From an optimization exercise on the open Yosys and OpenROAD flow, aimed at small area and a short achievable clock period; shortcuts taken in it are not production practice.
Function was checked by simulation only, so behaviour that the tests miss may differ from the original.
The series may have gaps, and a smaller design here may also do less where the tests do not look.
Power is estimated from default activity; no workload was simulated.

==> flow/design.v <==
module mac (
    input  wire        clk,
    input  wire [31:0] a,
    input  wire [15:0] one,
    input  wire [15:0] two,
    input  wire [15:0] neg,
    input  wire [31:0] x,
    input  wire [31:0] y,
    input  wire        cin,
    output wire [31:0] p
);
    reg  [127:0] q1;
    wire pp1, pp2, pp3, pp4, pp5, pp6, pp7, pp8, pp9, pp10, pp11, pp12, pp13, pp14, pp15, pp16;
    wire pp17, pp18, pp19, pp20, pp21, pp22, pp23, pp24, pp25, pp26, pp27, pp28, pp29, pp30, pp31, pp32;
    wire pp33, pp34, pp35, pp36, pp37, pp38, pp39, pp40, pp41, pp42, pp43, pp44, pp45, pp46, pp47, pp48;
    wire pp49, pp50, pp51, pp52, pp53, pp54, pp55, pp56, pp57, pp58, pp59, pp60, pp61, pp62, pp63, pp64;
    wire pp65, pp66, pp67, pp68, pp69, pp70, pp71, pp72, pp73, pp74, pp75, pp76, pp77, pp78, pp79, pp80;
    wire pp81, pp82, pp83, pp84, pp85, pp86, pp87, pp88, pp89, pp90, pp91, pp92, pp93, pp94, pp95, pp96;
    wire pp97, pp98, pp99, pp100, pp101, pp102, pp103, pp104, pp105, pp106, pp107, pp108, pp109, pp110, pp111, pp112;
    wire pp113, pp114, pp115, pp116, pp117, pp118, pp119, pp120, pp121, pp122, pp123, pp124, pp125, pp126, pp127, pp128;
    wire pp129, pp130, pp131, pp132, pp133, pp134, pp135, pp136, pp137, pp138, pp139, pp140, pp141, pp142, pp143, pp144;
    wire pp145, pp146, pp147, pp148, pp149, pp150, pp151, pp152, pp153, pp154, pp155, pp156, pp157, pp158, pp159, pp160;
    wire pp161, pp162, pp163, pp164, pp165, pp166, pp167, pp168, pp169, pp170, pp171, pp172, pp173, pp174, pp175, pp176;
    wire pp177, pp178, pp179, pp180, pp181, pp182, pp183, pp184, pp185, pp186, pp187, pp188, pp189, pp190, pp191, pp192;
    wire pp193, pp194, pp195, pp196, pp197, pp198, pp199, pp200, pp201, pp202, pp203, pp204, pp205, pp206, pp207, pp208;
    wire pp209, pp210, pp211, pp212, pp213, pp214, pp215, pp216, pp217, pp218, pp219, pp220, pp221, pp222, pp223, pp224;
    wire pp225, pp226, pp227, pp228, pp229, pp230, pp231, pp232, pp233, pp234, pp235, pp236, pp237, pp238, pp239, pp240;
    wire pp241, pp242, pp243, pp244, pp245, pp246, pp247, pp248, pp249, pp250, pp251, pp252, pp253, pp254, pp255, pp256;
    wire pp257, pp258, pp259, pp260, pp261, pp262, pp263, pp264, pp265, pp266, pp267, pp268, pp269, pp270, pp271, pp272;
    wire s273, c274, s275, c276, s277, c278, s279, c280, s281, c282, s283, c284, s285, c286, s287, c288;
    wire s289, c290, s291, c292, s293, c294, s295, c296, s297, c298, s299, c300, s301, c302, s303, c304;
    wire s305, c306, s307, c308, s309, c310, s311, c312, s313, c314, s315, c316, s317, c318, s319, c320;
    wire s321, c322, s323, c324, s325, c326, s327, c328, s329, c330, s331, c332, s333, c334, s335, c336;
    wire s337, c338, s339, c340, s341, c342, s343, c344, s345, s346, s347, s348, s349, s350, s351, c352;
    wire s353, c354, s355, c356, s357, c358, s359, c360, s361, c362, s363, c364, s365, c366, s367, c368;
    wire s369, c370, s371, c372, s373, c374, s375, c376, s377, c378, s379, c380, s381, c382, s383, c384;
    wire s385, c386, s387, c388, s389, c390, s391, c392, s393, c394, s395, c396, s397, c398, s399, c400;
    wire s401, c402, s403, c404, s405, c406, s407, c408, s409, c410, s411, c412, s413, c414, s415, c416;
    wire s417, c418, s419, c420, s421, c422, s423, c424, s425, c426, s427, c428, s429, c430, s431, c432;
    wire s433, c434, s435, c436, s437, c438, s439, c440, s441, c442, s443, c444, s445, c446, s447, c448;
    wire s449, c450, s451, c452, s453, c454, s455, c456, s457, c458, s459, c460, s461, c462, s463, c464;
    wire s465, c466, s467, c468, s469, c470, s471, c472, s473, c474, s475, c476, s477, c478, s479, s480;
    wire s481, s482, s483, c484, s485, c486, s487, c488, s489, c490, s491, c492, s493, c494, s495, c496;
    wire s497, c498, s499, c500, s501, c502, s503, c504, s505, c506, s507, c508, s509, c510, s511, c512;
    wire s513, c514, s515, c516, s517, c518, s519, c520, s521, c522, s523, c524, s525, c526, s527, c528;
    wire s529, c530, s531, c532, s533, c534, s535, c536, s537, c538, s539, c540, s541, c542, s543, c544;
    wire s545, c546, s547, c548, s549, c550, s551, c552, s553, c554, s555, c556, s557, c558, s559, c560;
    wire s561, c562, s563, c564, s565, c566, s567, c568, s569, c570, s571, c572, s573, c574, s575, c576;
    wire s577, c578, s579, c580, s581, c582, s583, c584, s585, c586, s587, c588, s589, c590, s591, c592;
    wire s593, c594, s595, c596, s597, c598, s599, c600, s601, c602, s603, c604, s605, c606, s607, c608;
    wire s609, c610, s611, c612, s613, c614, s615, c616, s617, c618, s619, c620, s621, s622, s623, s624;
    wire c625, s626, c627, s628, c629, s630, c631, s632, c633, s634, c635, s636, c637, s638, c639, s640;
    wire c641, s642, c643, s644, c645, s646, c647, s648, c649, s650, c651, s652, c653, s654, c655, s656;
    wire c657, s658, c659, s660, c661, s662, c663, s664, c665, s666, c667, s668, c669, s670, c671, s672;
    wire c673, s674, c675, s676, c677, s678, c679, s680, c681, s682, c683, s684, c685, s686, c687, s688;
    wire c689, s690, c691, s692, c693, s694, c695, s696, c697, s698, c699, s700, c701, s702, c703, s704;
    wire c705, s706, c707, s708, c709, s710, c711, s712, c713, s714, c715, s716, c717, s718, c719, s720;
    wire c721, s722, c723, s724, c725, s726, c727, s728, c729, s730, c731, s732, c733, s734, c735, s736;
    wire c737, s738, s739, s740, c741, s742, c743, s744, c745, s746, c747, s748, c749, s750, c751, s752;
    wire c753, s754, c755, s756, c757, s758, c759, s760, c761, s762, c763, s764, c765, s766, c767, s768;
    wire c769, s770, c771, s772, c773, s774, c775, s776, c777, s778, c779, s780, c781, s782, c783, s784;
    wire c785, s786, c787, s788, c789, s790, c791, s792, c793, s794, c795, s796, c797, s798, c799, s800;
    wire c801, s802, s803, c804, s805, c806, s807, c808, s809, c810, s811, c812, s813, c814, s815, c816;
    wire s817, c818, s819, c820, s821, c822, s823, c824, s825, c826, s827, c828, s829, c830, s831, c832;
    wire s833, c834, s835, c836, s837, c838, s839, c840, s841, c842, s843, c844, s845, c846, s847, c848;
    wire s849, c850, s851, c852, s853, c854, s855, c856, s857, c858, s859, c860, s861, c862, s863, c864;
    wire s865;
    assign pp1 = (one[0] & a[0]) ^ neg[0];
    assign pp2 = ((one[0] & a[1]) | (two[0] & a[0])) ^ neg[0];
    assign pp3 = ((one[0] & a[2]) | (two[0] & a[1])) ^ neg[0];
    assign pp4 = ((one[0] & a[3]) | (two[0] & a[2])) ^ neg[0];
    assign pp5 = ((one[0] & a[4]) | (two[0] & a[3])) ^ neg[0];
    assign pp6 = ((one[0] & a[5]) | (two[0] & a[4])) ^ neg[0];
    assign pp7 = ((one[0] & a[6]) | (two[0] & a[5])) ^ neg[0];
    assign pp8 = ((one[0] & a[7]) | (two[0] & a[6])) ^ neg[0];
    assign pp9 = ((one[0] & a[8]) | (two[0] & a[7])) ^ neg[0];
    assign pp10 = ((one[0] & a[9]) | (two[0] & a[8])) ^ neg[0];
    assign pp11 = ((one[0] & a[10]) | (two[0] & a[9])) ^ neg[0];
    assign pp12 = ((one[0] & a[11]) | (two[0] & a[10])) ^ neg[0];
    assign pp13 = ((one[0] & a[12]) | (two[0] & a[11])) ^ neg[0];
    assign pp14 = ((one[0] & a[13]) | (two[0] & a[12])) ^ neg[0];
    assign pp15 = ((one[0] & a[14]) | (two[0] & a[13])) ^ neg[0];
    assign pp16 = ((one[0] & a[15]) | (two[0] & a[14])) ^ neg[0];
    assign pp17 = ((one[0] & a[16]) | (two[0] & a[15])) ^ neg[0];
    assign pp18 = ((one[0] & a[17]) | (two[0] & a[16])) ^ neg[0];
    assign pp19 = ((one[0] & a[18]) | (two[0] & a[17])) ^ neg[0];
    assign pp20 = ((one[0] & a[19]) | (two[0] & a[18])) ^ neg[0];
    assign pp21 = ((one[0] & a[20]) | (two[0] & a[19])) ^ neg[0];
    assign pp22 = ((one[0] & a[21]) | (two[0] & a[20])) ^ neg[0];
    assign pp23 = ((one[0] & a[22]) | (two[0] & a[21])) ^ neg[0];
    assign pp24 = ((one[0] & a[23]) | (two[0] & a[22])) ^ neg[0];
    assign pp25 = ((one[0] & a[24]) | (two[0] & a[23])) ^ neg[0];
    assign pp26 = ((one[0] & a[25]) | (two[0] & a[24])) ^ neg[0];
    assign pp27 = ((one[0] & a[26]) | (two[0] & a[25])) ^ neg[0];
    assign pp28 = ((one[0] & a[27]) | (two[0] & a[26])) ^ neg[0];
    assign pp29 = ((one[0] & a[28]) | (two[0] & a[27])) ^ neg[0];
    assign pp30 = ((one[0] & a[29]) | (two[0] & a[28])) ^ neg[0];
    assign pp31 = ((one[0] & a[30]) | (two[0] & a[29])) ^ neg[0];
    assign pp32 = ((one[0] & a[31]) | (two[0] & a[30])) ^ neg[0];
    assign pp33 = (one[1] & a[0]) ^ neg[1];
    assign pp34 = ((one[1] & a[1]) | (two[1] & a[0])) ^ neg[1];
    assign pp35 = ((one[1] & a[2]) | (two[1] & a[1])) ^ neg[1];
    assign pp36 = ((one[1] & a[3]) | (two[1] & a[2])) ^ neg[1];
    assign pp37 = ((one[1] & a[4]) | (two[1] & a[3])) ^ neg[1];
    assign pp38 = ((one[1] & a[5]) | (two[1] & a[4])) ^ neg[1];
    assign pp39 = ((one[1] & a[6]) | (two[1] & a[5])) ^ neg[1];
    assign pp40 = ((one[1] & a[7]) | (two[1] & a[6])) ^ neg[1];
    assign pp41 = ((one[1] & a[8]) | (two[1] & a[7])) ^ neg[1];
    assign pp42 = ((one[1] & a[9]) | (two[1] & a[8])) ^ neg[1];
    assign pp43 = ((one[1] & a[10]) | (two[1] & a[9])) ^ neg[1];
    assign pp44 = ((one[1] & a[11]) | (two[1] & a[10])) ^ neg[1];
    assign pp45 = ((one[1] & a[12]) | (two[1] & a[11])) ^ neg[1];
    assign pp46 = ((one[1] & a[13]) | (two[1] & a[12])) ^ neg[1];
    assign pp47 = ((one[1] & a[14]) | (two[1] & a[13])) ^ neg[1];
    assign pp48 = ((one[1] & a[15]) | (two[1] & a[14])) ^ neg[1];
    assign pp49 = ((one[1] & a[16]) | (two[1] & a[15])) ^ neg[1];
    assign pp50 = ((one[1] & a[17]) | (two[1] & a[16])) ^ neg[1];
    assign pp51 = ((one[1] & a[18]) | (two[1] & a[17])) ^ neg[1];
    assign pp52 = ((one[1] & a[19]) | (two[1] & a[18])) ^ neg[1];
    assign pp53 = ((one[1] & a[20]) | (two[1] & a[19])) ^ neg[1];
    assign pp54 = ((one[1] & a[21]) | (two[1] & a[20])) ^ neg[1];
    assign pp55 = ((one[1] & a[22]) | (two[1] & a[21])) ^ neg[1];
    assign pp56 = ((one[1] & a[23]) | (two[1] & a[22])) ^ neg[1];
    assign pp57 = ((one[1] & a[24]) | (two[1] & a[23])) ^ neg[1];
    assign pp58 = ((one[1] & a[25]) | (two[1] & a[24])) ^ neg[1];
    assign pp59 = ((one[1] & a[26]) | (two[1] & a[25])) ^ neg[1];
    assign pp60 = ((one[1] & a[27]) | (two[1] & a[26])) ^ neg[1];
    assign pp61 = ((one[1] & a[28]) | (two[1] & a[27])) ^ neg[1];
    assign pp62 = ((one[1] & a[29]) | (two[1] & a[28])) ^ neg[1];
    assign pp63 = (one[2] & a[0]) ^ neg[2];
    assign pp64 = ((one[2] & a[1]) | (two[2] & a[0])) ^ neg[2];
    assign pp65 = ((one[2] & a[2]) | (two[2] & a[1])) ^ neg[2];
    assign pp66 = ((one[2] & a[3]) | (two[2] & a[2])) ^ neg[2];
    assign pp67 = ((one[2] & a[4]) | (two[2] & a[3])) ^ neg[2];
    assign pp68 = ((one[2] & a[5]) | (two[2] & a[4])) ^ neg[2];
    assign pp69 = ((one[2] & a[6]) | (two[2] & a[5])) ^ neg[2];
    assign pp70 = ((one[2] & a[7]) | (two[2] & a[6])) ^ neg[2];
    assign pp71 = ((one[2] & a[8]) | (two[2] & a[7])) ^ neg[2];
    assign pp72 = ((one[2] & a[9]) | (two[2] & a[8])) ^ neg[2];
    assign pp73 = ((one[2] & a[10]) | (two[2] & a[9])) ^ neg[2];
    assign pp74 = ((one[2] & a[11]) | (two[2] & a[10])) ^ neg[2];
    assign pp75 = ((one[2] & a[12]) | (two[2] & a[11])) ^ neg[2];
    assign pp76 = ((one[2] & a[13]) | (two[2] & a[12])) ^ neg[2];
    assign pp77 = ((one[2] & a[14]) | (two[2] & a[13])) ^ neg[2];
    assign pp78 = ((one[2] & a[15]) | (two[2] & a[14])) ^ neg[2];
    assign pp79 = ((one[2] & a[16]) | (two[2] & a[15])) ^ neg[2];
    assign pp80 = ((one[2] & a[17]) | (two[2] & a[16])) ^ neg[2];
    assign pp81 = ((one[2] & a[18]) | (two[2] & a[17])) ^ neg[2];
    assign pp82 = ((one[2] & a[19]) | (two[2] & a[18])) ^ neg[2];
    assign pp83 = ((one[2] & a[20]) | (two[2] & a[19])) ^ neg[2];
    assign pp84 = ((one[2] & a[21]) | (two[2] & a[20])) ^ neg[2];
    assign pp85 = ((one[2] & a[22]) | (two[2] & a[21])) ^ neg[2];
    assign pp86 = ((one[2] & a[23]) | (two[2] & a[22])) ^ neg[2];
    assign pp87 = ((one[2] & a[24]) | (two[2] & a[23])) ^ neg[2];
    assign pp88 = ((one[2] & a[25]) | (two[2] & a[24])) ^ neg[2];
    assign pp89 = ((one[2] & a[26]) | (two[2] & a[25])) ^ neg[2];
    assign pp90 = ((one[2] & a[27]) | (two[2] & a[26])) ^ neg[2];
    assign pp91 = (one[3] & a[0]) ^ neg[3];
    assign pp92 = ((one[3] & a[1]) | (two[3] & a[0])) ^ neg[3];
    assign pp93 = ((one[3] & a[2]) | (two[3] & a[1])) ^ neg[3];
    assign pp94 = ((one[3] & a[3]) | (two[3] & a[2])) ^ neg[3];
    assign pp95 = ((one[3] & a[4]) | (two[3] & a[3])) ^ neg[3];
    assign pp96 = ((one[3] & a[5]) | (two[3] & a[4])) ^ neg[3];
    assign pp97 = ((one[3] & a[6]) | (two[3] & a[5])) ^ neg[3];
    assign pp98 = ((one[3] & a[7]) | (two[3] & a[6])) ^ neg[3];
    assign pp99 = ((one[3] & a[8]) | (two[3] & a[7])) ^ neg[3];
    assign pp100 = ((one[3] & a[9]) | (two[3] & a[8])) ^ neg[3];
    assign pp101 = ((one[3] & a[10]) | (two[3] & a[9])) ^ neg[3];
    assign pp102 = ((one[3] & a[11]) | (two[3] & a[10])) ^ neg[3];
    assign pp103 = ((one[3] & a[12]) | (two[3] & a[11])) ^ neg[3];
    assign pp104 = ((one[3] & a[13]) | (two[3] & a[12])) ^ neg[3];
    assign pp105 = ((one[3] & a[14]) | (two[3] & a[13])) ^ neg[3];
    assign pp106 = ((one[3] & a[15]) | (two[3] & a[14])) ^ neg[3];
    assign pp107 = ((one[3] & a[16]) | (two[3] & a[15])) ^ neg[3];
    assign pp108 = ((one[3] & a[17]) | (two[3] & a[16])) ^ neg[3];
    assign pp109 = ((one[3] & a[18]) | (two[3] & a[17])) ^ neg[3];
    assign pp110 = ((one[3] & a[19]) | (two[3] & a[18])) ^ neg[3];
    assign pp111 = ((one[3] & a[20]) | (two[3] & a[19])) ^ neg[3];
    assign pp112 = ((one[3] & a[21]) | (two[3] & a[20])) ^ neg[3];
    assign pp113 = ((one[3] & a[22]) | (two[3] & a[21])) ^ neg[3];
    assign pp114 = ((one[3] & a[23]) | (two[3] & a[22])) ^ neg[3];
    assign pp115 = ((one[3] & a[24]) | (two[3] & a[23])) ^ neg[3];
    assign pp116 = ((one[3] & a[25]) | (two[3] & a[24])) ^ neg[3];
    assign pp117 = (one[4] & a[0]) ^ neg[4];
    assign pp118 = ((one[4] & a[1]) | (two[4] & a[0])) ^ neg[4];
    assign pp119 = ((one[4] & a[2]) | (two[4] & a[1])) ^ neg[4];
    assign pp120 = ((one[4] & a[3]) | (two[4] & a[2])) ^ neg[4];
    assign pp121 = ((one[4] & a[4]) | (two[4] & a[3])) ^ neg[4];
    assign pp122 = ((one[4] & a[5]) | (two[4] & a[4])) ^ neg[4];
    assign pp123 = ((one[4] & a[6]) | (two[4] & a[5])) ^ neg[4];
    assign pp124 = ((one[4] & a[7]) | (two[4] & a[6])) ^ neg[4];
    assign pp125 = ((one[4] & a[8]) | (two[4] & a[7])) ^ neg[4];
    assign pp126 = ((one[4] & a[9]) | (two[4] & a[8])) ^ neg[4];
    assign pp127 = ((one[4] & a[10]) | (two[4] & a[9])) ^ neg[4];
    assign pp128 = ((one[4] & a[11]) | (two[4] & a[10])) ^ neg[4];
    assign pp129 = ((one[4] & a[12]) | (two[4] & a[11])) ^ neg[4];
    assign pp130 = ((one[4] & a[13]) | (two[4] & a[12])) ^ neg[4];
    assign pp131 = ((one[4] & a[14]) | (two[4] & a[13])) ^ neg[4];
    assign pp132 = ((one[4] & a[15]) | (two[4] & a[14])) ^ neg[4];
    assign pp133 = ((one[4] & a[16]) | (two[4] & a[15])) ^ neg[4];
    assign pp134 = ((one[4] & a[17]) | (two[4] & a[16])) ^ neg[4];
    assign pp135 = ((one[4] & a[18]) | (two[4] & a[17])) ^ neg[4];
    assign pp136 = ((one[4] & a[19]) | (two[4] & a[18])) ^ neg[4];
    assign pp137 = ((one[4] & a[20]) | (two[4] & a[19])) ^ neg[4];
    assign pp138 = ((one[4] & a[21]) | (two[4] & a[20])) ^ neg[4];
    assign pp139 = ((one[4] & a[22]) | (two[4] & a[21])) ^ neg[4];
    assign pp140 = ((one[4] & a[23]) | (two[4] & a[22])) ^ neg[4];
    assign pp141 = (one[5] & a[0]) ^ neg[5];
    assign pp142 = ((one[5] & a[1]) | (two[5] & a[0])) ^ neg[5];
    assign pp143 = ((one[5] & a[2]) | (two[5] & a[1])) ^ neg[5];
    assign pp144 = ((one[5] & a[3]) | (two[5] & a[2])) ^ neg[5];
    assign pp145 = ((one[5] & a[4]) | (two[5] & a[3])) ^ neg[5];
    assign pp146 = ((one[5] & a[5]) | (two[5] & a[4])) ^ neg[5];
    assign pp147 = ((one[5] & a[6]) | (two[5] & a[5])) ^ neg[5];
    assign pp148 = ((one[5] & a[7]) | (two[5] & a[6])) ^ neg[5];
    assign pp149 = ((one[5] & a[8]) | (two[5] & a[7])) ^ neg[5];
    assign pp150 = ((one[5] & a[9]) | (two[5] & a[8])) ^ neg[5];
    assign pp151 = ((one[5] & a[10]) | (two[5] & a[9])) ^ neg[5];
    assign pp152 = ((one[5] & a[11]) | (two[5] & a[10])) ^ neg[5];
    assign pp153 = ((one[5] & a[12]) | (two[5] & a[11])) ^ neg[5];
    assign pp154 = ((one[5] & a[13]) | (two[5] & a[12])) ^ neg[5];
    assign pp155 = ((one[5] & a[14]) | (two[5] & a[13])) ^ neg[5];
    assign pp156 = ((one[5] & a[15]) | (two[5] & a[14])) ^ neg[5];
    assign pp157 = ((one[5] & a[16]) | (two[5] & a[15])) ^ neg[5];
    assign pp158 = ((one[5] & a[17]) | (two[5] & a[16])) ^ neg[5];
    assign pp159 = ((one[5] & a[18]) | (two[5] & a[17])) ^ neg[5];
    assign pp160 = ((one[5] & a[19]) | (two[5] & a[18])) ^ neg[5];
    assign pp161 = ((one[5] & a[20]) | (two[5] & a[19])) ^ neg[5];
    assign pp162 = ((one[5] & a[21]) | (two[5] & a[20])) ^ neg[5];
    assign pp163 = (one[6] & a[0]) ^ neg[6];
    assign pp164 = ((one[6] & a[1]) | (two[6] & a[0])) ^ neg[6];
    assign pp165 = ((one[6] & a[2]) | (two[6] & a[1])) ^ neg[6];
    assign pp166 = ((one[6] & a[3]) | (two[6] & a[2])) ^ neg[6];
    assign pp167 = ((one[6] & a[4]) | (two[6] & a[3])) ^ neg[6];
    assign pp168 = ((one[6] & a[5]) | (two[6] & a[4])) ^ neg[6];
    assign pp169 = ((one[6] & a[6]) | (two[6] & a[5])) ^ neg[6];
    assign pp170 = ((one[6] & a[7]) | (two[6] & a[6])) ^ neg[6];
    assign pp171 = ((one[6] & a[8]) | (two[6] & a[7])) ^ neg[6];
    assign pp172 = ((one[6] & a[9]) | (two[6] & a[8])) ^ neg[6];
    assign pp173 = ((one[6] & a[10]) | (two[6] & a[9])) ^ neg[6];
    assign pp174 = ((one[6] & a[11]) | (two[6] & a[10])) ^ neg[6];
    assign pp175 = ((one[6] & a[12]) | (two[6] & a[11])) ^ neg[6];
    assign pp176 = ((one[6] & a[13]) | (two[6] & a[12])) ^ neg[6];
    assign pp177 = ((one[6] & a[14]) | (two[6] & a[13])) ^ neg[6];
    assign pp178 = ((one[6] & a[15]) | (two[6] & a[14])) ^ neg[6];
    assign pp179 = ((one[6] & a[16]) | (two[6] & a[15])) ^ neg[6];
    assign pp180 = ((one[6] & a[17]) | (two[6] & a[16])) ^ neg[6];
    assign pp181 = ((one[6] & a[18]) | (two[6] & a[17])) ^ neg[6];
    assign pp182 = ((one[6] & a[19]) | (two[6] & a[18])) ^ neg[6];
    assign pp183 = (one[7] & a[0]) ^ neg[7];
    assign pp184 = ((one[7] & a[1]) | (two[7] & a[0])) ^ neg[7];
    assign pp185 = ((one[7] & a[2]) | (two[7] & a[1])) ^ neg[7];
    assign pp186 = ((one[7] & a[3]) | (two[7] & a[2])) ^ neg[7];
    assign pp187 = ((one[7] & a[4]) | (two[7] & a[3])) ^ neg[7];
    assign pp188 = ((one[7] & a[5]) | (two[7] & a[4])) ^ neg[7];
    assign pp189 = ((one[7] & a[6]) | (two[7] & a[5])) ^ neg[7];
    assign pp190 = ((one[7] & a[7]) | (two[7] & a[6])) ^ neg[7];
    assign pp191 = ((one[7] & a[8]) | (two[7] & a[7])) ^ neg[7];
    assign pp192 = ((one[7] & a[9]) | (two[7] & a[8])) ^ neg[7];
    assign pp193 = ((one[7] & a[10]) | (two[7] & a[9])) ^ neg[7];
    assign pp194 = ((one[7] & a[11]) | (two[7] & a[10])) ^ neg[7];
    assign pp195 = ((one[7] & a[12]) | (two[7] & a[11])) ^ neg[7];
    assign pp196 = ((one[7] & a[13]) | (two[7] & a[12])) ^ neg[7];
    assign pp197 = ((one[7] & a[14]) | (two[7] & a[13])) ^ neg[7];
    assign pp198 = ((one[7] & a[15]) | (two[7] & a[14])) ^ neg[7];
    assign pp199 = ((one[7] & a[16]) | (two[7] & a[15])) ^ neg[7];
    assign pp200 = ((one[7] & a[17]) | (two[7] & a[16])) ^ neg[7];
    assign pp201 = (one[8] & a[0]) ^ neg[8];
    assign pp202 = ((one[8] & a[1]) | (two[8] & a[0])) ^ neg[8];
    assign pp203 = ((one[8] & a[2]) | (two[8] & a[1])) ^ neg[8];
    assign pp204 = ((one[8] & a[3]) | (two[8] & a[2])) ^ neg[8];
    assign pp205 = ((one[8] & a[4]) | (two[8] & a[3])) ^ neg[8];
    assign pp206 = ((one[8] & a[5]) | (two[8] & a[4])) ^ neg[8];
    assign pp207 = ((one[8] & a[6]) | (two[8] & a[5])) ^ neg[8];
    assign pp208 = ((one[8] & a[7]) | (two[8] & a[6])) ^ neg[8];
    assign pp209 = ((one[8] & a[8]) | (two[8] & a[7])) ^ neg[8];
    assign pp210 = ((one[8] & a[9]) | (two[8] & a[8])) ^ neg[8];
    assign pp211 = ((one[8] & a[10]) | (two[8] & a[9])) ^ neg[8];
    assign pp212 = ((one[8] & a[11]) | (two[8] & a[10])) ^ neg[8];
    assign pp213 = ((one[8] & a[12]) | (two[8] & a[11])) ^ neg[8];
    assign pp214 = ((one[8] & a[13]) | (two[8] & a[12])) ^ neg[8];
    assign pp215 = ((one[8] & a[14]) | (two[8] & a[13])) ^ neg[8];
    assign pp216 = ((one[8] & a[15]) | (two[8] & a[14])) ^ neg[8];
    assign pp217 = (one[9] & a[0]) ^ neg[9];
    assign pp218 = ((one[9] & a[1]) | (two[9] & a[0])) ^ neg[9];
    assign pp219 = ((one[9] & a[2]) | (two[9] & a[1])) ^ neg[9];
    assign pp220 = ((one[9] & a[3]) | (two[9] & a[2])) ^ neg[9];
    assign pp221 = ((one[9] & a[4]) | (two[9] & a[3])) ^ neg[9];
    assign pp222 = ((one[9] & a[5]) | (two[9] & a[4])) ^ neg[9];
    assign pp223 = ((one[9] & a[6]) | (two[9] & a[5])) ^ neg[9];
    assign pp224 = ((one[9] & a[7]) | (two[9] & a[6])) ^ neg[9];
    assign pp225 = ((one[9] & a[8]) | (two[9] & a[7])) ^ neg[9];
    assign pp226 = ((one[9] & a[9]) | (two[9] & a[8])) ^ neg[9];
    assign pp227 = ((one[9] & a[10]) | (two[9] & a[9])) ^ neg[9];
    assign pp228 = ((one[9] & a[11]) | (two[9] & a[10])) ^ neg[9];
    assign pp229 = ((one[9] & a[12]) | (two[9] & a[11])) ^ neg[9];
    assign pp230 = ((one[9] & a[13]) | (two[9] & a[12])) ^ neg[9];
    assign pp231 = (one[10] & a[0]) ^ neg[10];
    assign pp232 = ((one[10] & a[1]) | (two[10] & a[0])) ^ neg[10];
    assign pp233 = ((one[10] & a[2]) | (two[10] & a[1])) ^ neg[10];
    assign pp234 = ((one[10] & a[3]) | (two[10] & a[2])) ^ neg[10];
    assign pp235 = ((one[10] & a[4]) | (two[10] & a[3])) ^ neg[10];
    assign pp236 = ((one[10] & a[5]) | (two[10] & a[4])) ^ neg[10];
    assign pp237 = ((one[10] & a[6]) | (two[10] & a[5])) ^ neg[10];
    assign pp238 = ((one[10] & a[7]) | (two[10] & a[6])) ^ neg[10];
    assign pp239 = ((one[10] & a[8]) | (two[10] & a[7])) ^ neg[10];
    assign pp240 = ((one[10] & a[9]) | (two[10] & a[8])) ^ neg[10];
    assign pp241 = ((one[10] & a[10]) | (two[10] & a[9])) ^ neg[10];
    assign pp242 = ((one[10] & a[11]) | (two[10] & a[10])) ^ neg[10];
    assign pp243 = (one[11] & a[0]) ^ neg[11];
    assign pp244 = ((one[11] & a[1]) | (two[11] & a[0])) ^ neg[11];
    assign pp245 = ((one[11] & a[2]) | (two[11] & a[1])) ^ neg[11];
    assign pp246 = ((one[11] & a[3]) | (two[11] & a[2])) ^ neg[11];
    assign pp247 = ((one[11] & a[4]) | (two[11] & a[3])) ^ neg[11];
    assign pp248 = ((one[11] & a[5]) | (two[11] & a[4])) ^ neg[11];
    assign pp249 = ((one[11] & a[6]) | (two[11] & a[5])) ^ neg[11];
    assign pp250 = ((one[11] & a[7]) | (two[11] & a[6])) ^ neg[11];
    assign pp251 = ((one[11] & a[8]) | (two[11] & a[7])) ^ neg[11];
    assign pp252 = ((one[11] & a[9]) | (two[11] & a[8])) ^ neg[11];
    assign pp253 = (one[12] & a[0]) ^ neg[12];
    assign pp254 = ((one[12] & a[1]) | (two[12] & a[0])) ^ neg[12];
    assign pp255 = ((one[12] & a[2]) | (two[12] & a[1])) ^ neg[12];
    assign pp256 = ((one[12] & a[3]) | (two[12] & a[2])) ^ neg[12];
    assign pp257 = ((one[12] & a[4]) | (two[12] & a[3])) ^ neg[12];
    assign pp258 = ((one[12] & a[5]) | (two[12] & a[4])) ^ neg[12];
    assign pp259 = ((one[12] & a[6]) | (two[12] & a[5])) ^ neg[12];
    assign pp260 = ((one[12] & a[7]) | (two[12] & a[6])) ^ neg[12];
    assign pp261 = (one[13] & a[0]) ^ neg[13];
    assign pp262 = ((one[13] & a[1]) | (two[13] & a[0])) ^ neg[13];
    assign pp263 = ((one[13] & a[2]) | (two[13] & a[1])) ^ neg[13];
    assign pp264 = ((one[13] & a[3]) | (two[13] & a[2])) ^ neg[13];
    assign pp265 = ((one[13] & a[4]) | (two[13] & a[3])) ^ neg[13];
    assign pp266 = ((one[13] & a[5]) | (two[13] & a[4])) ^ neg[13];
    assign pp267 = (one[14] & a[0]) ^ neg[14];
    assign pp268 = ((one[14] & a[1]) | (two[14] & a[0])) ^ neg[14];
    assign pp269 = ((one[14] & a[2]) | (two[14] & a[1])) ^ neg[14];
    assign pp270 = ((one[14] & a[3]) | (two[14] & a[2])) ^ neg[14];
    assign pp271 = (one[15] & a[0]) ^ neg[15];
    assign pp272 = ((one[15] & a[1]) | (two[15] & a[0])) ^ neg[15];
    assign s273 = pp21 ^ pp51;
    assign c274 = pp21 & pp51;
    assign s275 = pp22 ^ pp52;
    assign c276 = pp22 & pp52;
    assign s277 = pp23 ^ pp53 ^ pp81;
    assign c278 = (pp23 & pp53) | (pp23 & pp81) | (pp53 & pp81);
    assign s279 = pp107 ^ pp131;
    assign c280 = pp107 & pp131;
    assign s281 = pp24 ^ pp54 ^ pp82;
    assign c282 = (pp24 & pp54) | (pp24 & pp82) | (pp54 & pp82);
    assign s283 = pp108 ^ pp132;
    assign c284 = pp108 & pp132;
    assign s285 = pp25 ^ pp55 ^ pp83;
    assign c286 = (pp25 & pp55) | (pp25 & pp83) | (pp55 & pp83);
    assign s287 = pp109 ^ pp133 ^ pp155;
    assign c288 = (pp109 & pp133) | (pp109 & pp155) | (pp133 & pp155);
    assign s289 = pp175 ^ pp193;
    assign c290 = pp175 & pp193;
    assign s291 = pp26 ^ pp56 ^ pp84;
    assign c292 = (pp26 & pp56) | (pp26 & pp84) | (pp56 & pp84);
    assign s293 = pp110 ^ pp134 ^ pp156;
    assign c294 = (pp110 & pp134) | (pp110 & pp156) | (pp134 & pp156);
    assign s295 = pp176 ^ pp194;
    assign c296 = pp176 & pp194;
    assign s297 = pp27 ^ pp57 ^ pp85;
    assign c298 = (pp27 & pp57) | (pp27 & pp85) | (pp57 & pp85);
    assign s299 = pp111 ^ pp135 ^ pp157;
    assign c300 = (pp111 & pp135) | (pp111 & pp157) | (pp135 & pp157);
    assign s301 = pp177 ^ pp195 ^ pp211;
    assign c302 = (pp177 & pp195) | (pp177 & pp211) | (pp195 & pp211);
    assign s303 = pp225 ^ pp237;
    assign c304 = pp225 & pp237;
    assign s305 = pp28 ^ pp58 ^ pp86;
    assign c306 = (pp28 & pp58) | (pp28 & pp86) | (pp58 & pp86);
    assign s307 = pp112 ^ pp136 ^ pp158;
    assign c308 = (pp112 & pp136) | (pp112 & pp158) | (pp136 & pp158);
    assign s309 = pp178 ^ pp196 ^ pp212;
    assign c310 = (pp178 & pp196) | (pp178 & pp212) | (pp196 & pp212);
    assign s311 = pp226 ^ pp238;
    assign c312 = pp226 & pp238;
    assign s313 = pp29 ^ pp59 ^ pp87;
    assign c314 = (pp29 & pp59) | (pp29 & pp87) | (pp59 & pp87);
    assign s315 = pp113 ^ pp137 ^ pp159;
    assign c316 = (pp113 & pp137) | (pp113 & pp159) | (pp137 & pp159);
    assign s317 = pp179 ^ pp197 ^ pp213;
    assign c318 = (pp179 & pp197) | (pp179 & pp213) | (pp197 & pp213);
    assign s319 = pp227 ^ pp239 ^ pp249;
    assign c320 = (pp227 & pp239) | (pp227 & pp249) | (pp239 & pp249);
    assign s321 = pp257 ^ pp263;
    assign c322 = pp257 & pp263;
    assign s323 = pp30 ^ pp60 ^ pp88;
    assign c324 = (pp30 & pp60) | (pp30 & pp88) | (pp60 & pp88);
    assign s325 = pp114 ^ pp138 ^ pp160;
    assign c326 = (pp114 & pp138) | (pp114 & pp160) | (pp138 & pp160);
    assign s327 = pp180 ^ pp198 ^ pp214;
    assign c328 = (pp180 & pp198) | (pp180 & pp214) | (pp198 & pp214);
    assign s329 = pp228 ^ pp240 ^ pp250;
    assign c330 = (pp228 & pp240) | (pp228 & pp250) | (pp240 & pp250);
    assign s331 = pp258 ^ pp264;
    assign c332 = pp258 & pp264;
    assign s333 = pp31 ^ pp61 ^ pp89;
    assign c334 = (pp31 & pp61) | (pp31 & pp89) | (pp61 & pp89);
    assign s335 = pp115 ^ pp139 ^ pp161;
    assign c336 = (pp115 & pp139) | (pp115 & pp161) | (pp139 & pp161);
    assign s337 = pp181 ^ pp199 ^ pp215;
    assign c338 = (pp181 & pp199) | (pp181 & pp215) | (pp199 & pp215);
    assign s339 = pp229 ^ pp241 ^ pp251;
    assign c340 = (pp229 & pp241) | (pp229 & pp251) | (pp241 & pp251);
    assign s341 = pp259 ^ pp265 ^ pp269;
    assign c342 = (pp259 & pp265) | (pp259 & pp269) | (pp265 & pp269);
    assign s343 = pp271 ^ neg[15];
    assign c344 = pp271 & neg[15];
    assign s345 = pp32 ^ pp62 ^ pp90;
    assign s346 = pp116 ^ pp140 ^ pp162;
    assign s347 = pp182 ^ pp200 ^ pp216;
    assign s348 = pp230 ^ pp242 ^ pp252;
    assign s349 = pp260 ^ pp266 ^ pp270;
    assign s350 = pp272 ^ x[31];
    assign s351 = pp13 ^ pp43;
    assign c352 = pp13 & pp43;
    assign s353 = pp14 ^ pp44;
    assign c354 = pp14 & pp44;
    assign s355 = pp15 ^ pp45 ^ pp73;
    assign c356 = (pp15 & pp45) | (pp15 & pp73) | (pp45 & pp73);
    assign s357 = pp99 ^ pp123;
    assign c358 = pp99 & pp123;
    assign s359 = pp16 ^ pp46 ^ pp74;
    assign c360 = (pp16 & pp46) | (pp16 & pp74) | (pp46 & pp74);
    assign s361 = pp100 ^ pp124;
    assign c362 = pp100 & pp124;
    assign s363 = pp17 ^ pp47 ^ pp75;
    assign c364 = (pp17 & pp47) | (pp17 & pp75) | (pp47 & pp75);
    assign s365 = pp101 ^ pp125 ^ pp147;
    assign c366 = (pp101 & pp125) | (pp101 & pp147) | (pp125 & pp147);
    assign s367 = pp167 ^ pp185;
    assign c368 = pp167 & pp185;
    assign s369 = pp18 ^ pp48 ^ pp76;
    assign c370 = (pp18 & pp48) | (pp18 & pp76) | (pp48 & pp76);
    assign s371 = pp102 ^ pp126 ^ pp148;
    assign c372 = (pp102 & pp126) | (pp102 & pp148) | (pp126 & pp148);
    assign s373 = pp168 ^ pp186;
    assign c374 = pp168 & pp186;
    assign s375 = pp19 ^ pp49 ^ pp77;
    assign c376 = (pp19 & pp49) | (pp19 & pp77) | (pp49 & pp77);
    assign s377 = pp103 ^ pp127 ^ pp149;
    assign c378 = (pp103 & pp127) | (pp103 & pp149) | (pp127 & pp149);
    assign s379 = pp169 ^ pp187 ^ pp203;
    assign c380 = (pp169 & pp187) | (pp169 & pp203) | (pp187 & pp203);
    assign s381 = pp217 ^ neg[9];
    assign c382 = pp217 & neg[9];
    assign s383 = pp20 ^ pp50 ^ pp78;
    assign c384 = (pp20 & pp50) | (pp20 & pp78) | (pp50 & pp78);
    assign s385 = pp104 ^ pp128 ^ pp150;
    assign c386 = (pp104 & pp128) | (pp104 & pp150) | (pp128 & pp150);
    assign s387 = pp170 ^ pp188 ^ pp204;
    assign c388 = (pp170 & pp188) | (pp170 & pp204) | (pp188 & pp204);
    assign s389 = pp218 ^ x[19];
    assign c390 = pp218 & x[19];
    assign s391 = pp79 ^ pp105 ^ pp129;
    assign c392 = (pp79 & pp105) | (pp79 & pp129) | (pp105 & pp129);
    assign s393 = pp151 ^ pp171 ^ pp189;
    assign c394 = (pp151 & pp171) | (pp151 & pp189) | (pp171 & pp189);
    assign s395 = pp205 ^ pp219 ^ pp231;
    assign c396 = (pp205 & pp219) | (pp205 & pp231) | (pp219 & pp231);
    assign s397 = neg[10] ^ x[20] ^ y[20];
    assign c398 = (neg[10] & x[20]) | (neg[10] & y[20]) | (x[20] & y[20]);
    assign s399 = pp80 ^ pp106 ^ pp130;
    assign c400 = (pp80 & pp106) | (pp80 & pp130) | (pp106 & pp130);
    assign s401 = pp152 ^ pp172 ^ pp190;
    assign c402 = (pp152 & pp172) | (pp152 & pp190) | (pp172 & pp190);
    assign s403 = pp206 ^ pp220 ^ pp232;
    assign c404 = (pp206 & pp220) | (pp206 & pp232) | (pp220 & pp232);
    assign s405 = x[21] ^ y[21] ^ s275;
    assign c406 = (x[21] & y[21]) | (x[21] & s275) | (y[21] & s275);
    assign s407 = pp153 ^ pp173 ^ pp191;
    assign c408 = (pp153 & pp173) | (pp153 & pp191) | (pp173 & pp191);
    assign s409 = pp207 ^ pp221 ^ pp233;
    assign c410 = (pp207 & pp221) | (pp207 & pp233) | (pp221 & pp233);
    assign s411 = pp243 ^ neg[11] ^ x[22];
    assign c412 = (pp243 & neg[11]) | (pp243 & x[22]) | (neg[11] & x[22]);
    assign s413 = y[22] ^ s277 ^ s279;
    assign c414 = (y[22] & s277) | (y[22] & s279) | (s277 & s279);
    assign s415 = pp154 ^ pp174 ^ pp192;
    assign c416 = (pp154 & pp174) | (pp154 & pp192) | (pp174 & pp192);
    assign s417 = pp208 ^ pp222 ^ pp234;
    assign c418 = (pp208 & pp222) | (pp208 & pp234) | (pp222 & pp234);
    assign s419 = pp244 ^ x[23] ^ y[23];
    assign c420 = (pp244 & x[23]) | (pp244 & y[23]) | (x[23] & y[23]);
    assign s421 = s281 ^ s283 ^ c278;
    assign c422 = (s281 & s283) | (s281 & c278) | (s283 & c278);
    assign s423 = pp209 ^ pp223 ^ pp235;
    assign c424 = (pp209 & pp223) | (pp209 & pp235) | (pp223 & pp235);
    assign s425 = pp245 ^ pp253 ^ neg[12];
    assign c426 = (pp245 & pp253) | (pp245 & neg[12]) | (pp253 & neg[12]);
    assign s427 = x[24] ^ y[24] ^ s285;
    assign c428 = (x[24] & y[24]) | (x[24] & s285) | (y[24] & s285);
    assign s429 = s287 ^ s289 ^ c282;
    assign c430 = (s287 & s289) | (s287 & c282) | (s289 & c282);
    assign s431 = pp210 ^ pp224 ^ pp236;
    assign c432 = (pp210 & pp224) | (pp210 & pp236) | (pp224 & pp236);
    assign s433 = pp246 ^ pp254 ^ x[25];
    assign c434 = (pp246 & pp254) | (pp246 & x[25]) | (pp254 & x[25]);
    assign s435 = y[25] ^ s291 ^ s293;
    assign c436 = (y[25] & s291) | (y[25] & s293) | (s291 & s293);
    assign s437 = s295 ^ c286 ^ c288;
    assign c438 = (s295 & c286) | (s295 & c288) | (c286 & c288);
    assign s439 = pp247 ^ pp255 ^ pp261;
    assign c440 = (pp247 & pp255) | (pp247 & pp261) | (pp255 & pp261);
    assign s441 = neg[13] ^ x[26] ^ y[26];
    assign c442 = (neg[13] & x[26]) | (neg[13] & y[26]) | (x[26] & y[26]);
    assign s443 = s297 ^ s299 ^ s301;
    assign c444 = (s297 & s299) | (s297 & s301) | (s299 & s301);
    assign s445 = s303 ^ c292 ^ c294;
    assign c446 = (s303 & c292) | (s303 & c294) | (c292 & c294);
    assign s447 = pp248 ^ pp256 ^ pp262;
    assign c448 = (pp248 & pp256) | (pp248 & pp262) | (pp256 & pp262);
    assign s449 = x[27] ^ y[27] ^ s305;
    assign c450 = (x[27] & y[27]) | (x[27] & s305) | (y[27] & s305);
    assign s451 = s307 ^ s309 ^ s311;
    assign c452 = (s307 & s309) | (s307 & s311) | (s309 & s311);
    assign s453 = c298 ^ c300 ^ c302;
    assign c454 = (c298 & c300) | (c298 & c302) | (c300 & c302);
    assign s455 = pp267 ^ neg[14] ^ x[28];
    assign c456 = (pp267 & neg[14]) | (pp267 & x[28]) | (neg[14] & x[28]);
    assign s457 = y[28] ^ s313 ^ s315;
    assign c458 = (y[28] & s313) | (y[28] & s315) | (s313 & s315);
    assign s459 = s317 ^ s319 ^ s321;
    assign c460 = (s317 & s319) | (s317 & s321) | (s319 & s321);
    assign s461 = c306 ^ c308 ^ c310;
    assign c462 = (c306 & c308) | (c306 & c310) | (c308 & c310);
    assign s463 = pp268 ^ x[29] ^ y[29];
    assign c464 = (pp268 & x[29]) | (pp268 & y[29]) | (x[29] & y[29]);
    assign s465 = s323 ^ s325 ^ s327;
    assign c466 = (s323 & s325) | (s323 & s327) | (s325 & s327);
    assign s467 = s329 ^ s331 ^ c314;
    assign c468 = (s329 & s331) | (s329 & c314) | (s331 & c314);
    assign s469 = c316 ^ c318 ^ c320;
    assign c470 = (c316 & c318) | (c316 & c320) | (c318 & c320);
    assign s471 = x[30] ^ y[30] ^ s333;
    assign c472 = (x[30] & y[30]) | (x[30] & s333) | (y[30] & s333);
    assign s473 = s335 ^ s337 ^ s339;
    assign c474 = (s335 & s337) | (s335 & s339) | (s337 & s339);
    assign s475 = s341 ^ s343 ^ c324;
    assign c476 = (s341 & s343) | (s341 & c324) | (s343 & c324);
    assign s477 = c326 ^ c328 ^ c330;
    assign c478 = (c326 & c328) | (c326 & c330) | (c328 & c330);
    assign s479 = y[31] ^ s345 ^ s346;
    assign s480 = s347 ^ s348 ^ s349;
    assign s481 = s350 ^ c334 ^ c336;
    assign s482 = c338 ^ c340 ^ c342;
    assign s483 = pp7 ^ pp37;
    assign c484 = pp7 & pp37;
    assign s485 = pp8 ^ pp38;
    assign c486 = pp8 & pp38;
    assign s487 = pp9 ^ pp39 ^ pp67;
    assign c488 = (pp9 & pp39) | (pp9 & pp67) | (pp39 & pp67);
    assign s489 = pp93 ^ pp117;
    assign c490 = pp93 & pp117;
    assign s491 = pp10 ^ pp40 ^ pp68;
    assign c492 = (pp10 & pp40) | (pp10 & pp68) | (pp40 & pp68);
    assign s493 = pp94 ^ pp118;
    assign c494 = pp94 & pp118;
    assign s495 = pp11 ^ pp41 ^ pp69;
    assign c496 = (pp11 & pp41) | (pp11 & pp69) | (pp41 & pp69);
    assign s497 = pp95 ^ pp119 ^ pp141;
    assign c498 = (pp95 & pp119) | (pp95 & pp141) | (pp119 & pp141);
    assign s499 = neg[5] ^ x[10];
    assign c500 = neg[5] & x[10];
    assign s501 = pp12 ^ pp42 ^ pp70;
    assign c502 = (pp12 & pp42) | (pp12 & pp70) | (pp42 & pp70);
    assign s503 = pp96 ^ pp120 ^ pp142;
    assign c504 = (pp96 & pp120) | (pp96 & pp142) | (pp120 & pp142);
    assign s505 = x[11] ^ y[11];
    assign c506 = x[11] & y[11];
    assign s507 = pp71 ^ pp97 ^ pp121;
    assign c508 = (pp71 & pp97) | (pp71 & pp121) | (pp97 & pp121);
    assign s509 = pp143 ^ pp163 ^ neg[6];
    assign c510 = (pp143 & pp163) | (pp143 & neg[6]) | (pp163 & neg[6]);
    assign s511 = x[12] ^ y[12] ^ s351;
    assign c512 = (x[12] & y[12]) | (x[12] & s351) | (y[12] & s351);
    assign s513 = pp72 ^ pp98 ^ pp122;
    assign c514 = (pp72 & pp98) | (pp72 & pp122) | (pp98 & pp122);
    assign s515 = pp144 ^ pp164 ^ x[13];
    assign c516 = (pp144 & pp164) | (pp144 & x[13]) | (pp164 & x[13]);
    assign s517 = y[13] ^ s353 ^ c352;
    assign c518 = (y[13] & s353) | (y[13] & c352) | (s353 & c352);
    assign s519 = pp145 ^ pp165 ^ pp183;
    assign c520 = (pp145 & pp165) | (pp145 & pp183) | (pp165 & pp183);
    assign s521 = neg[7] ^ x[14] ^ y[14];
    assign c522 = (neg[7] & x[14]) | (neg[7] & y[14]) | (x[14] & y[14]);
    assign s523 = s355 ^ s357 ^ c354;
    assign c524 = (s355 & s357) | (s355 & c354) | (s357 & c354);
    assign s525 = pp146 ^ pp166 ^ pp184;
    assign c526 = (pp146 & pp166) | (pp146 & pp184) | (pp166 & pp184);
    assign s527 = x[15] ^ y[15] ^ s359;
    assign c528 = (x[15] & y[15]) | (x[15] & s359) | (y[15] & s359);
    assign s529 = s361 ^ c356 ^ c358;
    assign c530 = (s361 & c356) | (s361 & c358) | (c356 & c358);
    assign s531 = pp201 ^ neg[8] ^ x[16];
    assign c532 = (pp201 & neg[8]) | (pp201 & x[16]) | (neg[8] & x[16]);
    assign s533 = y[16] ^ s363 ^ s365;
    assign c534 = (y[16] & s363) | (y[16] & s365) | (s363 & s365);
    assign s535 = s367 ^ c360 ^ c362;
    assign c536 = (s367 & c360) | (s367 & c362) | (c360 & c362);
    assign s537 = pp202 ^ x[17] ^ y[17];
    assign c538 = (pp202 & x[17]) | (pp202 & y[17]) | (x[17] & y[17]);
    assign s539 = s369 ^ s371 ^ s373;
    assign c540 = (s369 & s371) | (s369 & s373) | (s371 & s373);
    assign s541 = c364 ^ c366 ^ c368;
    assign c542 = (c364 & c366) | (c364 & c368) | (c366 & c368);
    assign s543 = x[18] ^ y[18] ^ s375;
    assign c544 = (x[18] & y[18]) | (x[18] & s375) | (y[18] & s375);
    assign s545 = s377 ^ s379 ^ s381;
    assign c546 = (s377 & s379) | (s377 & s381) | (s379 & s381);
    assign s547 = c370 ^ c372 ^ c374;
    assign c548 = (c370 & c372) | (c370 & c374) | (c372 & c374);
    assign s549 = y[19] ^ s383 ^ s385;
    assign c550 = (y[19] & s383) | (y[19] & s385) | (s383 & s385);
    assign s551 = s387 ^ s389 ^ c376;
    assign c552 = (s387 & s389) | (s387 & c376) | (s389 & c376);
    assign s553 = c378 ^ c380 ^ c382;
    assign c554 = (c378 & c380) | (c378 & c382) | (c380 & c382);
    assign s555 = s273 ^ s391 ^ s393;
    assign c556 = (s273 & s391) | (s273 & s393) | (s391 & s393);
    assign s557 = s395 ^ s397 ^ c384;
    assign c558 = (s395 & s397) | (s395 & c384) | (s397 & c384);
    assign s559 = c386 ^ c388 ^ c390;
    assign c560 = (c386 & c388) | (c386 & c390) | (c388 & c390);
    assign s561 = c274 ^ s399 ^ s401;
    assign c562 = (c274 & s399) | (c274 & s401) | (s399 & s401);
    assign s563 = s403 ^ s405 ^ c392;
    assign c564 = (s403 & s405) | (s403 & c392) | (s405 & c392);
    assign s565 = c394 ^ c396 ^ c398;
    assign c566 = (c394 & c396) | (c394 & c398) | (c396 & c398);
    assign s567 = c276 ^ s407 ^ s409;
    assign c568 = (c276 & s407) | (c276 & s409) | (s407 & s409);
    assign s569 = s411 ^ s413 ^ c400;
    assign c570 = (s411 & s413) | (s411 & c400) | (s413 & c400);
    assign s571 = c402 ^ c404 ^ c406;
    assign c572 = (c402 & c404) | (c402 & c406) | (c404 & c406);
    assign s573 = c280 ^ s415 ^ s417;
    assign c574 = (c280 & s415) | (c280 & s417) | (s415 & s417);
    assign s575 = s419 ^ s421 ^ c408;
    assign c576 = (s419 & s421) | (s419 & c408) | (s421 & c408);
    assign s577 = c410 ^ c412 ^ c414;
    assign c578 = (c410 & c412) | (c410 & c414) | (c412 & c414);
    assign s579 = c284 ^ s423 ^ s425;
    assign c580 = (c284 & s423) | (c284 & s425) | (s423 & s425);
    assign s581 = s427 ^ s429 ^ c416;
    assign c582 = (s427 & s429) | (s427 & c416) | (s429 & c416);
    assign s583 = c418 ^ c420 ^ c422;
    assign c584 = (c418 & c420) | (c418 & c422) | (c420 & c422);
    assign s585 = c290 ^ s431 ^ s433;
    assign c586 = (c290 & s431) | (c290 & s433) | (s431 & s433);
    assign s587 = s435 ^ s437 ^ c424;
    assign c588 = (s435 & s437) | (s435 & c424) | (s437 & c424);
    assign s589 = c426 ^ c428 ^ c430;
    assign c590 = (c426 & c428) | (c426 & c430) | (c428 & c430);
    assign s591 = c296 ^ s439 ^ s441;
    assign c592 = (c296 & s439) | (c296 & s441) | (s439 & s441);
    assign s593 = s443 ^ s445 ^ c432;
    assign c594 = (s443 & s445) | (s443 & c432) | (s445 & c432);
    assign s595 = c434 ^ c436 ^ c438;
    assign c596 = (c434 & c436) | (c434 & c438) | (c436 & c438);
    assign s597 = c304 ^ s447 ^ s449;
    assign c598 = (c304 & s447) | (c304 & s449) | (s447 & s449);
    assign s599 = s451 ^ s453 ^ c440;
    assign c600 = (s451 & s453) | (s451 & c440) | (s453 & c440);
    assign s601 = c442 ^ c444 ^ c446;
    assign c602 = (c442 & c444) | (c442 & c446) | (c444 & c446);
    assign s603 = c312 ^ s455 ^ s457;
    assign c604 = (c312 & s455) | (c312 & s457) | (s455 & s457);
    assign s605 = s459 ^ s461 ^ c448;
    assign c606 = (s459 & s461) | (s459 & c448) | (s461 & c448);
    assign s607 = c450 ^ c452 ^ c454;
    assign c608 = (c450 & c452) | (c450 & c454) | (c452 & c454);
    assign s609 = c322 ^ s463 ^ s465;
    assign c610 = (c322 & s463) | (c322 & s465) | (s463 & s465);
    assign s611 = s467 ^ s469 ^ c456;
    assign c612 = (s467 & s469) | (s467 & c456) | (s469 & c456);
    assign s613 = c458 ^ c460 ^ c462;
    assign c614 = (c458 & c460) | (c458 & c462) | (c460 & c462);
    assign s615 = c332 ^ s471 ^ s473;
    assign c616 = (c332 & s471) | (c332 & s473) | (s471 & s473);
    assign s617 = s475 ^ s477 ^ c464;
    assign c618 = (s475 & s477) | (s475 & c464) | (s477 & c464);
    assign s619 = c466 ^ c468 ^ c470;
    assign c620 = (c466 & c468) | (c466 & c470) | (c468 & c470);
    assign s621 = c344 ^ s479 ^ s480;
    assign s622 = s481 ^ s482 ^ c472;
    assign s623 = c474 ^ c476 ^ c478;
    assign s624 = pp1 ^ neg[0];
    assign c625 = pp1 & neg[0];
    assign s626 = pp3 ^ pp33;
    assign c627 = pp3 & pp33;
    assign s628 = pp4 ^ pp34;
    assign c629 = pp4 & pp34;
    assign s630 = pp5 ^ pp35 ^ pp63;
    assign c631 = (pp5 & pp35) | (pp5 & pp63) | (pp35 & pp63);
    assign s632 = neg[2] ^ x[4];
    assign c633 = neg[2] & x[4];
    assign s634 = pp6 ^ pp36 ^ pp64;
    assign c635 = (pp6 & pp36) | (pp6 & pp64) | (pp36 & pp64);
    assign s636 = x[5] ^ y[5];
    assign c637 = x[5] & y[5];
    assign s638 = pp65 ^ pp91 ^ neg[3];
    assign c639 = (pp65 & pp91) | (pp65 & neg[3]) | (pp91 & neg[3]);
    assign s640 = x[6] ^ y[6] ^ s483;
    assign c641 = (x[6] & y[6]) | (x[6] & s483) | (y[6] & s483);
    assign s642 = pp66 ^ pp92 ^ x[7];
    assign c643 = (pp66 & pp92) | (pp66 & x[7]) | (pp92 & x[7]);
    assign s644 = y[7] ^ s485 ^ c484;
    assign c645 = (y[7] & s485) | (y[7] & c484) | (s485 & c484);
    assign s646 = neg[4] ^ x[8] ^ y[8];
    assign c647 = (neg[4] & x[8]) | (neg[4] & y[8]) | (x[8] & y[8]);
    assign s648 = s487 ^ s489 ^ c486;
    assign c649 = (s487 & s489) | (s487 & c486) | (s489 & c486);
    assign s650 = x[9] ^ y[9] ^ s491;
    assign c651 = (x[9] & y[9]) | (x[9] & s491) | (y[9] & s491);
    assign s652 = s493 ^ c488 ^ c490;
    assign c653 = (s493 & c488) | (s493 & c490) | (c488 & c490);
    assign s654 = y[10] ^ s495 ^ s497;
    assign c655 = (y[10] & s495) | (y[10] & s497) | (s495 & s497);
    assign s656 = s499 ^ c492 ^ c494;
    assign c657 = (s499 & c492) | (s499 & c494) | (c492 & c494);
    assign s658 = s501 ^ s503 ^ s505;
    assign c659 = (s501 & s503) | (s501 & s505) | (s503 & s505);
    assign s660 = c496 ^ c498 ^ c500;
    assign c661 = (c496 & c498) | (c496 & c500) | (c498 & c500);
    assign s662 = s507 ^ s509 ^ s511;
    assign c663 = (s507 & s509) | (s507 & s511) | (s509 & s511);
    assign s664 = c502 ^ c504 ^ c506;
    assign c665 = (c502 & c504) | (c502 & c506) | (c504 & c506);
    assign s666 = s513 ^ s515 ^ s517;
    assign c667 = (s513 & s515) | (s513 & s517) | (s515 & s517);
    assign s668 = c508 ^ c510 ^ c512;
    assign c669 = (c508 & c510) | (c508 & c512) | (c510 & c512);
    assign s670 = s519 ^ s521 ^ s523;
    assign c671 = (s519 & s521) | (s519 & s523) | (s521 & s523);
    assign s672 = c514 ^ c516 ^ c518;
    assign c673 = (c514 & c516) | (c514 & c518) | (c516 & c518);
    assign s674 = s525 ^ s527 ^ s529;
    assign c675 = (s525 & s527) | (s525 & s529) | (s527 & s529);
    assign s676 = c520 ^ c522 ^ c524;
    assign c677 = (c520 & c522) | (c520 & c524) | (c522 & c524);
    assign s678 = s531 ^ s533 ^ s535;
    assign c679 = (s531 & s533) | (s531 & s535) | (s533 & s535);
    assign s680 = c526 ^ c528 ^ c530;
    assign c681 = (c526 & c528) | (c526 & c530) | (c528 & c530);
    assign s682 = s537 ^ s539 ^ s541;
    assign c683 = (s537 & s539) | (s537 & s541) | (s539 & s541);
    assign s684 = c532 ^ c534 ^ c536;
    assign c685 = (c532 & c534) | (c532 & c536) | (c534 & c536);
    assign s686 = s543 ^ s545 ^ s547;
    assign c687 = (s543 & s545) | (s543 & s547) | (s545 & s547);
    assign s688 = c538 ^ c540 ^ c542;
    assign c689 = (c538 & c540) | (c538 & c542) | (c540 & c542);
    assign s690 = s549 ^ s551 ^ s553;
    assign c691 = (s549 & s551) | (s549 & s553) | (s551 & s553);
    assign s692 = c544 ^ c546 ^ c548;
    assign c693 = (c544 & c546) | (c544 & c548) | (c546 & c548);
    assign s694 = s555 ^ s557 ^ s559;
    assign c695 = (s555 & s557) | (s555 & s559) | (s557 & s559);
    assign s696 = c550 ^ c552 ^ c554;
    assign c697 = (c550 & c552) | (c550 & c554) | (c552 & c554);
    assign s698 = s561 ^ s563 ^ s565;
    assign c699 = (s561 & s563) | (s561 & s565) | (s563 & s565);
    assign s700 = c556 ^ c558 ^ c560;
    assign c701 = (c556 & c558) | (c556 & c560) | (c558 & c560);
    assign s702 = s567 ^ s569 ^ s571;
    assign c703 = (s567 & s569) | (s567 & s571) | (s569 & s571);
    assign s704 = c562 ^ c564 ^ c566;
    assign c705 = (c562 & c564) | (c562 & c566) | (c564 & c566);
    assign s706 = s573 ^ s575 ^ s577;
    assign c707 = (s573 & s575) | (s573 & s577) | (s575 & s577);
    assign s708 = c568 ^ c570 ^ c572;
    assign c709 = (c568 & c570) | (c568 & c572) | (c570 & c572);
    assign s710 = s579 ^ s581 ^ s583;
    assign c711 = (s579 & s581) | (s579 & s583) | (s581 & s583);
    assign s712 = c574 ^ c576 ^ c578;
    assign c713 = (c574 & c576) | (c574 & c578) | (c576 & c578);
    assign s714 = s585 ^ s587 ^ s589;
    assign c715 = (s585 & s587) | (s585 & s589) | (s587 & s589);
    assign s716 = c580 ^ c582 ^ c584;
    assign c717 = (c580 & c582) | (c580 & c584) | (c582 & c584);
    assign s718 = s591 ^ s593 ^ s595;
    assign c719 = (s591 & s593) | (s591 & s595) | (s593 & s595);
    assign s720 = c586 ^ c588 ^ c590;
    assign c721 = (c586 & c588) | (c586 & c590) | (c588 & c590);
    assign s722 = s597 ^ s599 ^ s601;
    assign c723 = (s597 & s599) | (s597 & s601) | (s599 & s601);
    assign s724 = c592 ^ c594 ^ c596;
    assign c725 = (c592 & c594) | (c592 & c596) | (c594 & c596);
    assign s726 = s603 ^ s605 ^ s607;
    assign c727 = (s603 & s605) | (s603 & s607) | (s605 & s607);
    assign s728 = c598 ^ c600 ^ c602;
    assign c729 = (c598 & c600) | (c598 & c602) | (c600 & c602);
    assign s730 = s609 ^ s611 ^ s613;
    assign c731 = (s609 & s611) | (s609 & s613) | (s611 & s613);
    assign s732 = c604 ^ c606 ^ c608;
    assign c733 = (c604 & c606) | (c604 & c608) | (c606 & c608);
    assign s734 = s615 ^ s617 ^ s619;
    assign c735 = (s615 & s617) | (s615 & s619) | (s617 & s619);
    assign s736 = c610 ^ c612 ^ c614;
    assign c737 = (c610 & c612) | (c610 & c614) | (c612 & c614);
    assign s738 = s621 ^ s622 ^ s623;
    assign s739 = c616 ^ c618 ^ c620;
    always @(posedge clk) q1 <= {c737, c735, s739, s738, c733, c731, s736, s734, c729, c727, s732, s730, c725, c723, s728, s726, c721, c719, s724, s722, c717, c715, s720, s718, c713, c711, s716, s714, c709, c707, s712, s710, c705, c703, s708, s706, c701, c699, s704, s702, c697, c695, s700, s698, c693, c691, s696, s694, c689, c687, s692, s690, c685, c683, s688, s686, c681, c679, s684, s682, c677, c675, s680, s678, c673, c671, s676, s674, c669, c667, s672, s670, c665, c663, s668, s666, c661, c659, s664, s662, c657, c655, s660, s658, c653, c651, s656, s654, c649, c647, s652, s650, c645, c643, s648, s646, c641, c639, s644, s642, c637, c635, s640, s638, c633, c631, s636, s634, c629, s632, s630, y[4], c627, s628, y[3], x[3], s626, y[2], x[2], neg[1], c625, y[1], x[1], pp2, s624, cin, y[0], x[0]};
    assign s740 = q1[0] ^ q1[1];
    assign c741 = q1[0] & q1[1];
    assign s742 = q1[4] ^ q1[5] ^ q1[6];
    assign c743 = (q1[4] & q1[5]) | (q1[4] & q1[6]) | (q1[5] & q1[6]);
    assign s744 = q1[8] ^ q1[9] ^ q1[10];
    assign c745 = (q1[8] & q1[9]) | (q1[8] & q1[10]) | (q1[9] & q1[10]);
    assign s746 = q1[12] ^ q1[13] ^ q1[14];
    assign c747 = (q1[12] & q1[13]) | (q1[12] & q1[14]) | (q1[13] & q1[14]);
    assign s748 = q1[16] ^ q1[17] ^ q1[18];
    assign c749 = (q1[16] & q1[17]) | (q1[16] & q1[18]) | (q1[17] & q1[18]);
    assign s750 = q1[20] ^ q1[21] ^ q1[22];
    assign c751 = (q1[20] & q1[21]) | (q1[20] & q1[22]) | (q1[21] & q1[22]);
    assign s752 = q1[24] ^ q1[25] ^ q1[26];
    assign c753 = (q1[24] & q1[25]) | (q1[24] & q1[26]) | (q1[25] & q1[26]);
    assign s754 = q1[28] ^ q1[29] ^ q1[30];
    assign c755 = (q1[28] & q1[29]) | (q1[28] & q1[30]) | (q1[29] & q1[30]);
    assign s756 = q1[32] ^ q1[33] ^ q1[34];
    assign c757 = (q1[32] & q1[33]) | (q1[32] & q1[34]) | (q1[33] & q1[34]);
    assign s758 = q1[36] ^ q1[37] ^ q1[38];
    assign c759 = (q1[36] & q1[37]) | (q1[36] & q1[38]) | (q1[37] & q1[38]);
    assign s760 = q1[40] ^ q1[41] ^ q1[42];
    assign c761 = (q1[40] & q1[41]) | (q1[40] & q1[42]) | (q1[41] & q1[42]);
    assign s762 = q1[44] ^ q1[45] ^ q1[46];
    assign c763 = (q1[44] & q1[45]) | (q1[44] & q1[46]) | (q1[45] & q1[46]);
    assign s764 = q1[48] ^ q1[49] ^ q1[50];
    assign c765 = (q1[48] & q1[49]) | (q1[48] & q1[50]) | (q1[49] & q1[50]);
    assign s766 = q1[52] ^ q1[53] ^ q1[54];
    assign c767 = (q1[52] & q1[53]) | (q1[52] & q1[54]) | (q1[53] & q1[54]);
    assign s768 = q1[56] ^ q1[57] ^ q1[58];
    assign c769 = (q1[56] & q1[57]) | (q1[56] & q1[58]) | (q1[57] & q1[58]);
    assign s770 = q1[60] ^ q1[61] ^ q1[62];
    assign c771 = (q1[60] & q1[61]) | (q1[60] & q1[62]) | (q1[61] & q1[62]);
    assign s772 = q1[64] ^ q1[65] ^ q1[66];
    assign c773 = (q1[64] & q1[65]) | (q1[64] & q1[66]) | (q1[65] & q1[66]);
    assign s774 = q1[68] ^ q1[69] ^ q1[70];
    assign c775 = (q1[68] & q1[69]) | (q1[68] & q1[70]) | (q1[69] & q1[70]);
    assign s776 = q1[72] ^ q1[73] ^ q1[74];
    assign c777 = (q1[72] & q1[73]) | (q1[72] & q1[74]) | (q1[73] & q1[74]);
    assign s778 = q1[76] ^ q1[77] ^ q1[78];
    assign c779 = (q1[76] & q1[77]) | (q1[76] & q1[78]) | (q1[77] & q1[78]);
    assign s780 = q1[80] ^ q1[81] ^ q1[82];
    assign c781 = (q1[80] & q1[81]) | (q1[80] & q1[82]) | (q1[81] & q1[82]);
    assign s782 = q1[84] ^ q1[85] ^ q1[86];
    assign c783 = (q1[84] & q1[85]) | (q1[84] & q1[86]) | (q1[85] & q1[86]);
    assign s784 = q1[88] ^ q1[89] ^ q1[90];
    assign c785 = (q1[88] & q1[89]) | (q1[88] & q1[90]) | (q1[89] & q1[90]);
    assign s786 = q1[92] ^ q1[93] ^ q1[94];
    assign c787 = (q1[92] & q1[93]) | (q1[92] & q1[94]) | (q1[93] & q1[94]);
    assign s788 = q1[96] ^ q1[97] ^ q1[98];
    assign c789 = (q1[96] & q1[97]) | (q1[96] & q1[98]) | (q1[97] & q1[98]);
    assign s790 = q1[100] ^ q1[101] ^ q1[102];
    assign c791 = (q1[100] & q1[101]) | (q1[100] & q1[102]) | (q1[101] & q1[102]);
    assign s792 = q1[104] ^ q1[105] ^ q1[106];
    assign c793 = (q1[104] & q1[105]) | (q1[104] & q1[106]) | (q1[105] & q1[106]);
    assign s794 = q1[108] ^ q1[109] ^ q1[110];
    assign c795 = (q1[108] & q1[109]) | (q1[108] & q1[110]) | (q1[109] & q1[110]);
    assign s796 = q1[112] ^ q1[113] ^ q1[114];
    assign c797 = (q1[112] & q1[113]) | (q1[112] & q1[114]) | (q1[113] & q1[114]);
    assign s798 = q1[116] ^ q1[117] ^ q1[118];
    assign c799 = (q1[116] & q1[117]) | (q1[116] & q1[118]) | (q1[117] & q1[118]);
    assign s800 = q1[120] ^ q1[121] ^ q1[122];
    assign c801 = (q1[120] & q1[121]) | (q1[120] & q1[122]) | (q1[121] & q1[122]);
    assign s802 = q1[124] ^ q1[125] ^ q1[126];
    assign s803 = q1[2] ^ q1[3];
    assign c804 = q1[2] & q1[3];
    assign s805 = q1[7] ^ s742 ^ c741;
    assign c806 = (q1[7] & s742) | (q1[7] & c741) | (s742 & c741);
    assign s807 = q1[11] ^ s744 ^ c743;
    assign c808 = (q1[11] & s744) | (q1[11] & c743) | (s744 & c743);
    assign s809 = q1[15] ^ s746 ^ c745;
    assign c810 = (q1[15] & s746) | (q1[15] & c745) | (s746 & c745);
    assign s811 = q1[19] ^ s748 ^ c747;
    assign c812 = (q1[19] & s748) | (q1[19] & c747) | (s748 & c747);
    assign s813 = q1[23] ^ s750 ^ c749;
    assign c814 = (q1[23] & s750) | (q1[23] & c749) | (s750 & c749);
    assign s815 = q1[27] ^ s752 ^ c751;
    assign c816 = (q1[27] & s752) | (q1[27] & c751) | (s752 & c751);
    assign s817 = q1[31] ^ s754 ^ c753;
    assign c818 = (q1[31] & s754) | (q1[31] & c753) | (s754 & c753);
    assign s819 = q1[35] ^ s756 ^ c755;
    assign c820 = (q1[35] & s756) | (q1[35] & c755) | (s756 & c755);
    assign s821 = q1[39] ^ s758 ^ c757;
    assign c822 = (q1[39] & s758) | (q1[39] & c757) | (s758 & c757);
    assign s823 = q1[43] ^ s760 ^ c759;
    assign c824 = (q1[43] & s760) | (q1[43] & c759) | (s760 & c759);
    assign s825 = q1[47] ^ s762 ^ c761;
    assign c826 = (q1[47] & s762) | (q1[47] & c761) | (s762 & c761);
    assign s827 = q1[51] ^ s764 ^ c763;
    assign c828 = (q1[51] & s764) | (q1[51] & c763) | (s764 & c763);
    assign s829 = q1[55] ^ s766 ^ c765;
    assign c830 = (q1[55] & s766) | (q1[55] & c765) | (s766 & c765);
    assign s831 = q1[59] ^ s768 ^ c767;
    assign c832 = (q1[59] & s768) | (q1[59] & c767) | (s768 & c767);
    assign s833 = q1[63] ^ s770 ^ c769;
    assign c834 = (q1[63] & s770) | (q1[63] & c769) | (s770 & c769);
    assign s835 = q1[67] ^ s772 ^ c771;
    assign c836 = (q1[67] & s772) | (q1[67] & c771) | (s772 & c771);
    assign s837 = q1[71] ^ s774 ^ c773;
    assign c838 = (q1[71] & s774) | (q1[71] & c773) | (s774 & c773);
    assign s839 = q1[75] ^ s776 ^ c775;
    assign c840 = (q1[75] & s776) | (q1[75] & c775) | (s776 & c775);
    assign s841 = q1[79] ^ s778 ^ c777;
    assign c842 = (q1[79] & s778) | (q1[79] & c777) | (s778 & c777);
    assign s843 = q1[83] ^ s780 ^ c779;
    assign c844 = (q1[83] & s780) | (q1[83] & c779) | (s780 & c779);
    assign s845 = q1[87] ^ s782 ^ c781;
    assign c846 = (q1[87] & s782) | (q1[87] & c781) | (s782 & c781);
    assign s847 = q1[91] ^ s784 ^ c783;
    assign c848 = (q1[91] & s784) | (q1[91] & c783) | (s784 & c783);
    assign s849 = q1[95] ^ s786 ^ c785;
    assign c850 = (q1[95] & s786) | (q1[95] & c785) | (s786 & c785);
    assign s851 = q1[99] ^ s788 ^ c787;
    assign c852 = (q1[99] & s788) | (q1[99] & c787) | (s788 & c787);
    assign s853 = q1[103] ^ s790 ^ c789;
    assign c854 = (q1[103] & s790) | (q1[103] & c789) | (s790 & c789);
    assign s855 = q1[107] ^ s792 ^ c791;
    assign c856 = (q1[107] & s792) | (q1[107] & c791) | (s792 & c791);
    assign s857 = q1[111] ^ s794 ^ c793;
    assign c858 = (q1[111] & s794) | (q1[111] & c793) | (s794 & c793);
    assign s859 = q1[115] ^ s796 ^ c795;
    assign c860 = (q1[115] & s796) | (q1[115] & c795) | (s796 & c795);
    assign s861 = q1[119] ^ s798 ^ c797;
    assign c862 = (q1[119] & s798) | (q1[119] & c797) | (s798 & c797);
    assign s863 = q1[123] ^ s800 ^ c799;
    assign c864 = (q1[123] & s800) | (q1[123] & c799) | (s800 & c799);
    assign s865 = q1[127] ^ s802 ^ c801;
    wire [31:0] r0 = {s865, s863, s861, s859, s857, s855, s853, s851, s849, s847, s845, s843, s841, s839, s837, s835, s833, s831, s829, s827, s825, s823, s821, s819, s817, s815, s813, s811, s809, s807, s805, s740};
    wire [31:0] r1 = {c864, c862, c860, c858, c856, c854, c852, c850, c848, c846, c844, c842, c840, c838, c836, c834, c832, c830, c828, c826, c824, c822, c820, c818, c816, c814, c812, c810, c808, c806, c804, s803};
    reg  [31:0] h0, h1;
    always @(posedge clk) begin
        h0 <= r0[31:0];
        h1 <= r1[31:0];
    end
    assign p = h0 + h1;
endmodule
module pipeline (
    input  wire        clk,
    input  wire        reset,
    output wire [9:0]  imem_addr,
    input  wire [31:0] imem_rdata,
    output wire [9:0]  dmem_addr,
    output wire [31:0] dmem_wdata,
    output wire        dmem_we,
    output wire        dmem_re,
    input  wire [31:0] dmem_rdata,
    output wire        wb_en,
    output wire [4:0]  wb_reg,
    output wire [31:0] wb_data
);
    reg [9:0] pc;
    always @(posedge clk or posedge reset)
        if (reset) pc <= 10'd0;
        else       pc <= pc + 10'd1;
    assign imem_addr = pc;
    reg [5:0]  ir_op;
    reg [4:0]  ir_rd;
    reg [4:0]  ir_rs, ir_rt;
    reg [10:0] ir_lo;
    always @(posedge clk or posedge reset)
        if (reset) begin
            ir_op <= 6'd0;
            ir_rd <= 5'd0;
        end else begin
            ir_op <= imem_rdata[31:26];
            ir_rd <= imem_rdata[15:11];
        end
    always @(posedge clk) begin
        ir_rs <= imem_rdata[25:21];
        ir_rt <= imem_rdata[20:16];
        ir_lo <= imem_rdata[10:0];
    end
    reg        wb_dis_q;            
    wire       wb_we = ~wb_dis_q;
    reg [4:0]  wb_reg_q;
    reg [31:0] wb_data_q;
    reg [32*32-1:32] rf;          
    reg [31:1] rf_valid;         
    wire [31:1] rf_we;
    genvar g;
    generate for (g = 1; g < 32; g = g + 1) begin : rfw
        assign rf_we[g] = wb_we & (wb_reg_q == g);
        always @(posedge clk)
            if (rf_we[g]) rf[32*g +: 32] <= wb_data_q;
        always @(posedge clk or posedge reset)
            if (reset)          rf_valid[g] <= 1'b0;
            else if (rf_we[g])  rf_valid[g] <= 1'b1;
    end endgenerate
    wire [15:0] imm = {ir_rd, ir_lo};
    wire [31:1] sel_s, sel_t;
    wire [31:0] rv_s [0:31];
    wire [31:0] rv_t [0:31];
    assign rv_s[0] = 32'd0;
    assign rv_t[0] = 32'd0;
    generate for (g = 1; g < 32; g = g + 1) begin : rfr
        assign sel_s[g] = rf_valid[g] & (ir_rs == g);
        assign sel_t[g] = rf_valid[g] & (ir_rt == g);
        assign rv_s[g] = rv_s[g-1] | ({32{sel_s[g]}} & rf[32*g +: 32]);
        assign rv_t[g] = rv_t[g-1] | ({32{sel_t[g]}} & rf[32*g +: 32]);
    end endgenerate
    wire [31:0] val_s = rv_s[31];
    wire [31:0] val_t = rv_t[31];
    wire       is_r   = (ir_op <= 6'd5);
    wire [4:0] dest   = is_r ? ir_rd : ir_rt;
    wire       d_add  = (ir_op == 6'd0) | (ir_op == 6'd8) | (ir_op == 6'd9) | (ir_op == 6'd10) |
                        (ir_op == 6'd35) | (ir_op == 6'd43);
    wire       d_sub  = (ir_op == 6'd1) | (ir_op == 6'd11);
    wire       d_and  = (ir_op == 6'd2);
    wire       d_or   = (ir_op == 6'd3);
    wire       d_slt  = (ir_op == 6'd4) | (ir_op == 6'd12);
    wire       d_mul  = (ir_op == 6'd5);
    wire       d_lw   = (ir_op == 6'd35);
    wire       d_sw   = (ir_op == 6'd43);
    wire [32:0] tx = {val_t, 1'b0};
    wire [15:0] d_one, d_two, d_neg;
    generate for (g = 0; g < 16; g = g + 1) begin : booth
        assign d_one[g] = d_mul & (tx[2*g+1] ^ tx[2*g]);
        assign d_two[g] = d_mul & ((tx[2*g+2] & ~tx[2*g+1] & ~tx[2*g]) |
                                   (~tx[2*g+2] & tx[2*g+1] & tx[2*g]));
        assign d_neg[g] = d_mul & tx[2*g+2];
    end endgenerate
    wire       d_inv  = d_sub | d_slt;
    wire       d_gt   = (d_add | d_sub | d_slt) & is_r;
    wire       d_gi   = (d_add | d_sub | d_slt) & ~is_r;
    wire [16:0] d_yi  = {17{d_gi}} & ({imm[15], imm} ^ {17{d_inv}});
    reg [31:0] ex_a, ex_t;
    reg [15:0] b_one, b_two, b_neg;
    reg [16:0] ex_yi;
    reg        ex_gt, ex_inv;
    reg        ex_add, ex_sub, ex_and, ex_or, ex_slt, ex_mul, ex_lw, ex_sw;
    reg [4:0]  ex_dest;
    always @(posedge clk) begin
        ex_a   <= val_s;
        ex_t   <= val_t;
        ex_yi  <= d_yi;
        ex_gt  <= d_gt;
        ex_inv <= d_inv;
        b_one  <= d_one;
        b_two  <= d_two;
        b_neg  <= d_neg;
    end
    always @(posedge clk or posedge reset)
        if (reset) begin
            {ex_add, ex_sub, ex_and, ex_or, ex_slt, ex_mul, ex_lw, ex_sw} <= 8'd0;
            ex_dest <= 5'd0;
        end else begin
            {ex_add, ex_sub, ex_and, ex_or, ex_slt, ex_mul, ex_lw, ex_sw} <=
                {d_add, d_sub, d_and, d_or, d_slt, d_mul, d_lw, d_sw};
            ex_dest <= dest;
        end
    wire [31:0] row_y  = ({32{ex_gt}} & (ex_t ^ {32{ex_inv}})) | {{15{ex_yi[16]}}, ex_yi};
    wire [11:0] addr   = ex_a[11:0] + ex_yi[11:0];
    wire [32:0] cmp    = {1'b0, ex_a} + {1'b0, row_y} + 33'd1;
    wire        lt     = ~cmp[32];           
    wire        arith  = ex_add | ex_sub;
    wire [31:0] row_x  = ({32{arith}} & ex_a)
                       | ({32{ex_and}} & (ex_a & ex_t))
                       | ({32{ex_or}}  & (ex_a | ex_t));
    wire [31:0] sum;
    mac mac (.clk(clk), .a(ex_a), .one(b_one), .two(b_two), .neg(b_neg),
             .x(row_x), .y(row_y), .cin(ex_sub), .p(sum));
    reg [9:0]  mem_addr;
    reg [31:0] mem_wdata;
    reg        mem_lt;
    reg        mem_we, mem_re, mem_val, mem_slt;
    reg [4:0]  mem_dest;
    always @(posedge clk) begin
        mem_addr  <= addr[11:2];
        mem_wdata <= ex_t;
        mem_lt    <= lt;
    end
    always @(posedge clk or posedge reset)
        if (reset) begin
            {mem_we, mem_re, mem_val, mem_slt} <= 4'd0;
            mem_dest <= 5'd0;
        end else begin
            {mem_we, mem_re, mem_val, mem_slt} <=
                {ex_sw, ex_lw, arith | ex_and | ex_or | ex_mul, ex_slt};
            mem_dest <= ex_dest;
        end
    assign dmem_addr  = mem_addr;
    assign dmem_wdata = mem_wdata;
    assign dmem_we    = mem_we;
    assign dmem_re    = mem_re;
    reg        wb_lt;
    reg        wb_ld, wb_sw, wb_val, wb_slt;
    reg [4:0]  wb_dest;
    always @(posedge clk)
        wb_lt <= mem_lt;
    always @(posedge clk or posedge reset)
        if (reset) begin
            {wb_ld, wb_sw, wb_val, wb_slt} <= 4'd0;
            wb_dest <= 5'd0;
        end else begin
            {wb_ld, wb_sw, wb_val, wb_slt} <= {mem_re, mem_we, mem_val & ~mem_re, mem_slt};
            wb_dest <= mem_dest;
        end
    wire [31:0] wb_value = ({32{wb_ld}} & dmem_rdata) | ({32{wb_val}} & sum) | {31'd0, wb_slt & wb_lt};
    reg        out_en;
    reg [4:0]  out_reg;
    reg [31:0] out_data;
    always @(posedge clk or posedge reset)
        if (reset) begin
            wb_dis_q  <= 1'b1;
            wb_reg_q  <= 5'd0;
            wb_data_q <= 32'd0;
            out_en    <= 1'b0;
        end else begin
            wb_dis_q  <= wb_sw;
            wb_reg_q  <= wb_dest;
            wb_data_q <= wb_value;
            out_en    <= ~wb_sw;
        end
    always @(posedge clk) begin
        out_reg  <= wb_dest;
        out_data <= wb_value;
    end
    assign wb_en   = out_en;
    assign wb_reg  = out_reg;
    assign wb_data = out_data;
endmodule
==> flow/flow/run.sh <==
#!/bin/bash
# Layout flow: the standard layout (standard.sh: ORFS synthesis, floorplan,
# placement, CTS, routing) with a larger setup margin for the timing repair, so
# that the repair works towards a clock period below the 10 ns constraint,
# and the smallest buffer for the ports' buffers (the repair resizes those on
# critical paths).
# Each step's full output goes to a log file of its own in this folder.
set -euo pipefail
MARGIN=$(cat flow/margin.txt)
bash standard.sh synth > log_synth.txt 2>&1
bash standard.sh SETUP_SLACK_MARGIN=$MARGIN floorplan > log_floorplan.txt 2>&1
bash standard.sh SETUP_SLACK_MARGIN=$MARGIN "BUFFER_PORTS_ARGS=-buffer_cell sky130_fd_sc_hd__buf_1" place > log_place.txt 2>&1
bash standard.sh SETUP_SLACK_MARGIN=$MARGIN cts > log_cts.txt 2>&1
bash standard.sh SETUP_SLACK_MARGIN=$MARGIN route > log_route.txt 2>&1
bash standard.sh SETUP_SLACK_MARGIN=$MARGIN finish > log_finish.txt 2>&1
test -f out/final.def
==> flow/flow/margin.txt <==
6.8
==> flow/standard.sh <==
#!/bin/bash
# synth_recipe.tcl (not shown) runs the flow's synth.tcl, then flattens the netlist and writes it again
# the make line also repeats each setting of config.mk as NAME=value (left out here)
make -C /OpenROAD-flow-scripts/flow DESIGN_CONFIG=/design/flow/config.mk WORK_HOME=/design/flow/orfs CLKGATE_MAP_FILE= SYNTH_SCRIPT=/design/flow/synth_recipe.tcl "${@:-finish}"
==> flow/config.mk <==
export PLATFORM = sky130hd
export DESIGN_NAME = pipeline
export DESIGN_NICKNAME = pipeline
export VERILOG_FILES = /design/flow/design.v
export SDC_FILE = /design/flow/constraint.sdc
export NUM_CORES = 4
export LEC_CHECK = 0
export CAP_MARGIN = 20
export CORE_MARGIN = 2
export CORE_UTILIZATION = 50
export PLACE_DENSITY = 0.6
export SLEW_MARGIN = 20
==> flow/constraint.sdc <==
create_clock -name core_clock -period 10.0 [get_ports {clk}]
set_input_delay 2.0000 -clock core_clock [delete_from_list [all_inputs] [get_ports {clk}]]
set_output_delay 2.0000 -clock core_clock [all_outputs]
set_load 0.01 [all_outputs]
**Run 1: cell classes on the final placement**

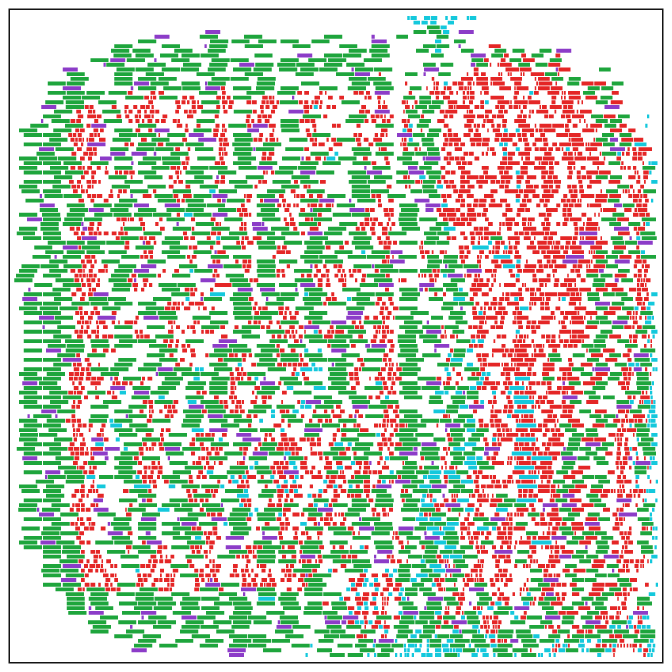
class	color	cells	share of their area
registers	green	1538	52%
remaining logic cells	red	3339	36%
remaining buffers and delay cells	cyan	430	5.3%
clock drivers and dummy loads	purple	300	6.7%

**Run 1: cell outlines without signal wires**

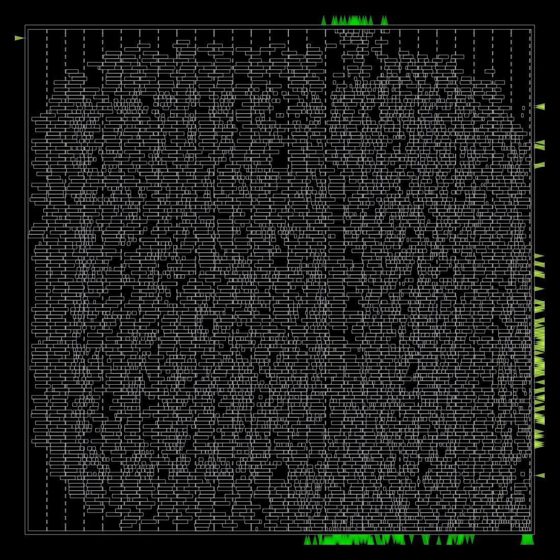
sequential share of cell area: 50.8%
Tapcells: 1876
Core Area: 139000 sq um
final core utilization: 58.7%

**Run 1: met2 routing**

Scale bar: 100 um.
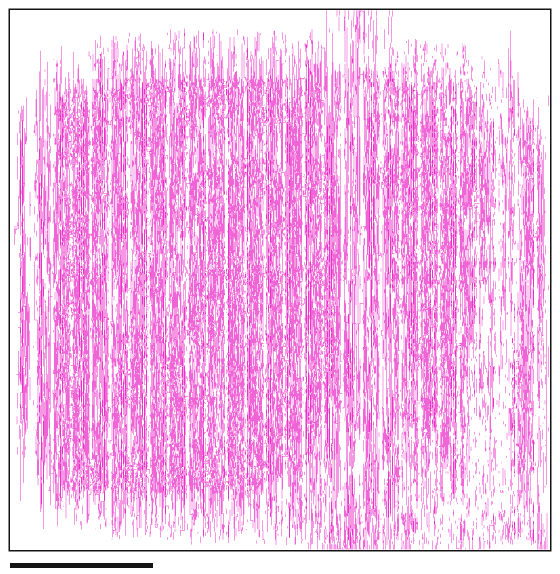
main direction	vertical
share of all routed wire	40%

==> out/summary.txt, run 1 <==
Sw Ratio: 23.7%
Total gr overflow: 0
Dominant cell type by area after synthesis: edfxtp_1
Final setup fails: 0
Share of power burned in registers: 50.9%
Syn. warnings: 2
Met2 WL: 130 mm
Register area share after synthesis: 58.9%
Die area: 143000 sq um
CP endpoint: ex_a[21]$_DFF_P_
Design Power: 13.6 mW
ANT nets after route: 0
Async SR Flop Fraction: 7.93%
Fin area: 81700 sq um
R2r setup slk: 6.61 ns
Syn Area/Cell: 13.2 sq um
# hold bufs at CTS: 0
Placed Instances: 7074
Placed Area: 72900 sq um
Iteration-0 DRC Markers: 13300
FF-to-FF End: ex_a[21]$_DFF_P_
Vias: 56300
Met3 Wirelength: 55.4 mm
Detailed-placement wirelength estimate: 180 mm
Logic pwr share: 4.5%
Crit path kind: reg -> reg
# rows: 137
Skew-Pair Late Insertion Delay: 0.84 ns
CTS tree: yes
Status: complete, no violations
Root Driver: clkbuf_16
Internal power: 10.3 mW
Compound-Gate Fraction of Synth Area: 15.7%
Top Ports: 158
CP startpoint: ir_rs[1]$_DFF_P_
Final Max Slew Viols: 0
Main synth FF type: edfxtp_1
Post-Route WL: 320 mm
Cell count after synthesis: 5320
Vias in the first global route: 52700
Setup tns final: 0 ns
CTS max path bufs: 3
P per Cell Area: 166 nW/um^2
Commonest non-fill, non-tap cell in the layout: edfxtp_1
Area grow syn2layout: 16.5%
Largest net degree at the start of global routing: 61
Synth Area in XOR/XNOR: 5.05%
Synth unique cells: 70
Slew @ Worst Pin: 1.26 ns
-- run 1: area by class of cell --
| type | instances | share of cell area [%] |
|---|---|---|
| clock inverters | 92 | 1.26 |
| clock buffers | 208 | 5.24 |
| well taps | 1876 | 2.87 |
| repair buffers | 430 | 5.17 |
| diodes | 21 | 0.0643 |
| inverters | 150 | 0.693 |
| multi-input cells | 3189 | 33.9 |
| flip-flops and latches | 1538 | 50.8 |
-- run 1: synthesized netlist by cell type, types with 5 or more instances --
cell,n
clkbuf_1,306
mux2_2,8
and4_1,9
ha_1,102
dfrtp_1,121
nand3b_1,15
nand3_1,160
inv_1,150
or2_2,35
a222oi_1,97
nor3b_1,12
buf_2,53
buf_1,65
and3b_1,17
nor2b_1,13
o21ai_0,41
edfxtp_1,992
or4_1,27
nor3_1,47
a31oi_1,6
o211ai_1,5
o31ai_1,6
o21bai_1,6
a22oi_1,706
dfxtp_1,424
o21a_1,9
xnor2_1,179
a221oi_1,139
and2_1,46
nand2b_1,9
nand2_1,194
or3b_1,6
buf_6,17
nor2_1,115
buf_4,6
a22o_1,154
fa_1,251
a21o_1,73
a21oi_1,106
nand4_1,66
nor4_1,12
and3_1,192
xor2_1,226
a2111oi_0,46
-- run 1: worst max-delay path, stage by stage (launching register included) --
cell and delay (ns):
dfxtp_1 0.39, nor2_2 0.52, and3_2 0.58, buf_4 0.73, a222oi_1 0.26, nand4_1 0.19, nor3_1 0.07, nand2_1 0.41
-- run 1: power groups by stage --
| stage | logic [mW] | registers (mW) | clock network, mW |
|---|---|---|---|
| global placement | 0.502 | 7.03 | 0 |
| CTS | 0.535 | 6.89 | 6.06 |
| global route | 0.586 | 6.90 | 6.33 |
| finish | 0.605 | 6.90 | 6.05 |
| detailed placement | 0.512 | 7.03 | 0 |
| floorplan | 0.231 | 6.99 | 0 |
-- run 1: layer usage --
| layer | up-vias | GRT usage (%) |
|---|---|---|
| li1 | 20800 | - |
| met1 | 27200 | 53.6 |
| met2 | 6350 | 62.0 |
| met3 | 2008 | 19.2 |
| met4 | 16 | 28.9 |
| met5 | - | 0 |
-- run 1: repair_timing --
action,4_1_cts,5_1_grt
cloned,13,7
pin swaps,29,73
gates resized for setup,445,238
setup buffers,39,49
setup endpoints to repair,237,258
--- run 2 (diff from run 1) ---
--- a/flow/config.mk
+++ b/flow/config.mk
@@ -8,5 +8,7 @@
 export CAP_MARGIN = 20
 export CORE_MARGIN = 2
 export CORE_UTILIZATION = 50
+export CTS_CLUSTER_DIAMETER = 100
+export CTS_CLUSTER_SIZE = 20
 export PLACE_DENSITY = 0.6
 export SLEW_MARGIN = 20
==> out/summary.txt, run 2 <==
Final setup fails: 0 (unchanged)
Biggest register: rf
CTS max path bufs: 3 (unchanged)
Dominant cell type by area after synthesis: edfxtp_1
Initial Utilization: 50.4%
Main synth FF type: edfxtp_1
Die height: 379 um
Area grow syn2layout: 12.8%
Setup tns final: 0 ns (unchanged)
Synth top cells by count: 992 x edfxtp_1, 706 x a22oi_1, 424 x dfxtp_1
Syn. warnings: 2 (unchanged)
Initial antenna violation count: 28
Detailed-placement wirelength estimate: 180 mm (unchanged)
Post-Route WL: 319 mm (-0.33%)
Vias: 55600 (-1.4%)
Mapped Area: 70200 sq um
Die Wd: 379 um
Iteration-0 DRC Markers: 13200 (-1.3%)
Die area: 143000 sq um (unchanged)
Crit path kind: reg -> reg
Largest net degree at the start of global routing: 61 (unchanged)
ANT nets after route: 0 (unchanged)
P per Cell Area: 142 nW/um^2 (-14%)
Startpoint Class: flop
Commonest non-fill, non-tap cell in the layout: edfxtp_1
Skew-Pair Late Insertion Delay: 0.77 ns (-0.07 ns)
Async SR Flop Fraction: 7.93% (unchanged)
Cell count after synthesis: 5320 (unchanged)
Most frequent cell after synthesis: edfxtp_1
Critical path fanouts, max: 22
Crit path max-delay cell type: and3_2
Clock transition at the registers of the reported paths: 0.09 ns
Placed Instances: 7074 (unchanged)
Synth unique cells: 70 (unchanged)
Cell family with most CP delay: simple AND/OR/NAND/NOR gates
Final Hold Viols: 0
Num CTS Buffers: 86
Critical path buffers and inverters: 1 (unchanged)
Final GP Congestion: 1.01
WP data required: 10.57 ns
Slew @ Worst Pin: 1.24 ns (-0.0156 ns)
Crit-path max cell delay: 0.71 ns (-0.02 ns)
Final Max Slew Viols: 0 (unchanged)
CTS tree: yes
Top Ports: 158 (unchanged)
Root Driver: clkbuf_16
Total gr overflow: 0 (unchanged)
Hold crit path type: reg -> reg
Max_slew headroom: 17.2%
Core Area: 139000 sq um (unchanged)
Fin nets: 5830
Status: complete, no violations
Vias in the first global route: 51800 (-1.7%)
Crit path DAT: 3.98 ns
Critical path cell sequence: nor2b_2 -> and3_2 -> buf_4 -> a221oi_1 -> nand4_1 -> nor3_1 -> nand2_1
CTS sink cnt: 1538
Register area share after synthesis: 58.9% (unchanged)
Most frequent cells in the layout: 992 x edfxtp_1, 656 x a22oi_1, 317 x dfxtp_1, 246 x fa_1, 214 x xor2_1
Syn Area/Cell: 13.2 sq um (unchanged)
[run 2: final cells by class]
cell class,instances,area [sq um]
Antenna cell,22,55.1
Inverter,150,567
Clock buffer,136,2400
Tap cell,1876,2350
Timing Repair Buffer,448,4510
Clock inverter,3,41.3
Sequential cell,1538,41600
Multi-Input combinational cell,3187,27700
Fill cell,11300,60200
[run 2: power by group]
group,total (mW),internal (mW),switching [mW]
clock network,3.76,1.66,2.10
logic,0.618,0.151,0.467
registers,6.89,6.80,0.0923
total,11.3,8.60,2.66
[run 2: path summary, 6_finish.rpt]
check | from | to | slack [ns] | cells past startpoint
min in group asynchronous | reset | pc[2]$_DFF_PP0_ | 1.29 | 2
max reg2reg | ir_rs[0]$_DFF_P_ | ex_a[21]$_DFF_P_ | 6.60 | 7
min reg2reg | ex_dest[0]$_DFF_PP0_ | mem_dest[0]$_DFF_PP0_ | 0.35 | 0
max in group asynchronous | reset | wb_data_q[13]$_DFF_PP0_ | 7.06 | 4
max | ir_rs[0]$_DFF_P_ | ex_a[21]$_DFF_P_ | 6.60 | 7
min | ex_dest[0]$_DFF_PP0_ | mem_dest[0]$_DFF_PP0_ | 0.35 | 0
[run 2: kinds of logic (layout without fill, tap and decap cells)]
logic type      after synthesis  after routing  share of synthesized area [%]
buf+inv                     597            737                           3.50
simple gates                992            994                           7.64
other cells                   0             22                              0
fa+ha+maj                   354            354                           8.99
compound gates             1422           1422                           15.7
flops                      1538           1538                           58.9
mux                          12             12                          0.185
xor+xnor                    405            405                           5.05
[run 2: per-layer routing]
metal | track usage [%] | part of all wire (%) | vias to the layer above
li1 | - | - | 20600
met1 | 52.8 | 33 | 26900
met2 | 60.4 | 40 | 6108
met3 | 19.4 | 17 | 2018
met4 | 28.0 | 9.9 | 14
met5 | 0 | 0.045 | -
[run 2: per-stage QoR]
stage	util [%]	setup slack [ns]	instance area, sq um	power [mW]	hold WS, ns
after floorplan	-	6.50	70200	7.22	0.310
after global placement	52.3	5.91	72900	7.53	0.332
after detailed placement	52.3	5.85	72900	7.54	0.336
after CTS	55.2	6.68	76900	11.2	0.353
after global routing	56.8	6.66	79100	11.5	0.355
final	56.8	6.60	79100	11.3	0.352
[run 2: repair_timing]
item	4_1_cts	5_1_grt
endpoints found under the setup margin	292	191
hold buffers	0	0
buffers inserted	32	68
gates cloned	5	20
pin swaps	14	69
resized for setup	401	279
**Run 2: cell classes on the final placement**

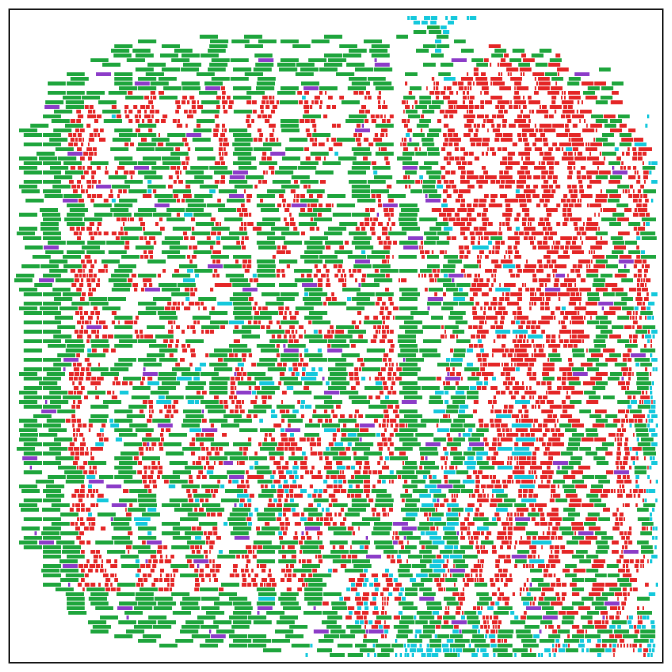
class	color	cells	share of their area
remaining logic cells	red	3337	37%
remaining buffers and delay cells	cyan	448	5.9%
clock drivers and dummy loads	purple	139	3.2%
registers	green	1538	54%

**Run 2: M1 wires**

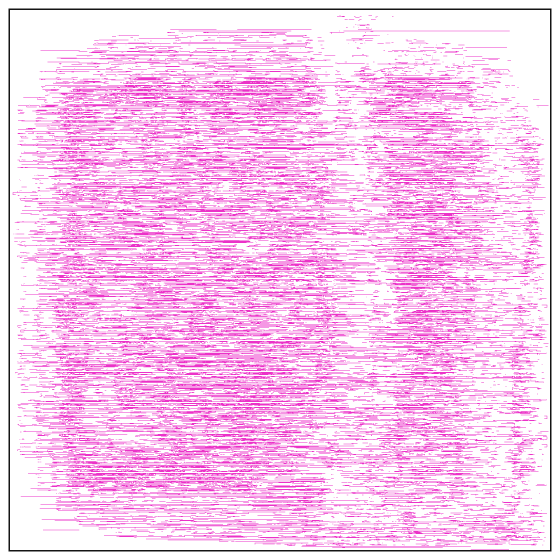
main direction	horizontal
share of all routed wire	33%
nets with wire on the layer	5444
longest straight run	119 um
wire length on this layer	105 mm

**Run 2: met2 routing**

Scale bar: 100 um.
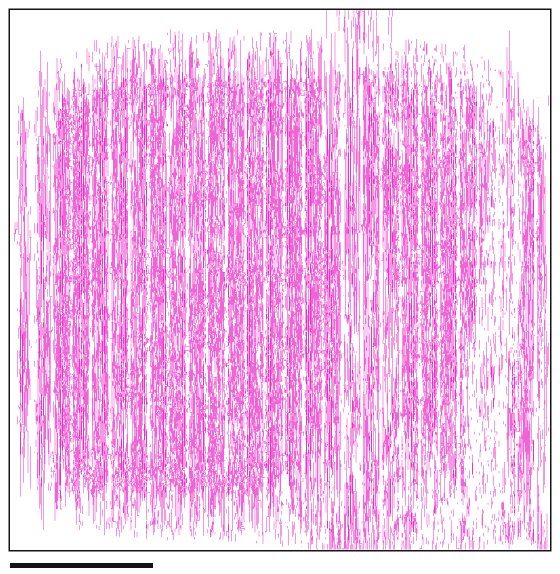
share of all routed wire	40%
main direction	vertical
longest straight run	125 um
nets with wire on the layer	5000
wire length on this layer	128 mm

**Run 2: cell outlines without signal wires**

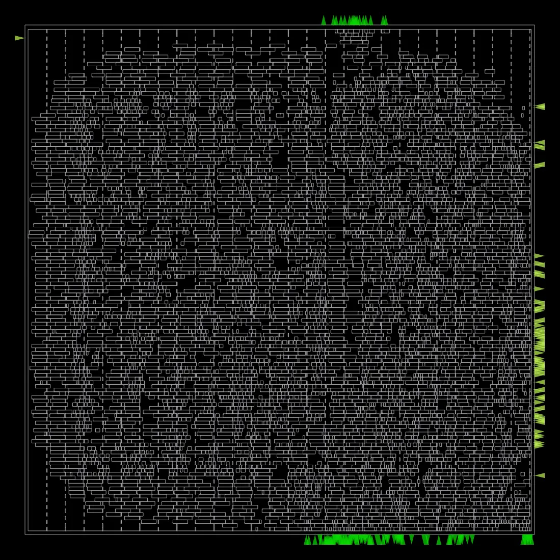
FF+latch count: 1538
non-filler cells, final: 7360
fillers: 11300
# rows: 137

--- run 3 (diff from run 2) ---
--- a/flow/design.v
+++ b/flow/design.v
@@ -954,15 +954,23 @@
     output wire [4:0]  wb_reg,
     output wire [31:0] wb_data
 );
-    reg [9:0] pc;
+    reg [9:0] pc_n, pc_out;
+    wire [9:0] pc_next = ~pc_n + 10'd1;
     always @(posedge clk or posedge reset)
-        if (reset) pc <= 10'd0;
-        else       pc <= pc + 10'd1;
-    assign imem_addr = pc;
+        if (reset) begin
+            pc_n   <= 10'h3ff;
+            pc_out <= 10'd0;
+        end else begin
+            pc_n   <= ~pc_next;
+            pc_out <= pc_next;
+        end
+    assign imem_addr = pc_out;
     reg [5:0]  ir_op;
     reg [4:0]  ir_rd;
-    reg [4:0]  ir_rs, ir_rt;
+    reg [4:0]  ir_rt;
     reg [10:0] ir_lo;
+    reg [3:0]  rs_hi, rt_hi;
+    reg [7:0]  rs_lo, rt_lo;
     always @(posedge clk or posedge reset)
         if (reset) begin
             ir_op <= 6'd0;
@@ -972,8 +980,11 @@
             ir_rd <= imem_rdata[15:11];
         end
     always @(posedge clk) begin
-        ir_rs <= imem_rdata[25:21];
         ir_rt <= imem_rdata[20:16];
+        rs_hi <= 4'b0001 << imem_rdata[25:24];
+        rs_lo <= 8'b00000001 << imem_rdata[23:21];
+        rt_hi <= 4'b0001 << imem_rdata[20:19];
+        rt_lo <= 8'b00000001 << imem_rdata[18:16];
         ir_lo <= imem_rdata[10:0];
     end
     reg        wb_dis_q;            
@@ -999,8 +1010,8 @@
     assign rv_s[0] = 32'd0;
     assign rv_t[0] = 32'd0;
     generate for (g = 1; g < 32; g = g + 1) begin : rfr
-        assign sel_s[g] = rf_valid[g] & (ir_rs == g);
-        assign sel_t[g] = rf_valid[g] & (ir_rt == g);
+        assign sel_s[g] = rf_valid[g] & rs_hi[g / 8] & rs_lo[g % 8];
+        assign sel_t[g] = rf_valid[g] & rt_hi[g / 8] & rt_lo[g % 8];
         assign rv_s[g] = rv_s[g-1] | ({32{sel_s[g]}} & rf[32*g +: 32]);
         assign rv_t[g] = rv_t[g-1] | ({32{sel_t[g]}} & rf[32*g +: 32]);
     end endgenerate
==> out/summary.txt, run 3 <==
Status: complete, no violations
Hold Path Cell Cnt: 0 (unchanged)
Synth unique cells: 71 (+1.4%)
Non-filler cells, final: 7367 (+0.095%)
WP data required: 10.52 ns (-0.05 ns)
Design Power: 11.7 mW (+4.2%)
Hold Slack: 0.350 ns (-0.00222 ns)
Clk pwr share: 33.3% (about the same)
Die area: 145000 sq um (+1.3%)
Logic pwr share: 5.8% (+0.3 points)
Placed Instances: 7146 (+1.0%)
Initial Utilization: 50.3% (-0.071 points)
Global routing usage on met3: 18.2% (-1.2 points)
Worst setup margin: 6.63 ns (+0.0397 ns)
Detailed-placement wirelength estimate: 187 mm (+3.4%)
Area grow syn2layout: 10.1%
Dominant cell type by area after synthesis: edfxtp_1
Num CTS Buffers: 89 (+3.5%)
Biggest register: rf
Hold crit path type: reg -> reg
CTS tree: yes
Startpoint Class: flop
GR met1 Demand/Resource: 52.1% (-0.66 points)
Root Driver: clkbuf_16
Cell count after synthesis: 5425 (+2.0%)
Top Ports: 158 (unchanged)
Async SR Flop Fraction: 8.42% (+0.49 points)
Syn. warnings: 2 (unchanged)
Synth top cells by count: 992 x edfxtp_1, 915 x a22oi_1, 443 x dfxtp_1
Mapped Area: 71100 sq um (+1.3%)
Internal power: 8.80 mW (+2.3%)
Final Max Slew Viols: 0 (unchanged)
Fin area: 78300 sq um (-1.0%)
Sw Ratio: 25.0% (+1.4 points)
Crit path DAT: 3.89 ns (-0.09 ns)
Final GP Congestion: 0.967 (-3.9%)
Post-Route WL: 323 mm (+1.4%)
Initial antenna violation count: 25 (-11%)
Die height: 381 um (+0.66%)
Crit path kind: reg -> reg
CTS sink cnt: 1567 (+1.9%)
Worst Reg-to-Reg Cells: 6 (-1)
Vias in the first global route: 52900 (+2.0%)
Commonest non-fill, non-tap cell in the layout: edfxtp_1
Post-place setup slack: 6.28 ns (+0.435 ns)
Slew @ Worst Pin: 1.25 ns (+0.00639 ns)
Placed Area: 73700 sq um (+1.0%)
P per Cell Area: 150 nW/um^2 (+5.3%)
Syn Area/Cell: 13.1 sq um (-0.63%)
run 3: changes by cell type in the layout (fill, tap and decap cells not counted), moves of 36 or more:
cell / delta
and4_1: +44
or4_1: +36
a22o_1: -74
a221oi_1: -70
a22oi_1: +211
buf_4: -47
and3_1: -144
nand4_1: +229
nand2_1: -92
run 3: worst paths after layout:
path / end / slack, ns / start
setup reg to reg: ex_a[19]$_DFF_P_ / 6.63 / rf_valid[31]$_DFFE_PP0P_
max in group asynchronous: mem_re$_DFF_PP0_ / 7.41 / reset
setup / recovery: ex_a[19]$_DFF_P_ / 6.63 / rf_valid[31]$_DFFE_PP0P_
min in group asynchronous: pc_out[7]$_DFF_PP0_ / 1.27 / reset
hold reg to reg: mem_slt$_DFF_PP0_ / 0.35 / ex_slt$_DFF_PP0_
hold / removal: mem_slt$_DFF_PP0_ / 0.35 / ex_slt$_DFF_PP0_
run 3: logic make-up after synthesis:
family,count (synthesis),share of synthesized area (%)
and+or+nand+nor,1039,8.43
DFF,1567,59.0
xor gates and xnor gates,401,4.94
adders and majority gates,353,8.86
AOI/OAI and AO/OA,1404,14.9
muxes,12,0.185
buffers and inverters,649,3.68
run 3: power groups by stage:
stage                     Sequential (mW)  Combinational, mW  Clock (mW)
after global placement               7.27              0.604           0
after CTS                            7.12              0.622        3.90
after detailed placement             7.27              0.608           0
after global routing                 7.14              0.662        4.12
after floorplan                      7.14              0.285           0
final                                7.15              0.685        3.90
run 3: area by class of cell:
cell class                      count  area, sq um
Clock buffer                      153         2470
Inverter                          160          604
Timing Repair Buffer              353         3150
Tap cell                         1890         2360
Clock inverter                      6          114
Fill cell                       11500        63100
Sequential cell                  1567        42200
Antenna cell                       29         72.6
Multi-Input combinational cell   3209        27400
run 3: layer usage:
metal	routed length, um	up-vias
li1	-	20800
met1	106000	27300
met2	133000	6277
met3	52300	1976
met4	31900	24
met5	731	-
run 3: what timing repair did:
item | in CTS | in global routing
buffers inserted | 5 | 17
gates cloned | 0 | 11
setup endpoints to repair | 219 | 138
gates resized for setup | 271 | 233
pin swaps | 2 | 37
run 3: critical path: stages (launching register included):
cell and delay, ns:
dfrtp_1 0.69, and3_2 0.64, buf_4 0.41, a22o_1 0.31, a221oi_1 0.22, nand3_1 0.10
or4_1 0.73
**Run 3: met2 routing**

Scale bar: 100 um.
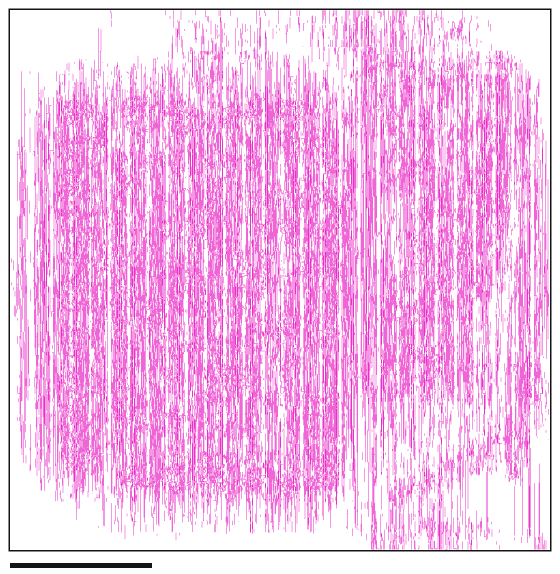
wire length on this layer	133 mm
nets with wire on the layer	4964
share of all routed wire	41%
longest straight run	127 um

**Run 3: cell outlines without signal wires**

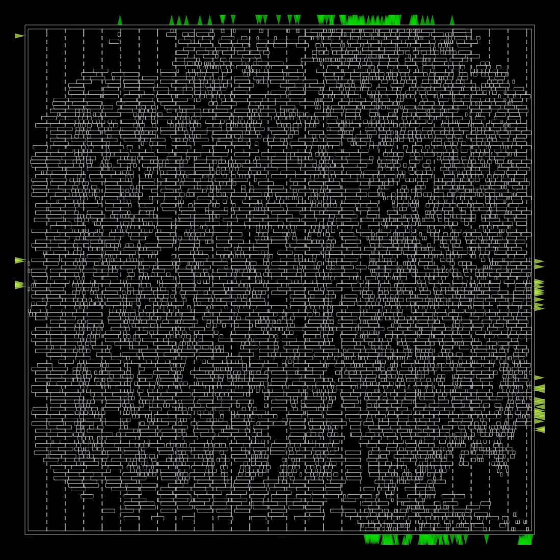
final core utilization: 55.4%
# rows: 138
Tapcells: 1890
FF+latch count: 1567
fillers: 11500

**Run 3: cell classes on the final placement**

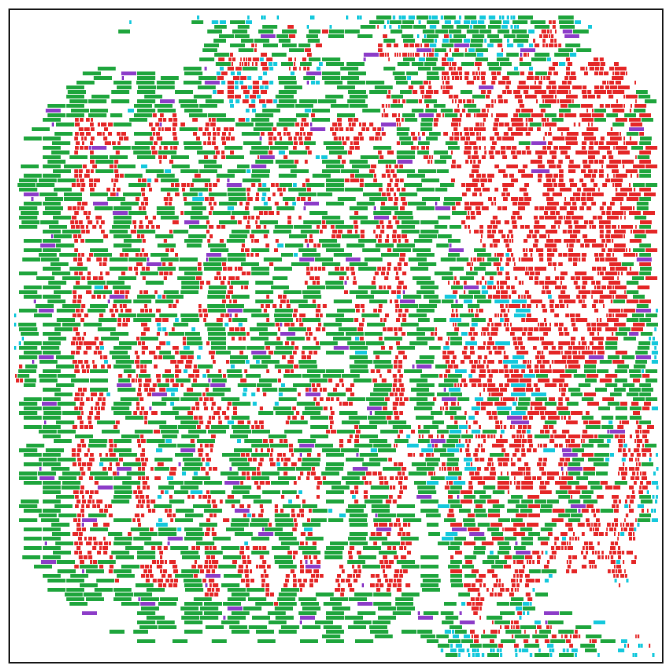
class	color	cells	share of their area
remaining buffers and delay cells	cyan	353	4.2%
clock drivers and dummy loads	purple	159	3.4%
registers	green	1567	56%
remaining logic cells	red	3369	37%

**Run 3: M1 wires**

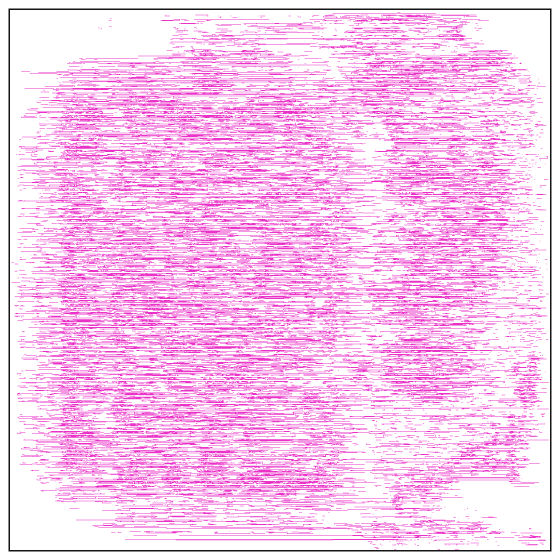
nets with wire on the layer	5465
main direction	horizontal
longest straight run	191 um

## Run 4: large edit since run 3, in outline
flow/design.v: 1138 -> 1106 lines; modules unchanged: 0
  mac: edited, 942 -> 939 lines
  pipeline: edited, 196 -> 167 lines
==> module pipeline as of run 4 <==
module pipeline (
    input  wire        clk,
    input  wire        reset,
    output wire [9:0]  imem_addr,
    input  wire [31:0] imem_rdata,
    output wire [9:0]  dmem_addr,
    output wire [31:0] dmem_wdata,
    output wire        dmem_we,
    output wire        dmem_re,
    input  wire [31:0] dmem_rdata,
    output wire        wb_en,
    output wire [4:0]  wb_reg,
    output wire [31:0] wb_data
);
    reg [9:0] pc;
    always @(posedge clk or posedge reset)
        if (reset) pc <= 10'd0;
        else       pc <= pc + 10'd1;
    assign imem_addr = pc;
    reg [5:0]  ir_op;
    reg [4:0]  ir_rd;
    reg [4:0]  ir_rs, ir_rt;
    reg [10:0] ir_lo;
    always @(posedge clk or posedge reset)
        if (reset) begin
            ir_op <= 6'd0;
            ir_rd <= 5'd0;
        end else begin
            ir_op <= imem_rdata[31:26];
            ir_rd <= imem_rdata[15:11];
        end
    always @(posedge clk) begin
        ir_rs <= imem_rdata[25:21];
        ir_rt <= imem_rdata[20:16];
        ir_lo <= imem_rdata[10:0];
    end
    reg        wb_en_q;
    reg [4:0]  wb_reg_q;
    reg [31:0] wb_data_q;
    reg [32*32-1:32] rf;          
    reg [31:1] rf_valid;         
    wire [31:1] rf_we;
    genvar g;
    generate for (g = 1; g < 32; g = g + 1) begin : rfw
        assign rf_we[g] = wb_en_q & (wb_reg_q == g);
        always @(posedge clk)
            if (rf_we[g]) rf[32*g +: 32] <= wb_data_q;
        always @(posedge clk or posedge reset)
            if (reset)          rf_valid[g] <= 1'b0;
            else if (rf_we[g])  rf_valid[g] <= 1'b1;
    end endgenerate
    wire [15:0] imm = {ir_rd, ir_lo};
    wire [31:1] sel_s, sel_t;
    wire [31:0] rv_s [0:31];
    wire [31:0] rv_t [0:31];
    assign rv_s[0] = 32'd0;
    assign rv_t[0] = 32'd0;
    generate for (g = 1; g < 32; g = g + 1) begin : rfr
        assign sel_s[g] = rf_valid[g] & (ir_rs == g);
        assign sel_t[g] = rf_valid[g] & (ir_rt == g);
        assign rv_s[g] = rv_s[g-1] | ({32{sel_s[g]}} & rf[32*g +: 32]);
        assign rv_t[g] = rv_t[g-1] | ({32{sel_t[g]}} & rf[32*g +: 32]);
    end endgenerate
    wire [31:0] val_s = rv_s[31];
    wire [31:0] val_t = rv_t[31];
    wire       is_r   = (ir_op <= 6'd5);
    wire [4:0] dest   = is_r ? ir_rd : ir_rt;
    wire       d_add  = (ir_op == 6'd0) | (ir_op == 6'd8) | (ir_op == 6'd9) | (ir_op == 6'd10) |
                        (ir_op == 6'd35) | (ir_op == 6'd43);
    wire       d_sub  = (ir_op == 6'd1) | (ir_op == 6'd11);
    wire       d_and  = (ir_op == 6'd2);
    wire       d_or   = (ir_op == 6'd3);
    wire       d_slt  = (ir_op == 6'd4) | (ir_op == 6'd12);
    wire       d_mul  = (ir_op == 6'd5);
    wire       d_lw   = (ir_op == 6'd35);
    wire       d_sw   = (ir_op == 6'd43);
    wire [32:0] tx = {val_t, 1'b0};
    wire [15:0] d_one, d_two, d_neg;
    generate for (g = 0; g < 16; g = g + 1) begin : booth
        assign d_one[g] = d_mul & (tx[2*g+1] ^ tx[2*g]);
        assign d_two[g] = d_mul & ((tx[2*g+2] & ~tx[2*g+1] & ~tx[2*g]) |
                                   (~tx[2*g+2] & tx[2*g+1] & tx[2*g]));
        assign d_neg[g] = d_mul & tx[2*g+2];
    end endgenerate
    reg [31:0] ex_a, ex_t;
    reg [15:0] b_one, b_two, b_neg;
    reg [15:0] ex_imm;
    reg        ex_r, ex_add, ex_sub, ex_and, ex_or, ex_slt, ex_mul, ex_lw, ex_sw;
    reg [4:0]  ex_dest;
    always @(posedge clk) begin
        ex_a   <= val_s;
        ex_t   <= val_t;
        ex_imm <= imm;
        ex_r   <= is_r;
        b_one  <= d_one;
        b_two  <= d_two;
        b_neg  <= d_neg;
    end
    always @(posedge clk or posedge reset)
        if (reset) begin
            {ex_add, ex_sub, ex_and, ex_or, ex_slt, ex_mul, ex_lw, ex_sw} <= 8'd0;
            ex_dest <= 5'd0;
        end else begin
            {ex_add, ex_sub, ex_and, ex_or, ex_slt, ex_mul, ex_lw, ex_sw} <=
                {d_add, d_sub, d_and, d_or, d_slt, d_mul, d_lw, d_sw};
            ex_dest <= dest;
        end
    wire        inv    = ex_sub | ex_slt;
    wire [31:0] ex_b   = ex_r ? ex_t : {{16{ex_imm[15]}}, ex_imm};
    wire [31:0] ex_bi  = ex_b ^ {32{inv}};
    wire [11:0] addr   = ex_a[11:0] + ex_imm[11:0];
    wire        lt     = ~(ex_a >= ex_b);    
    wire        arith  = ex_add | ex_sub;
    wire [31:0] row_x  = ({32{arith}} & ex_a)
                       | ({32{ex_and}} & (ex_a & ex_b))
                       | ({32{ex_or}}  & (ex_a | ex_b));
    wire [31:0] row_y  = {32{arith}} & ex_bi;
    wire [31:0] sum;
    mac mac (.clk(clk), .a(ex_a), .one(b_one), .two(b_two), .neg(b_neg),
             .x(row_x), .y(row_y), .cin(ex_sub), .p(sum));
    reg [9:0]  mem_addr;
    reg [31:0] mem_wdata;
    reg        mem_lt;
    reg        mem_we, mem_re, mem_val, mem_slt;
    reg [4:0]  mem_dest;
    always @(posedge clk) begin
        mem_addr  <= addr[11:2];
        mem_wdata <= ex_t;
        mem_lt    <= lt;
    end
    always @(posedge clk or posedge reset)
        if (reset) begin
            {mem_we, mem_re, mem_val, mem_slt} <= 4'd0;
            mem_dest <= 5'd0;
        end else begin
            {mem_we, mem_re, mem_val, mem_slt} <=
                {ex_sw, ex_lw, arith | ex_and | ex_or | ex_mul, ex_slt};
            mem_dest <= ex_dest;
        end
    assign dmem_addr  = mem_addr;
    assign dmem_wdata = mem_wdata;
    assign dmem_we    = mem_we;
    assign dmem_re    = mem_re;
    reg        wb_lt;
    reg        wb_ld, wb_sw, wb_val, wb_slt;
    reg [4:0]  wb_dest;
    always @(posedge clk)
        wb_lt <= mem_lt;
    always @(posedge clk or posedge reset)
        if (reset) begin
            {wb_ld, wb_sw, wb_val, wb_slt} <= 4'd0;
            wb_dest <= 5'd0;
        end else begin
            {wb_ld, wb_sw, wb_val, wb_slt} <= {mem_re, mem_we, mem_val & ~mem_re, mem_slt};
            wb_dest <= mem_dest;
        end
    always @(posedge clk or posedge reset)
        if (reset) wb_en_q <= 1'b0;
        else       wb_en_q <= ~wb_sw;
    always @(posedge clk) begin
        wb_reg_q  <= wb_dest;
        wb_data_q <= ({32{wb_ld}} & dmem_rdata) | ({32{wb_val}} & sum) | {31'd0, wb_slt & wb_lt};
    end
    assign wb_en   = wb_en_q;
    assign wb_reg  = wb_reg_q;
    assign wb_data = wb_data_q;
endmodule
==> flow/flow/run.sh (replaced) <==
#!/bin/bash
# Layout flow: the standard layout (standard.sh: ORFS synthesis, floorplan,
# placement, CTS, routing) with a larger setup margin for the timing repair, so
# that the repair works towards a clock period below the 10 ns constraint.
# Each step's full output goes to a log file of its own in this folder.
set -euo pipefail
MARGIN=$(cat flow/margin.txt)
bash standard.sh synth > log_synth.txt 2>&1
bash standard.sh SETUP_SLACK_MARGIN=$MARGIN floorplan > log_floorplan.txt 2>&1
bash standard.sh SETUP_SLACK_MARGIN=$MARGIN place > log_place.txt 2>&1
bash standard.sh SETUP_SLACK_MARGIN=$MARGIN cts > log_cts.txt 2>&1
bash standard.sh SETUP_SLACK_MARGIN=$MARGIN route > log_route.txt 2>&1
bash standard.sh SETUP_SLACK_MARGIN=$MARGIN finish > log_finish.txt 2>&1
test -f out/final.def
--- a/flow/config.mk
+++ b/flow/config.mk
@@ -8,7 +8,4 @@
 export CAP_MARGIN = 20
 export CORE_MARGIN = 2
-export CORE_UTILIZATION = 50
-export CTS_CLUSTER_DIAMETER = 100
-export CTS_CLUSTER_SIZE = 20
-export PLACE_DENSITY = 0.6
+export CORE_UTILIZATION = 40
 export SLEW_MARGIN = 20
==> out/summary.txt, run 4 <==
Status: complete, no violations
P per Cell Area: 167 nW/um^2 (+12%)
# rows: 154 (+12%)
Power Clock: 6.34 mW (+63%)
Root Driver: clkbuf_16
Logic pwr share: 4.2% (-1.6 points)
Cell family with most CP delay: flip-flops
Top Ports: 158 (unchanged)
Total gr overflow: 0
Synth top cells by count: 992 x edfxtp_1, 755 x a22oi_1, 479 x dfxtp_1
Final Max Slew Viols: 0 (unchanged)
IO buf count: 157
Slew @ Worst Pin: 1.15 ns (-0.0983 ns)
CTS tree: yes
Initial antenna violation count: 13 (-48%)
Hold Slack: 0.324 ns (-0.0255 ns)
Syn. warnings: 2 (unchanged)
Gr usage total: 33.4%
Non-filler cells, final: 8044 (+9.2%)
Max_slew headroom: 22.5%
Clk pwr share: 45.7% (+12 points)
Sw Ratio: 23.3% (-1.7 points)
Worst setup margin: 6.49 ns (-0.147 ns)
Yosys reg bits: 1555
Synth unique cells: 63 (-11%)
Dominant cell type by area after synthesis: edfxtp_1
Initial Utilization: 40.3% (-10 points)
Crit-path max cell delay: 0.46 ns (-0.27 ns)
RSZ-0062 raised after global routing: yes
Clock transition at the registers of the reported paths: 0.06 ns
F_max: 285 MHz
Share of power burned in registers: 50.0%
Crit path kind: reg -> out
Critical path buffers and inverters: 2 (+1)
Crit share post-route: 35.1%
Htree depth: 4
Die area: 181000 sq um (+24%)
Area grow syn2layout: 16.6%
Vias in the first global route: 53300 (+0.87%)
Commonest non-fill, non-tap cell in the layout: edfxtp_1
Mapped Area: 71000 sq um (-0.19%)
Detailed-placement wirelength estimate: 162 mm (-13%)
Post-place setup slack: 6.13 ns (-0.153 ns)
Pre-antenna DRT Iters: 13
Hold crit path type: reg -> reg
Num CTS Buffers: 163 (+83%)
ANT nets after route: 0
Crit path max-delay cell type: dfxtp_4
Die Wd: 425 um
Final GP Congestion: 0.924 (-4.4%)
Die height: 425 um (+12%)
Crit path DAT: 1.51 ns (-2.38 ns)
Biggest register: rf
CTS sink cnt: 1555 (-0.77%)
Critical path cell sequence: buf_12 -> buf_6
Power Combinational: 0.588 mW (-14%)
Post-Route WL: 308 mm (-4.6%)
Cell count after synthesis: 5444 (+0.35%)
Top pwr grp: sequential cells
Placed Instances: 7621 (+6.6%)
Syn Area/Cell: 13.0 sq um (-0.54%)
Internal power: 10.6 mW (+21%)
WP data required: 8.00 ns (-2.52 ns)
Power Sequential: 6.93 mW (-3.1%)
Startpoint Class: flop
Async SR Flop Fraction: 5.40% (-3.0 points)
run 4: changes by cell type in the layout (fill, tap and decap cells not counted), sizes merged, moves of 44 or more:
cell | previous run | this run
xnor2 | 182 | 243
a21o | 60 | 16
clkdlybuf4s50 | 0 | 65
clkinv | 4 | 53
ha | 102 | 168
inv | 160 | 388
nand2 | 98 | 146
a221oi | 68 | 199
a22oi | 915 | 755
a22o | 80 | 202
and4 | 52 | 3
xor2 | 219 | 152
nand4 | 295 | 60
run 4: final cells by class:
| class | instances | area, sq um |
|---|---|---|
| flip-flops and latches | 1555 | 41700 |
| clock buffers | 214 | 4540 |
| fillers | 15400 | 93500 |
| well taps | 2340 | 2930 |
| diodes | 9 | 22.5 |
| repair buffers | 396 | 4200 |
| clock inverters | 91 | 1020 |
| multi-input cells | 3063 | 26900 |
| inverters | 376 | 1420 |
run 4: worst paths after layout:
kind	start	end	slack [ns]	depth (start not counted)
max	wb_data_q[20]$_DFF_P_	wb_data[20]	6.49	2
min	ir_lo[10]$_DFF_P_	ex_imm[10]$_DFF_P_	0.32	0
max reg2reg	ir_rs[0]$_DFF_P_	ex_a[20]$_DFF_P_	6.69	9
min reg2reg	ir_lo[10]$_DFF_P_	ex_imm[10]$_DFF_P_	0.32	0
max in group asynchronous	reset	wb_en_q$_DFF_PP0_	7.25	3
min in group asynchronous	reset	pc[8]$_DFF_PP0_	1.50	2
run 4: repair_timing:
item,in CTS,in global routing
pin swaps,4,10
endpoints found under the setup margin,187,171
hold buffers,0,0
cloned,17,0
buffers inserted,84,8
gates resized for setup,702,68
run 4: metal layers:
metal | vias to the layer above | track usage, % | part of all wire [%]
met5 | - | 0 | 0.031
met4 | 10 | 22.7 | 8.9
met3 | 1707 | 13.4 | 16
met2 | 5588 | 49.5 | 42
met1 | 26800 | 39.7 | 33
li1 | 20800 | - | -
run 4: kinds of logic after synthesis:
kind of cell,count (synthesis),share of synthesized area [%]
buffers and inverters,826,4.66
AND/OR/NAND/NOR,785,5.72
XOR/XNOR,395,4.87
multiplexers,25,0.370
AO/OA/AOI/OAI,1438,15.9
adder cells (fa/ha/maj),420,10.1
flip-flops,1555,58.4
run 4: through the flow:
step,area [sq um],utilization (%),power (mW)
after floorplan,71000,-,7.28
after detailed placement,75000,42.6,7.59
final,82800,46.9,13.9
after global routing,82700,46.9,14.1
after global placement,75000,42.6,7.58
after CTS,82400,46.8,13.8
**Run 4: cell classes on the final placement**

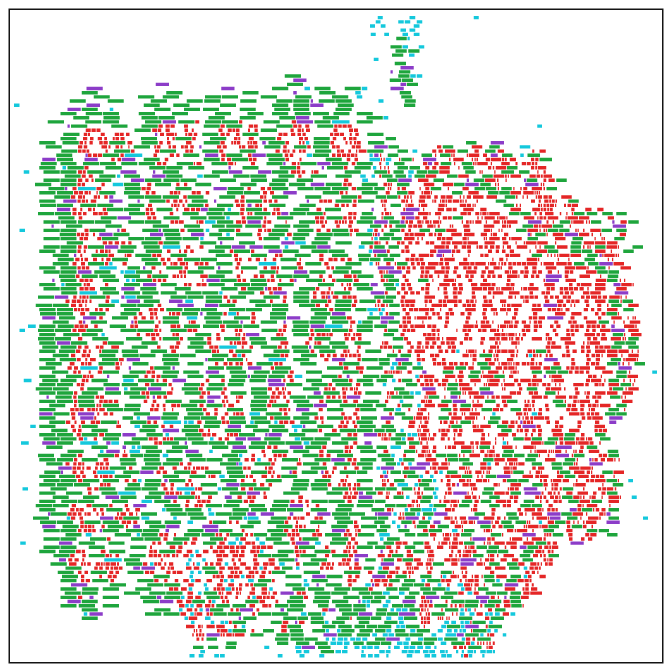
class	color	cells	share of their area
remaining buffers and delay cells	cyan	396	5.3%
remaining logic cells	red	3439	36%
clock drivers and dummy loads	purple	305	7.0%
registers	green	1555	52%

**Run 4: cell density map**

21 x 21 tiles, from white (low) to dark blue (high), 0 to 100% covered.
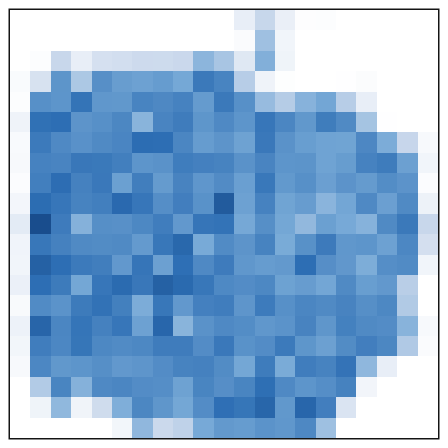
fullest tile	88%
mean over tiles	44%
emptiest ninth of the die	north-east

**Run 4: cell outlines without signal wires**

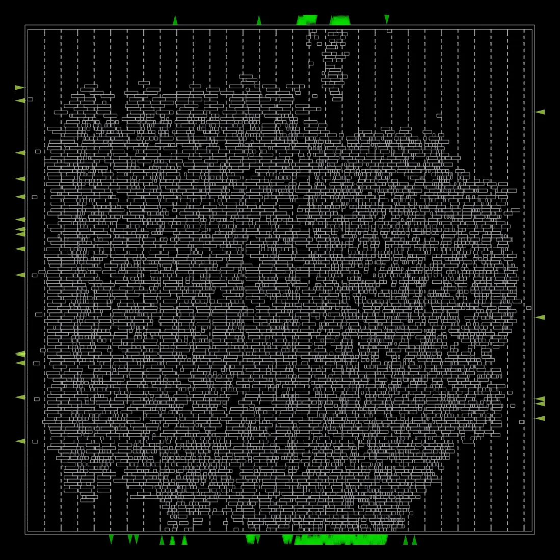
Core Area: 176000 sq um
FF+latch count: 1555

**Run 4: M1 wires**

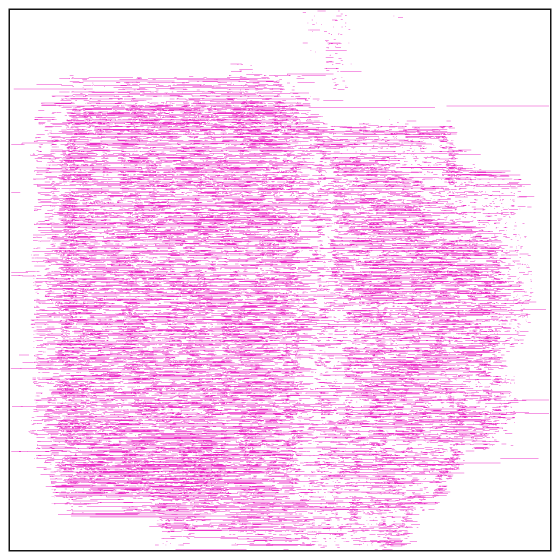
nets with wire on the layer	5643
wire length on this layer	102 mm
longest straight run	127 um
share of all routed wire	33%

[separate check: timing with driven ports]
The results above use ideal ports. As a check the final layouts listed here were re-extracted and re-timed, cells and wires unchanged. Step 1 sets driving cells, clkbuf_16 on the clock port and buf_2 on the other inputs (assumed; they add their load-dependent delay and slew). Step 2 moves the port delays by t, midway between the first and last clock arrival at a register: inputs arrive t later, outputs are due t later. That takes back most of the time a late clock gives input paths. Slacks: ideal / step 1 / step 2; pairs: ideal / step 1.
| run | t (ns) | setup slack, ns | worst hold slack (ns) | worst register clock-pin slew, ns | cell pins on the clock port's net |
|---|---|---|---|---|---|
| run 1 | 0.887 | 6.612 / 6.549 / 6.280 | 0.348 / 0.348 / 0.348 | 0.07 / 0.07 | 1 |
| run 2 | 0.835 | 6.595 / 6.595 / 6.296 | 0.352 / 0.352 / 0.352 | 0.10 / 0.10 | 1 |
| run 3 | 0.829 | 6.635 / 6.593 / 6.635 | 0.350 / 0.350 / 0.350 | 0.10 / 0.10 | 1 |
| run 4 | 0.899 | 6.488 / 6.400 / 6.407 | 0.324 / 0.324 / 0.324 | 0.07 / 0.07 | 1 |
After both steps setup and hold are still met in every run listed. For run 1, which loses most, drivers alone change the setup slack by -0.063 ns; drivers and shift together by -0.332 ns. The worst setup slack also covers recovery checks on asynchronous resets.
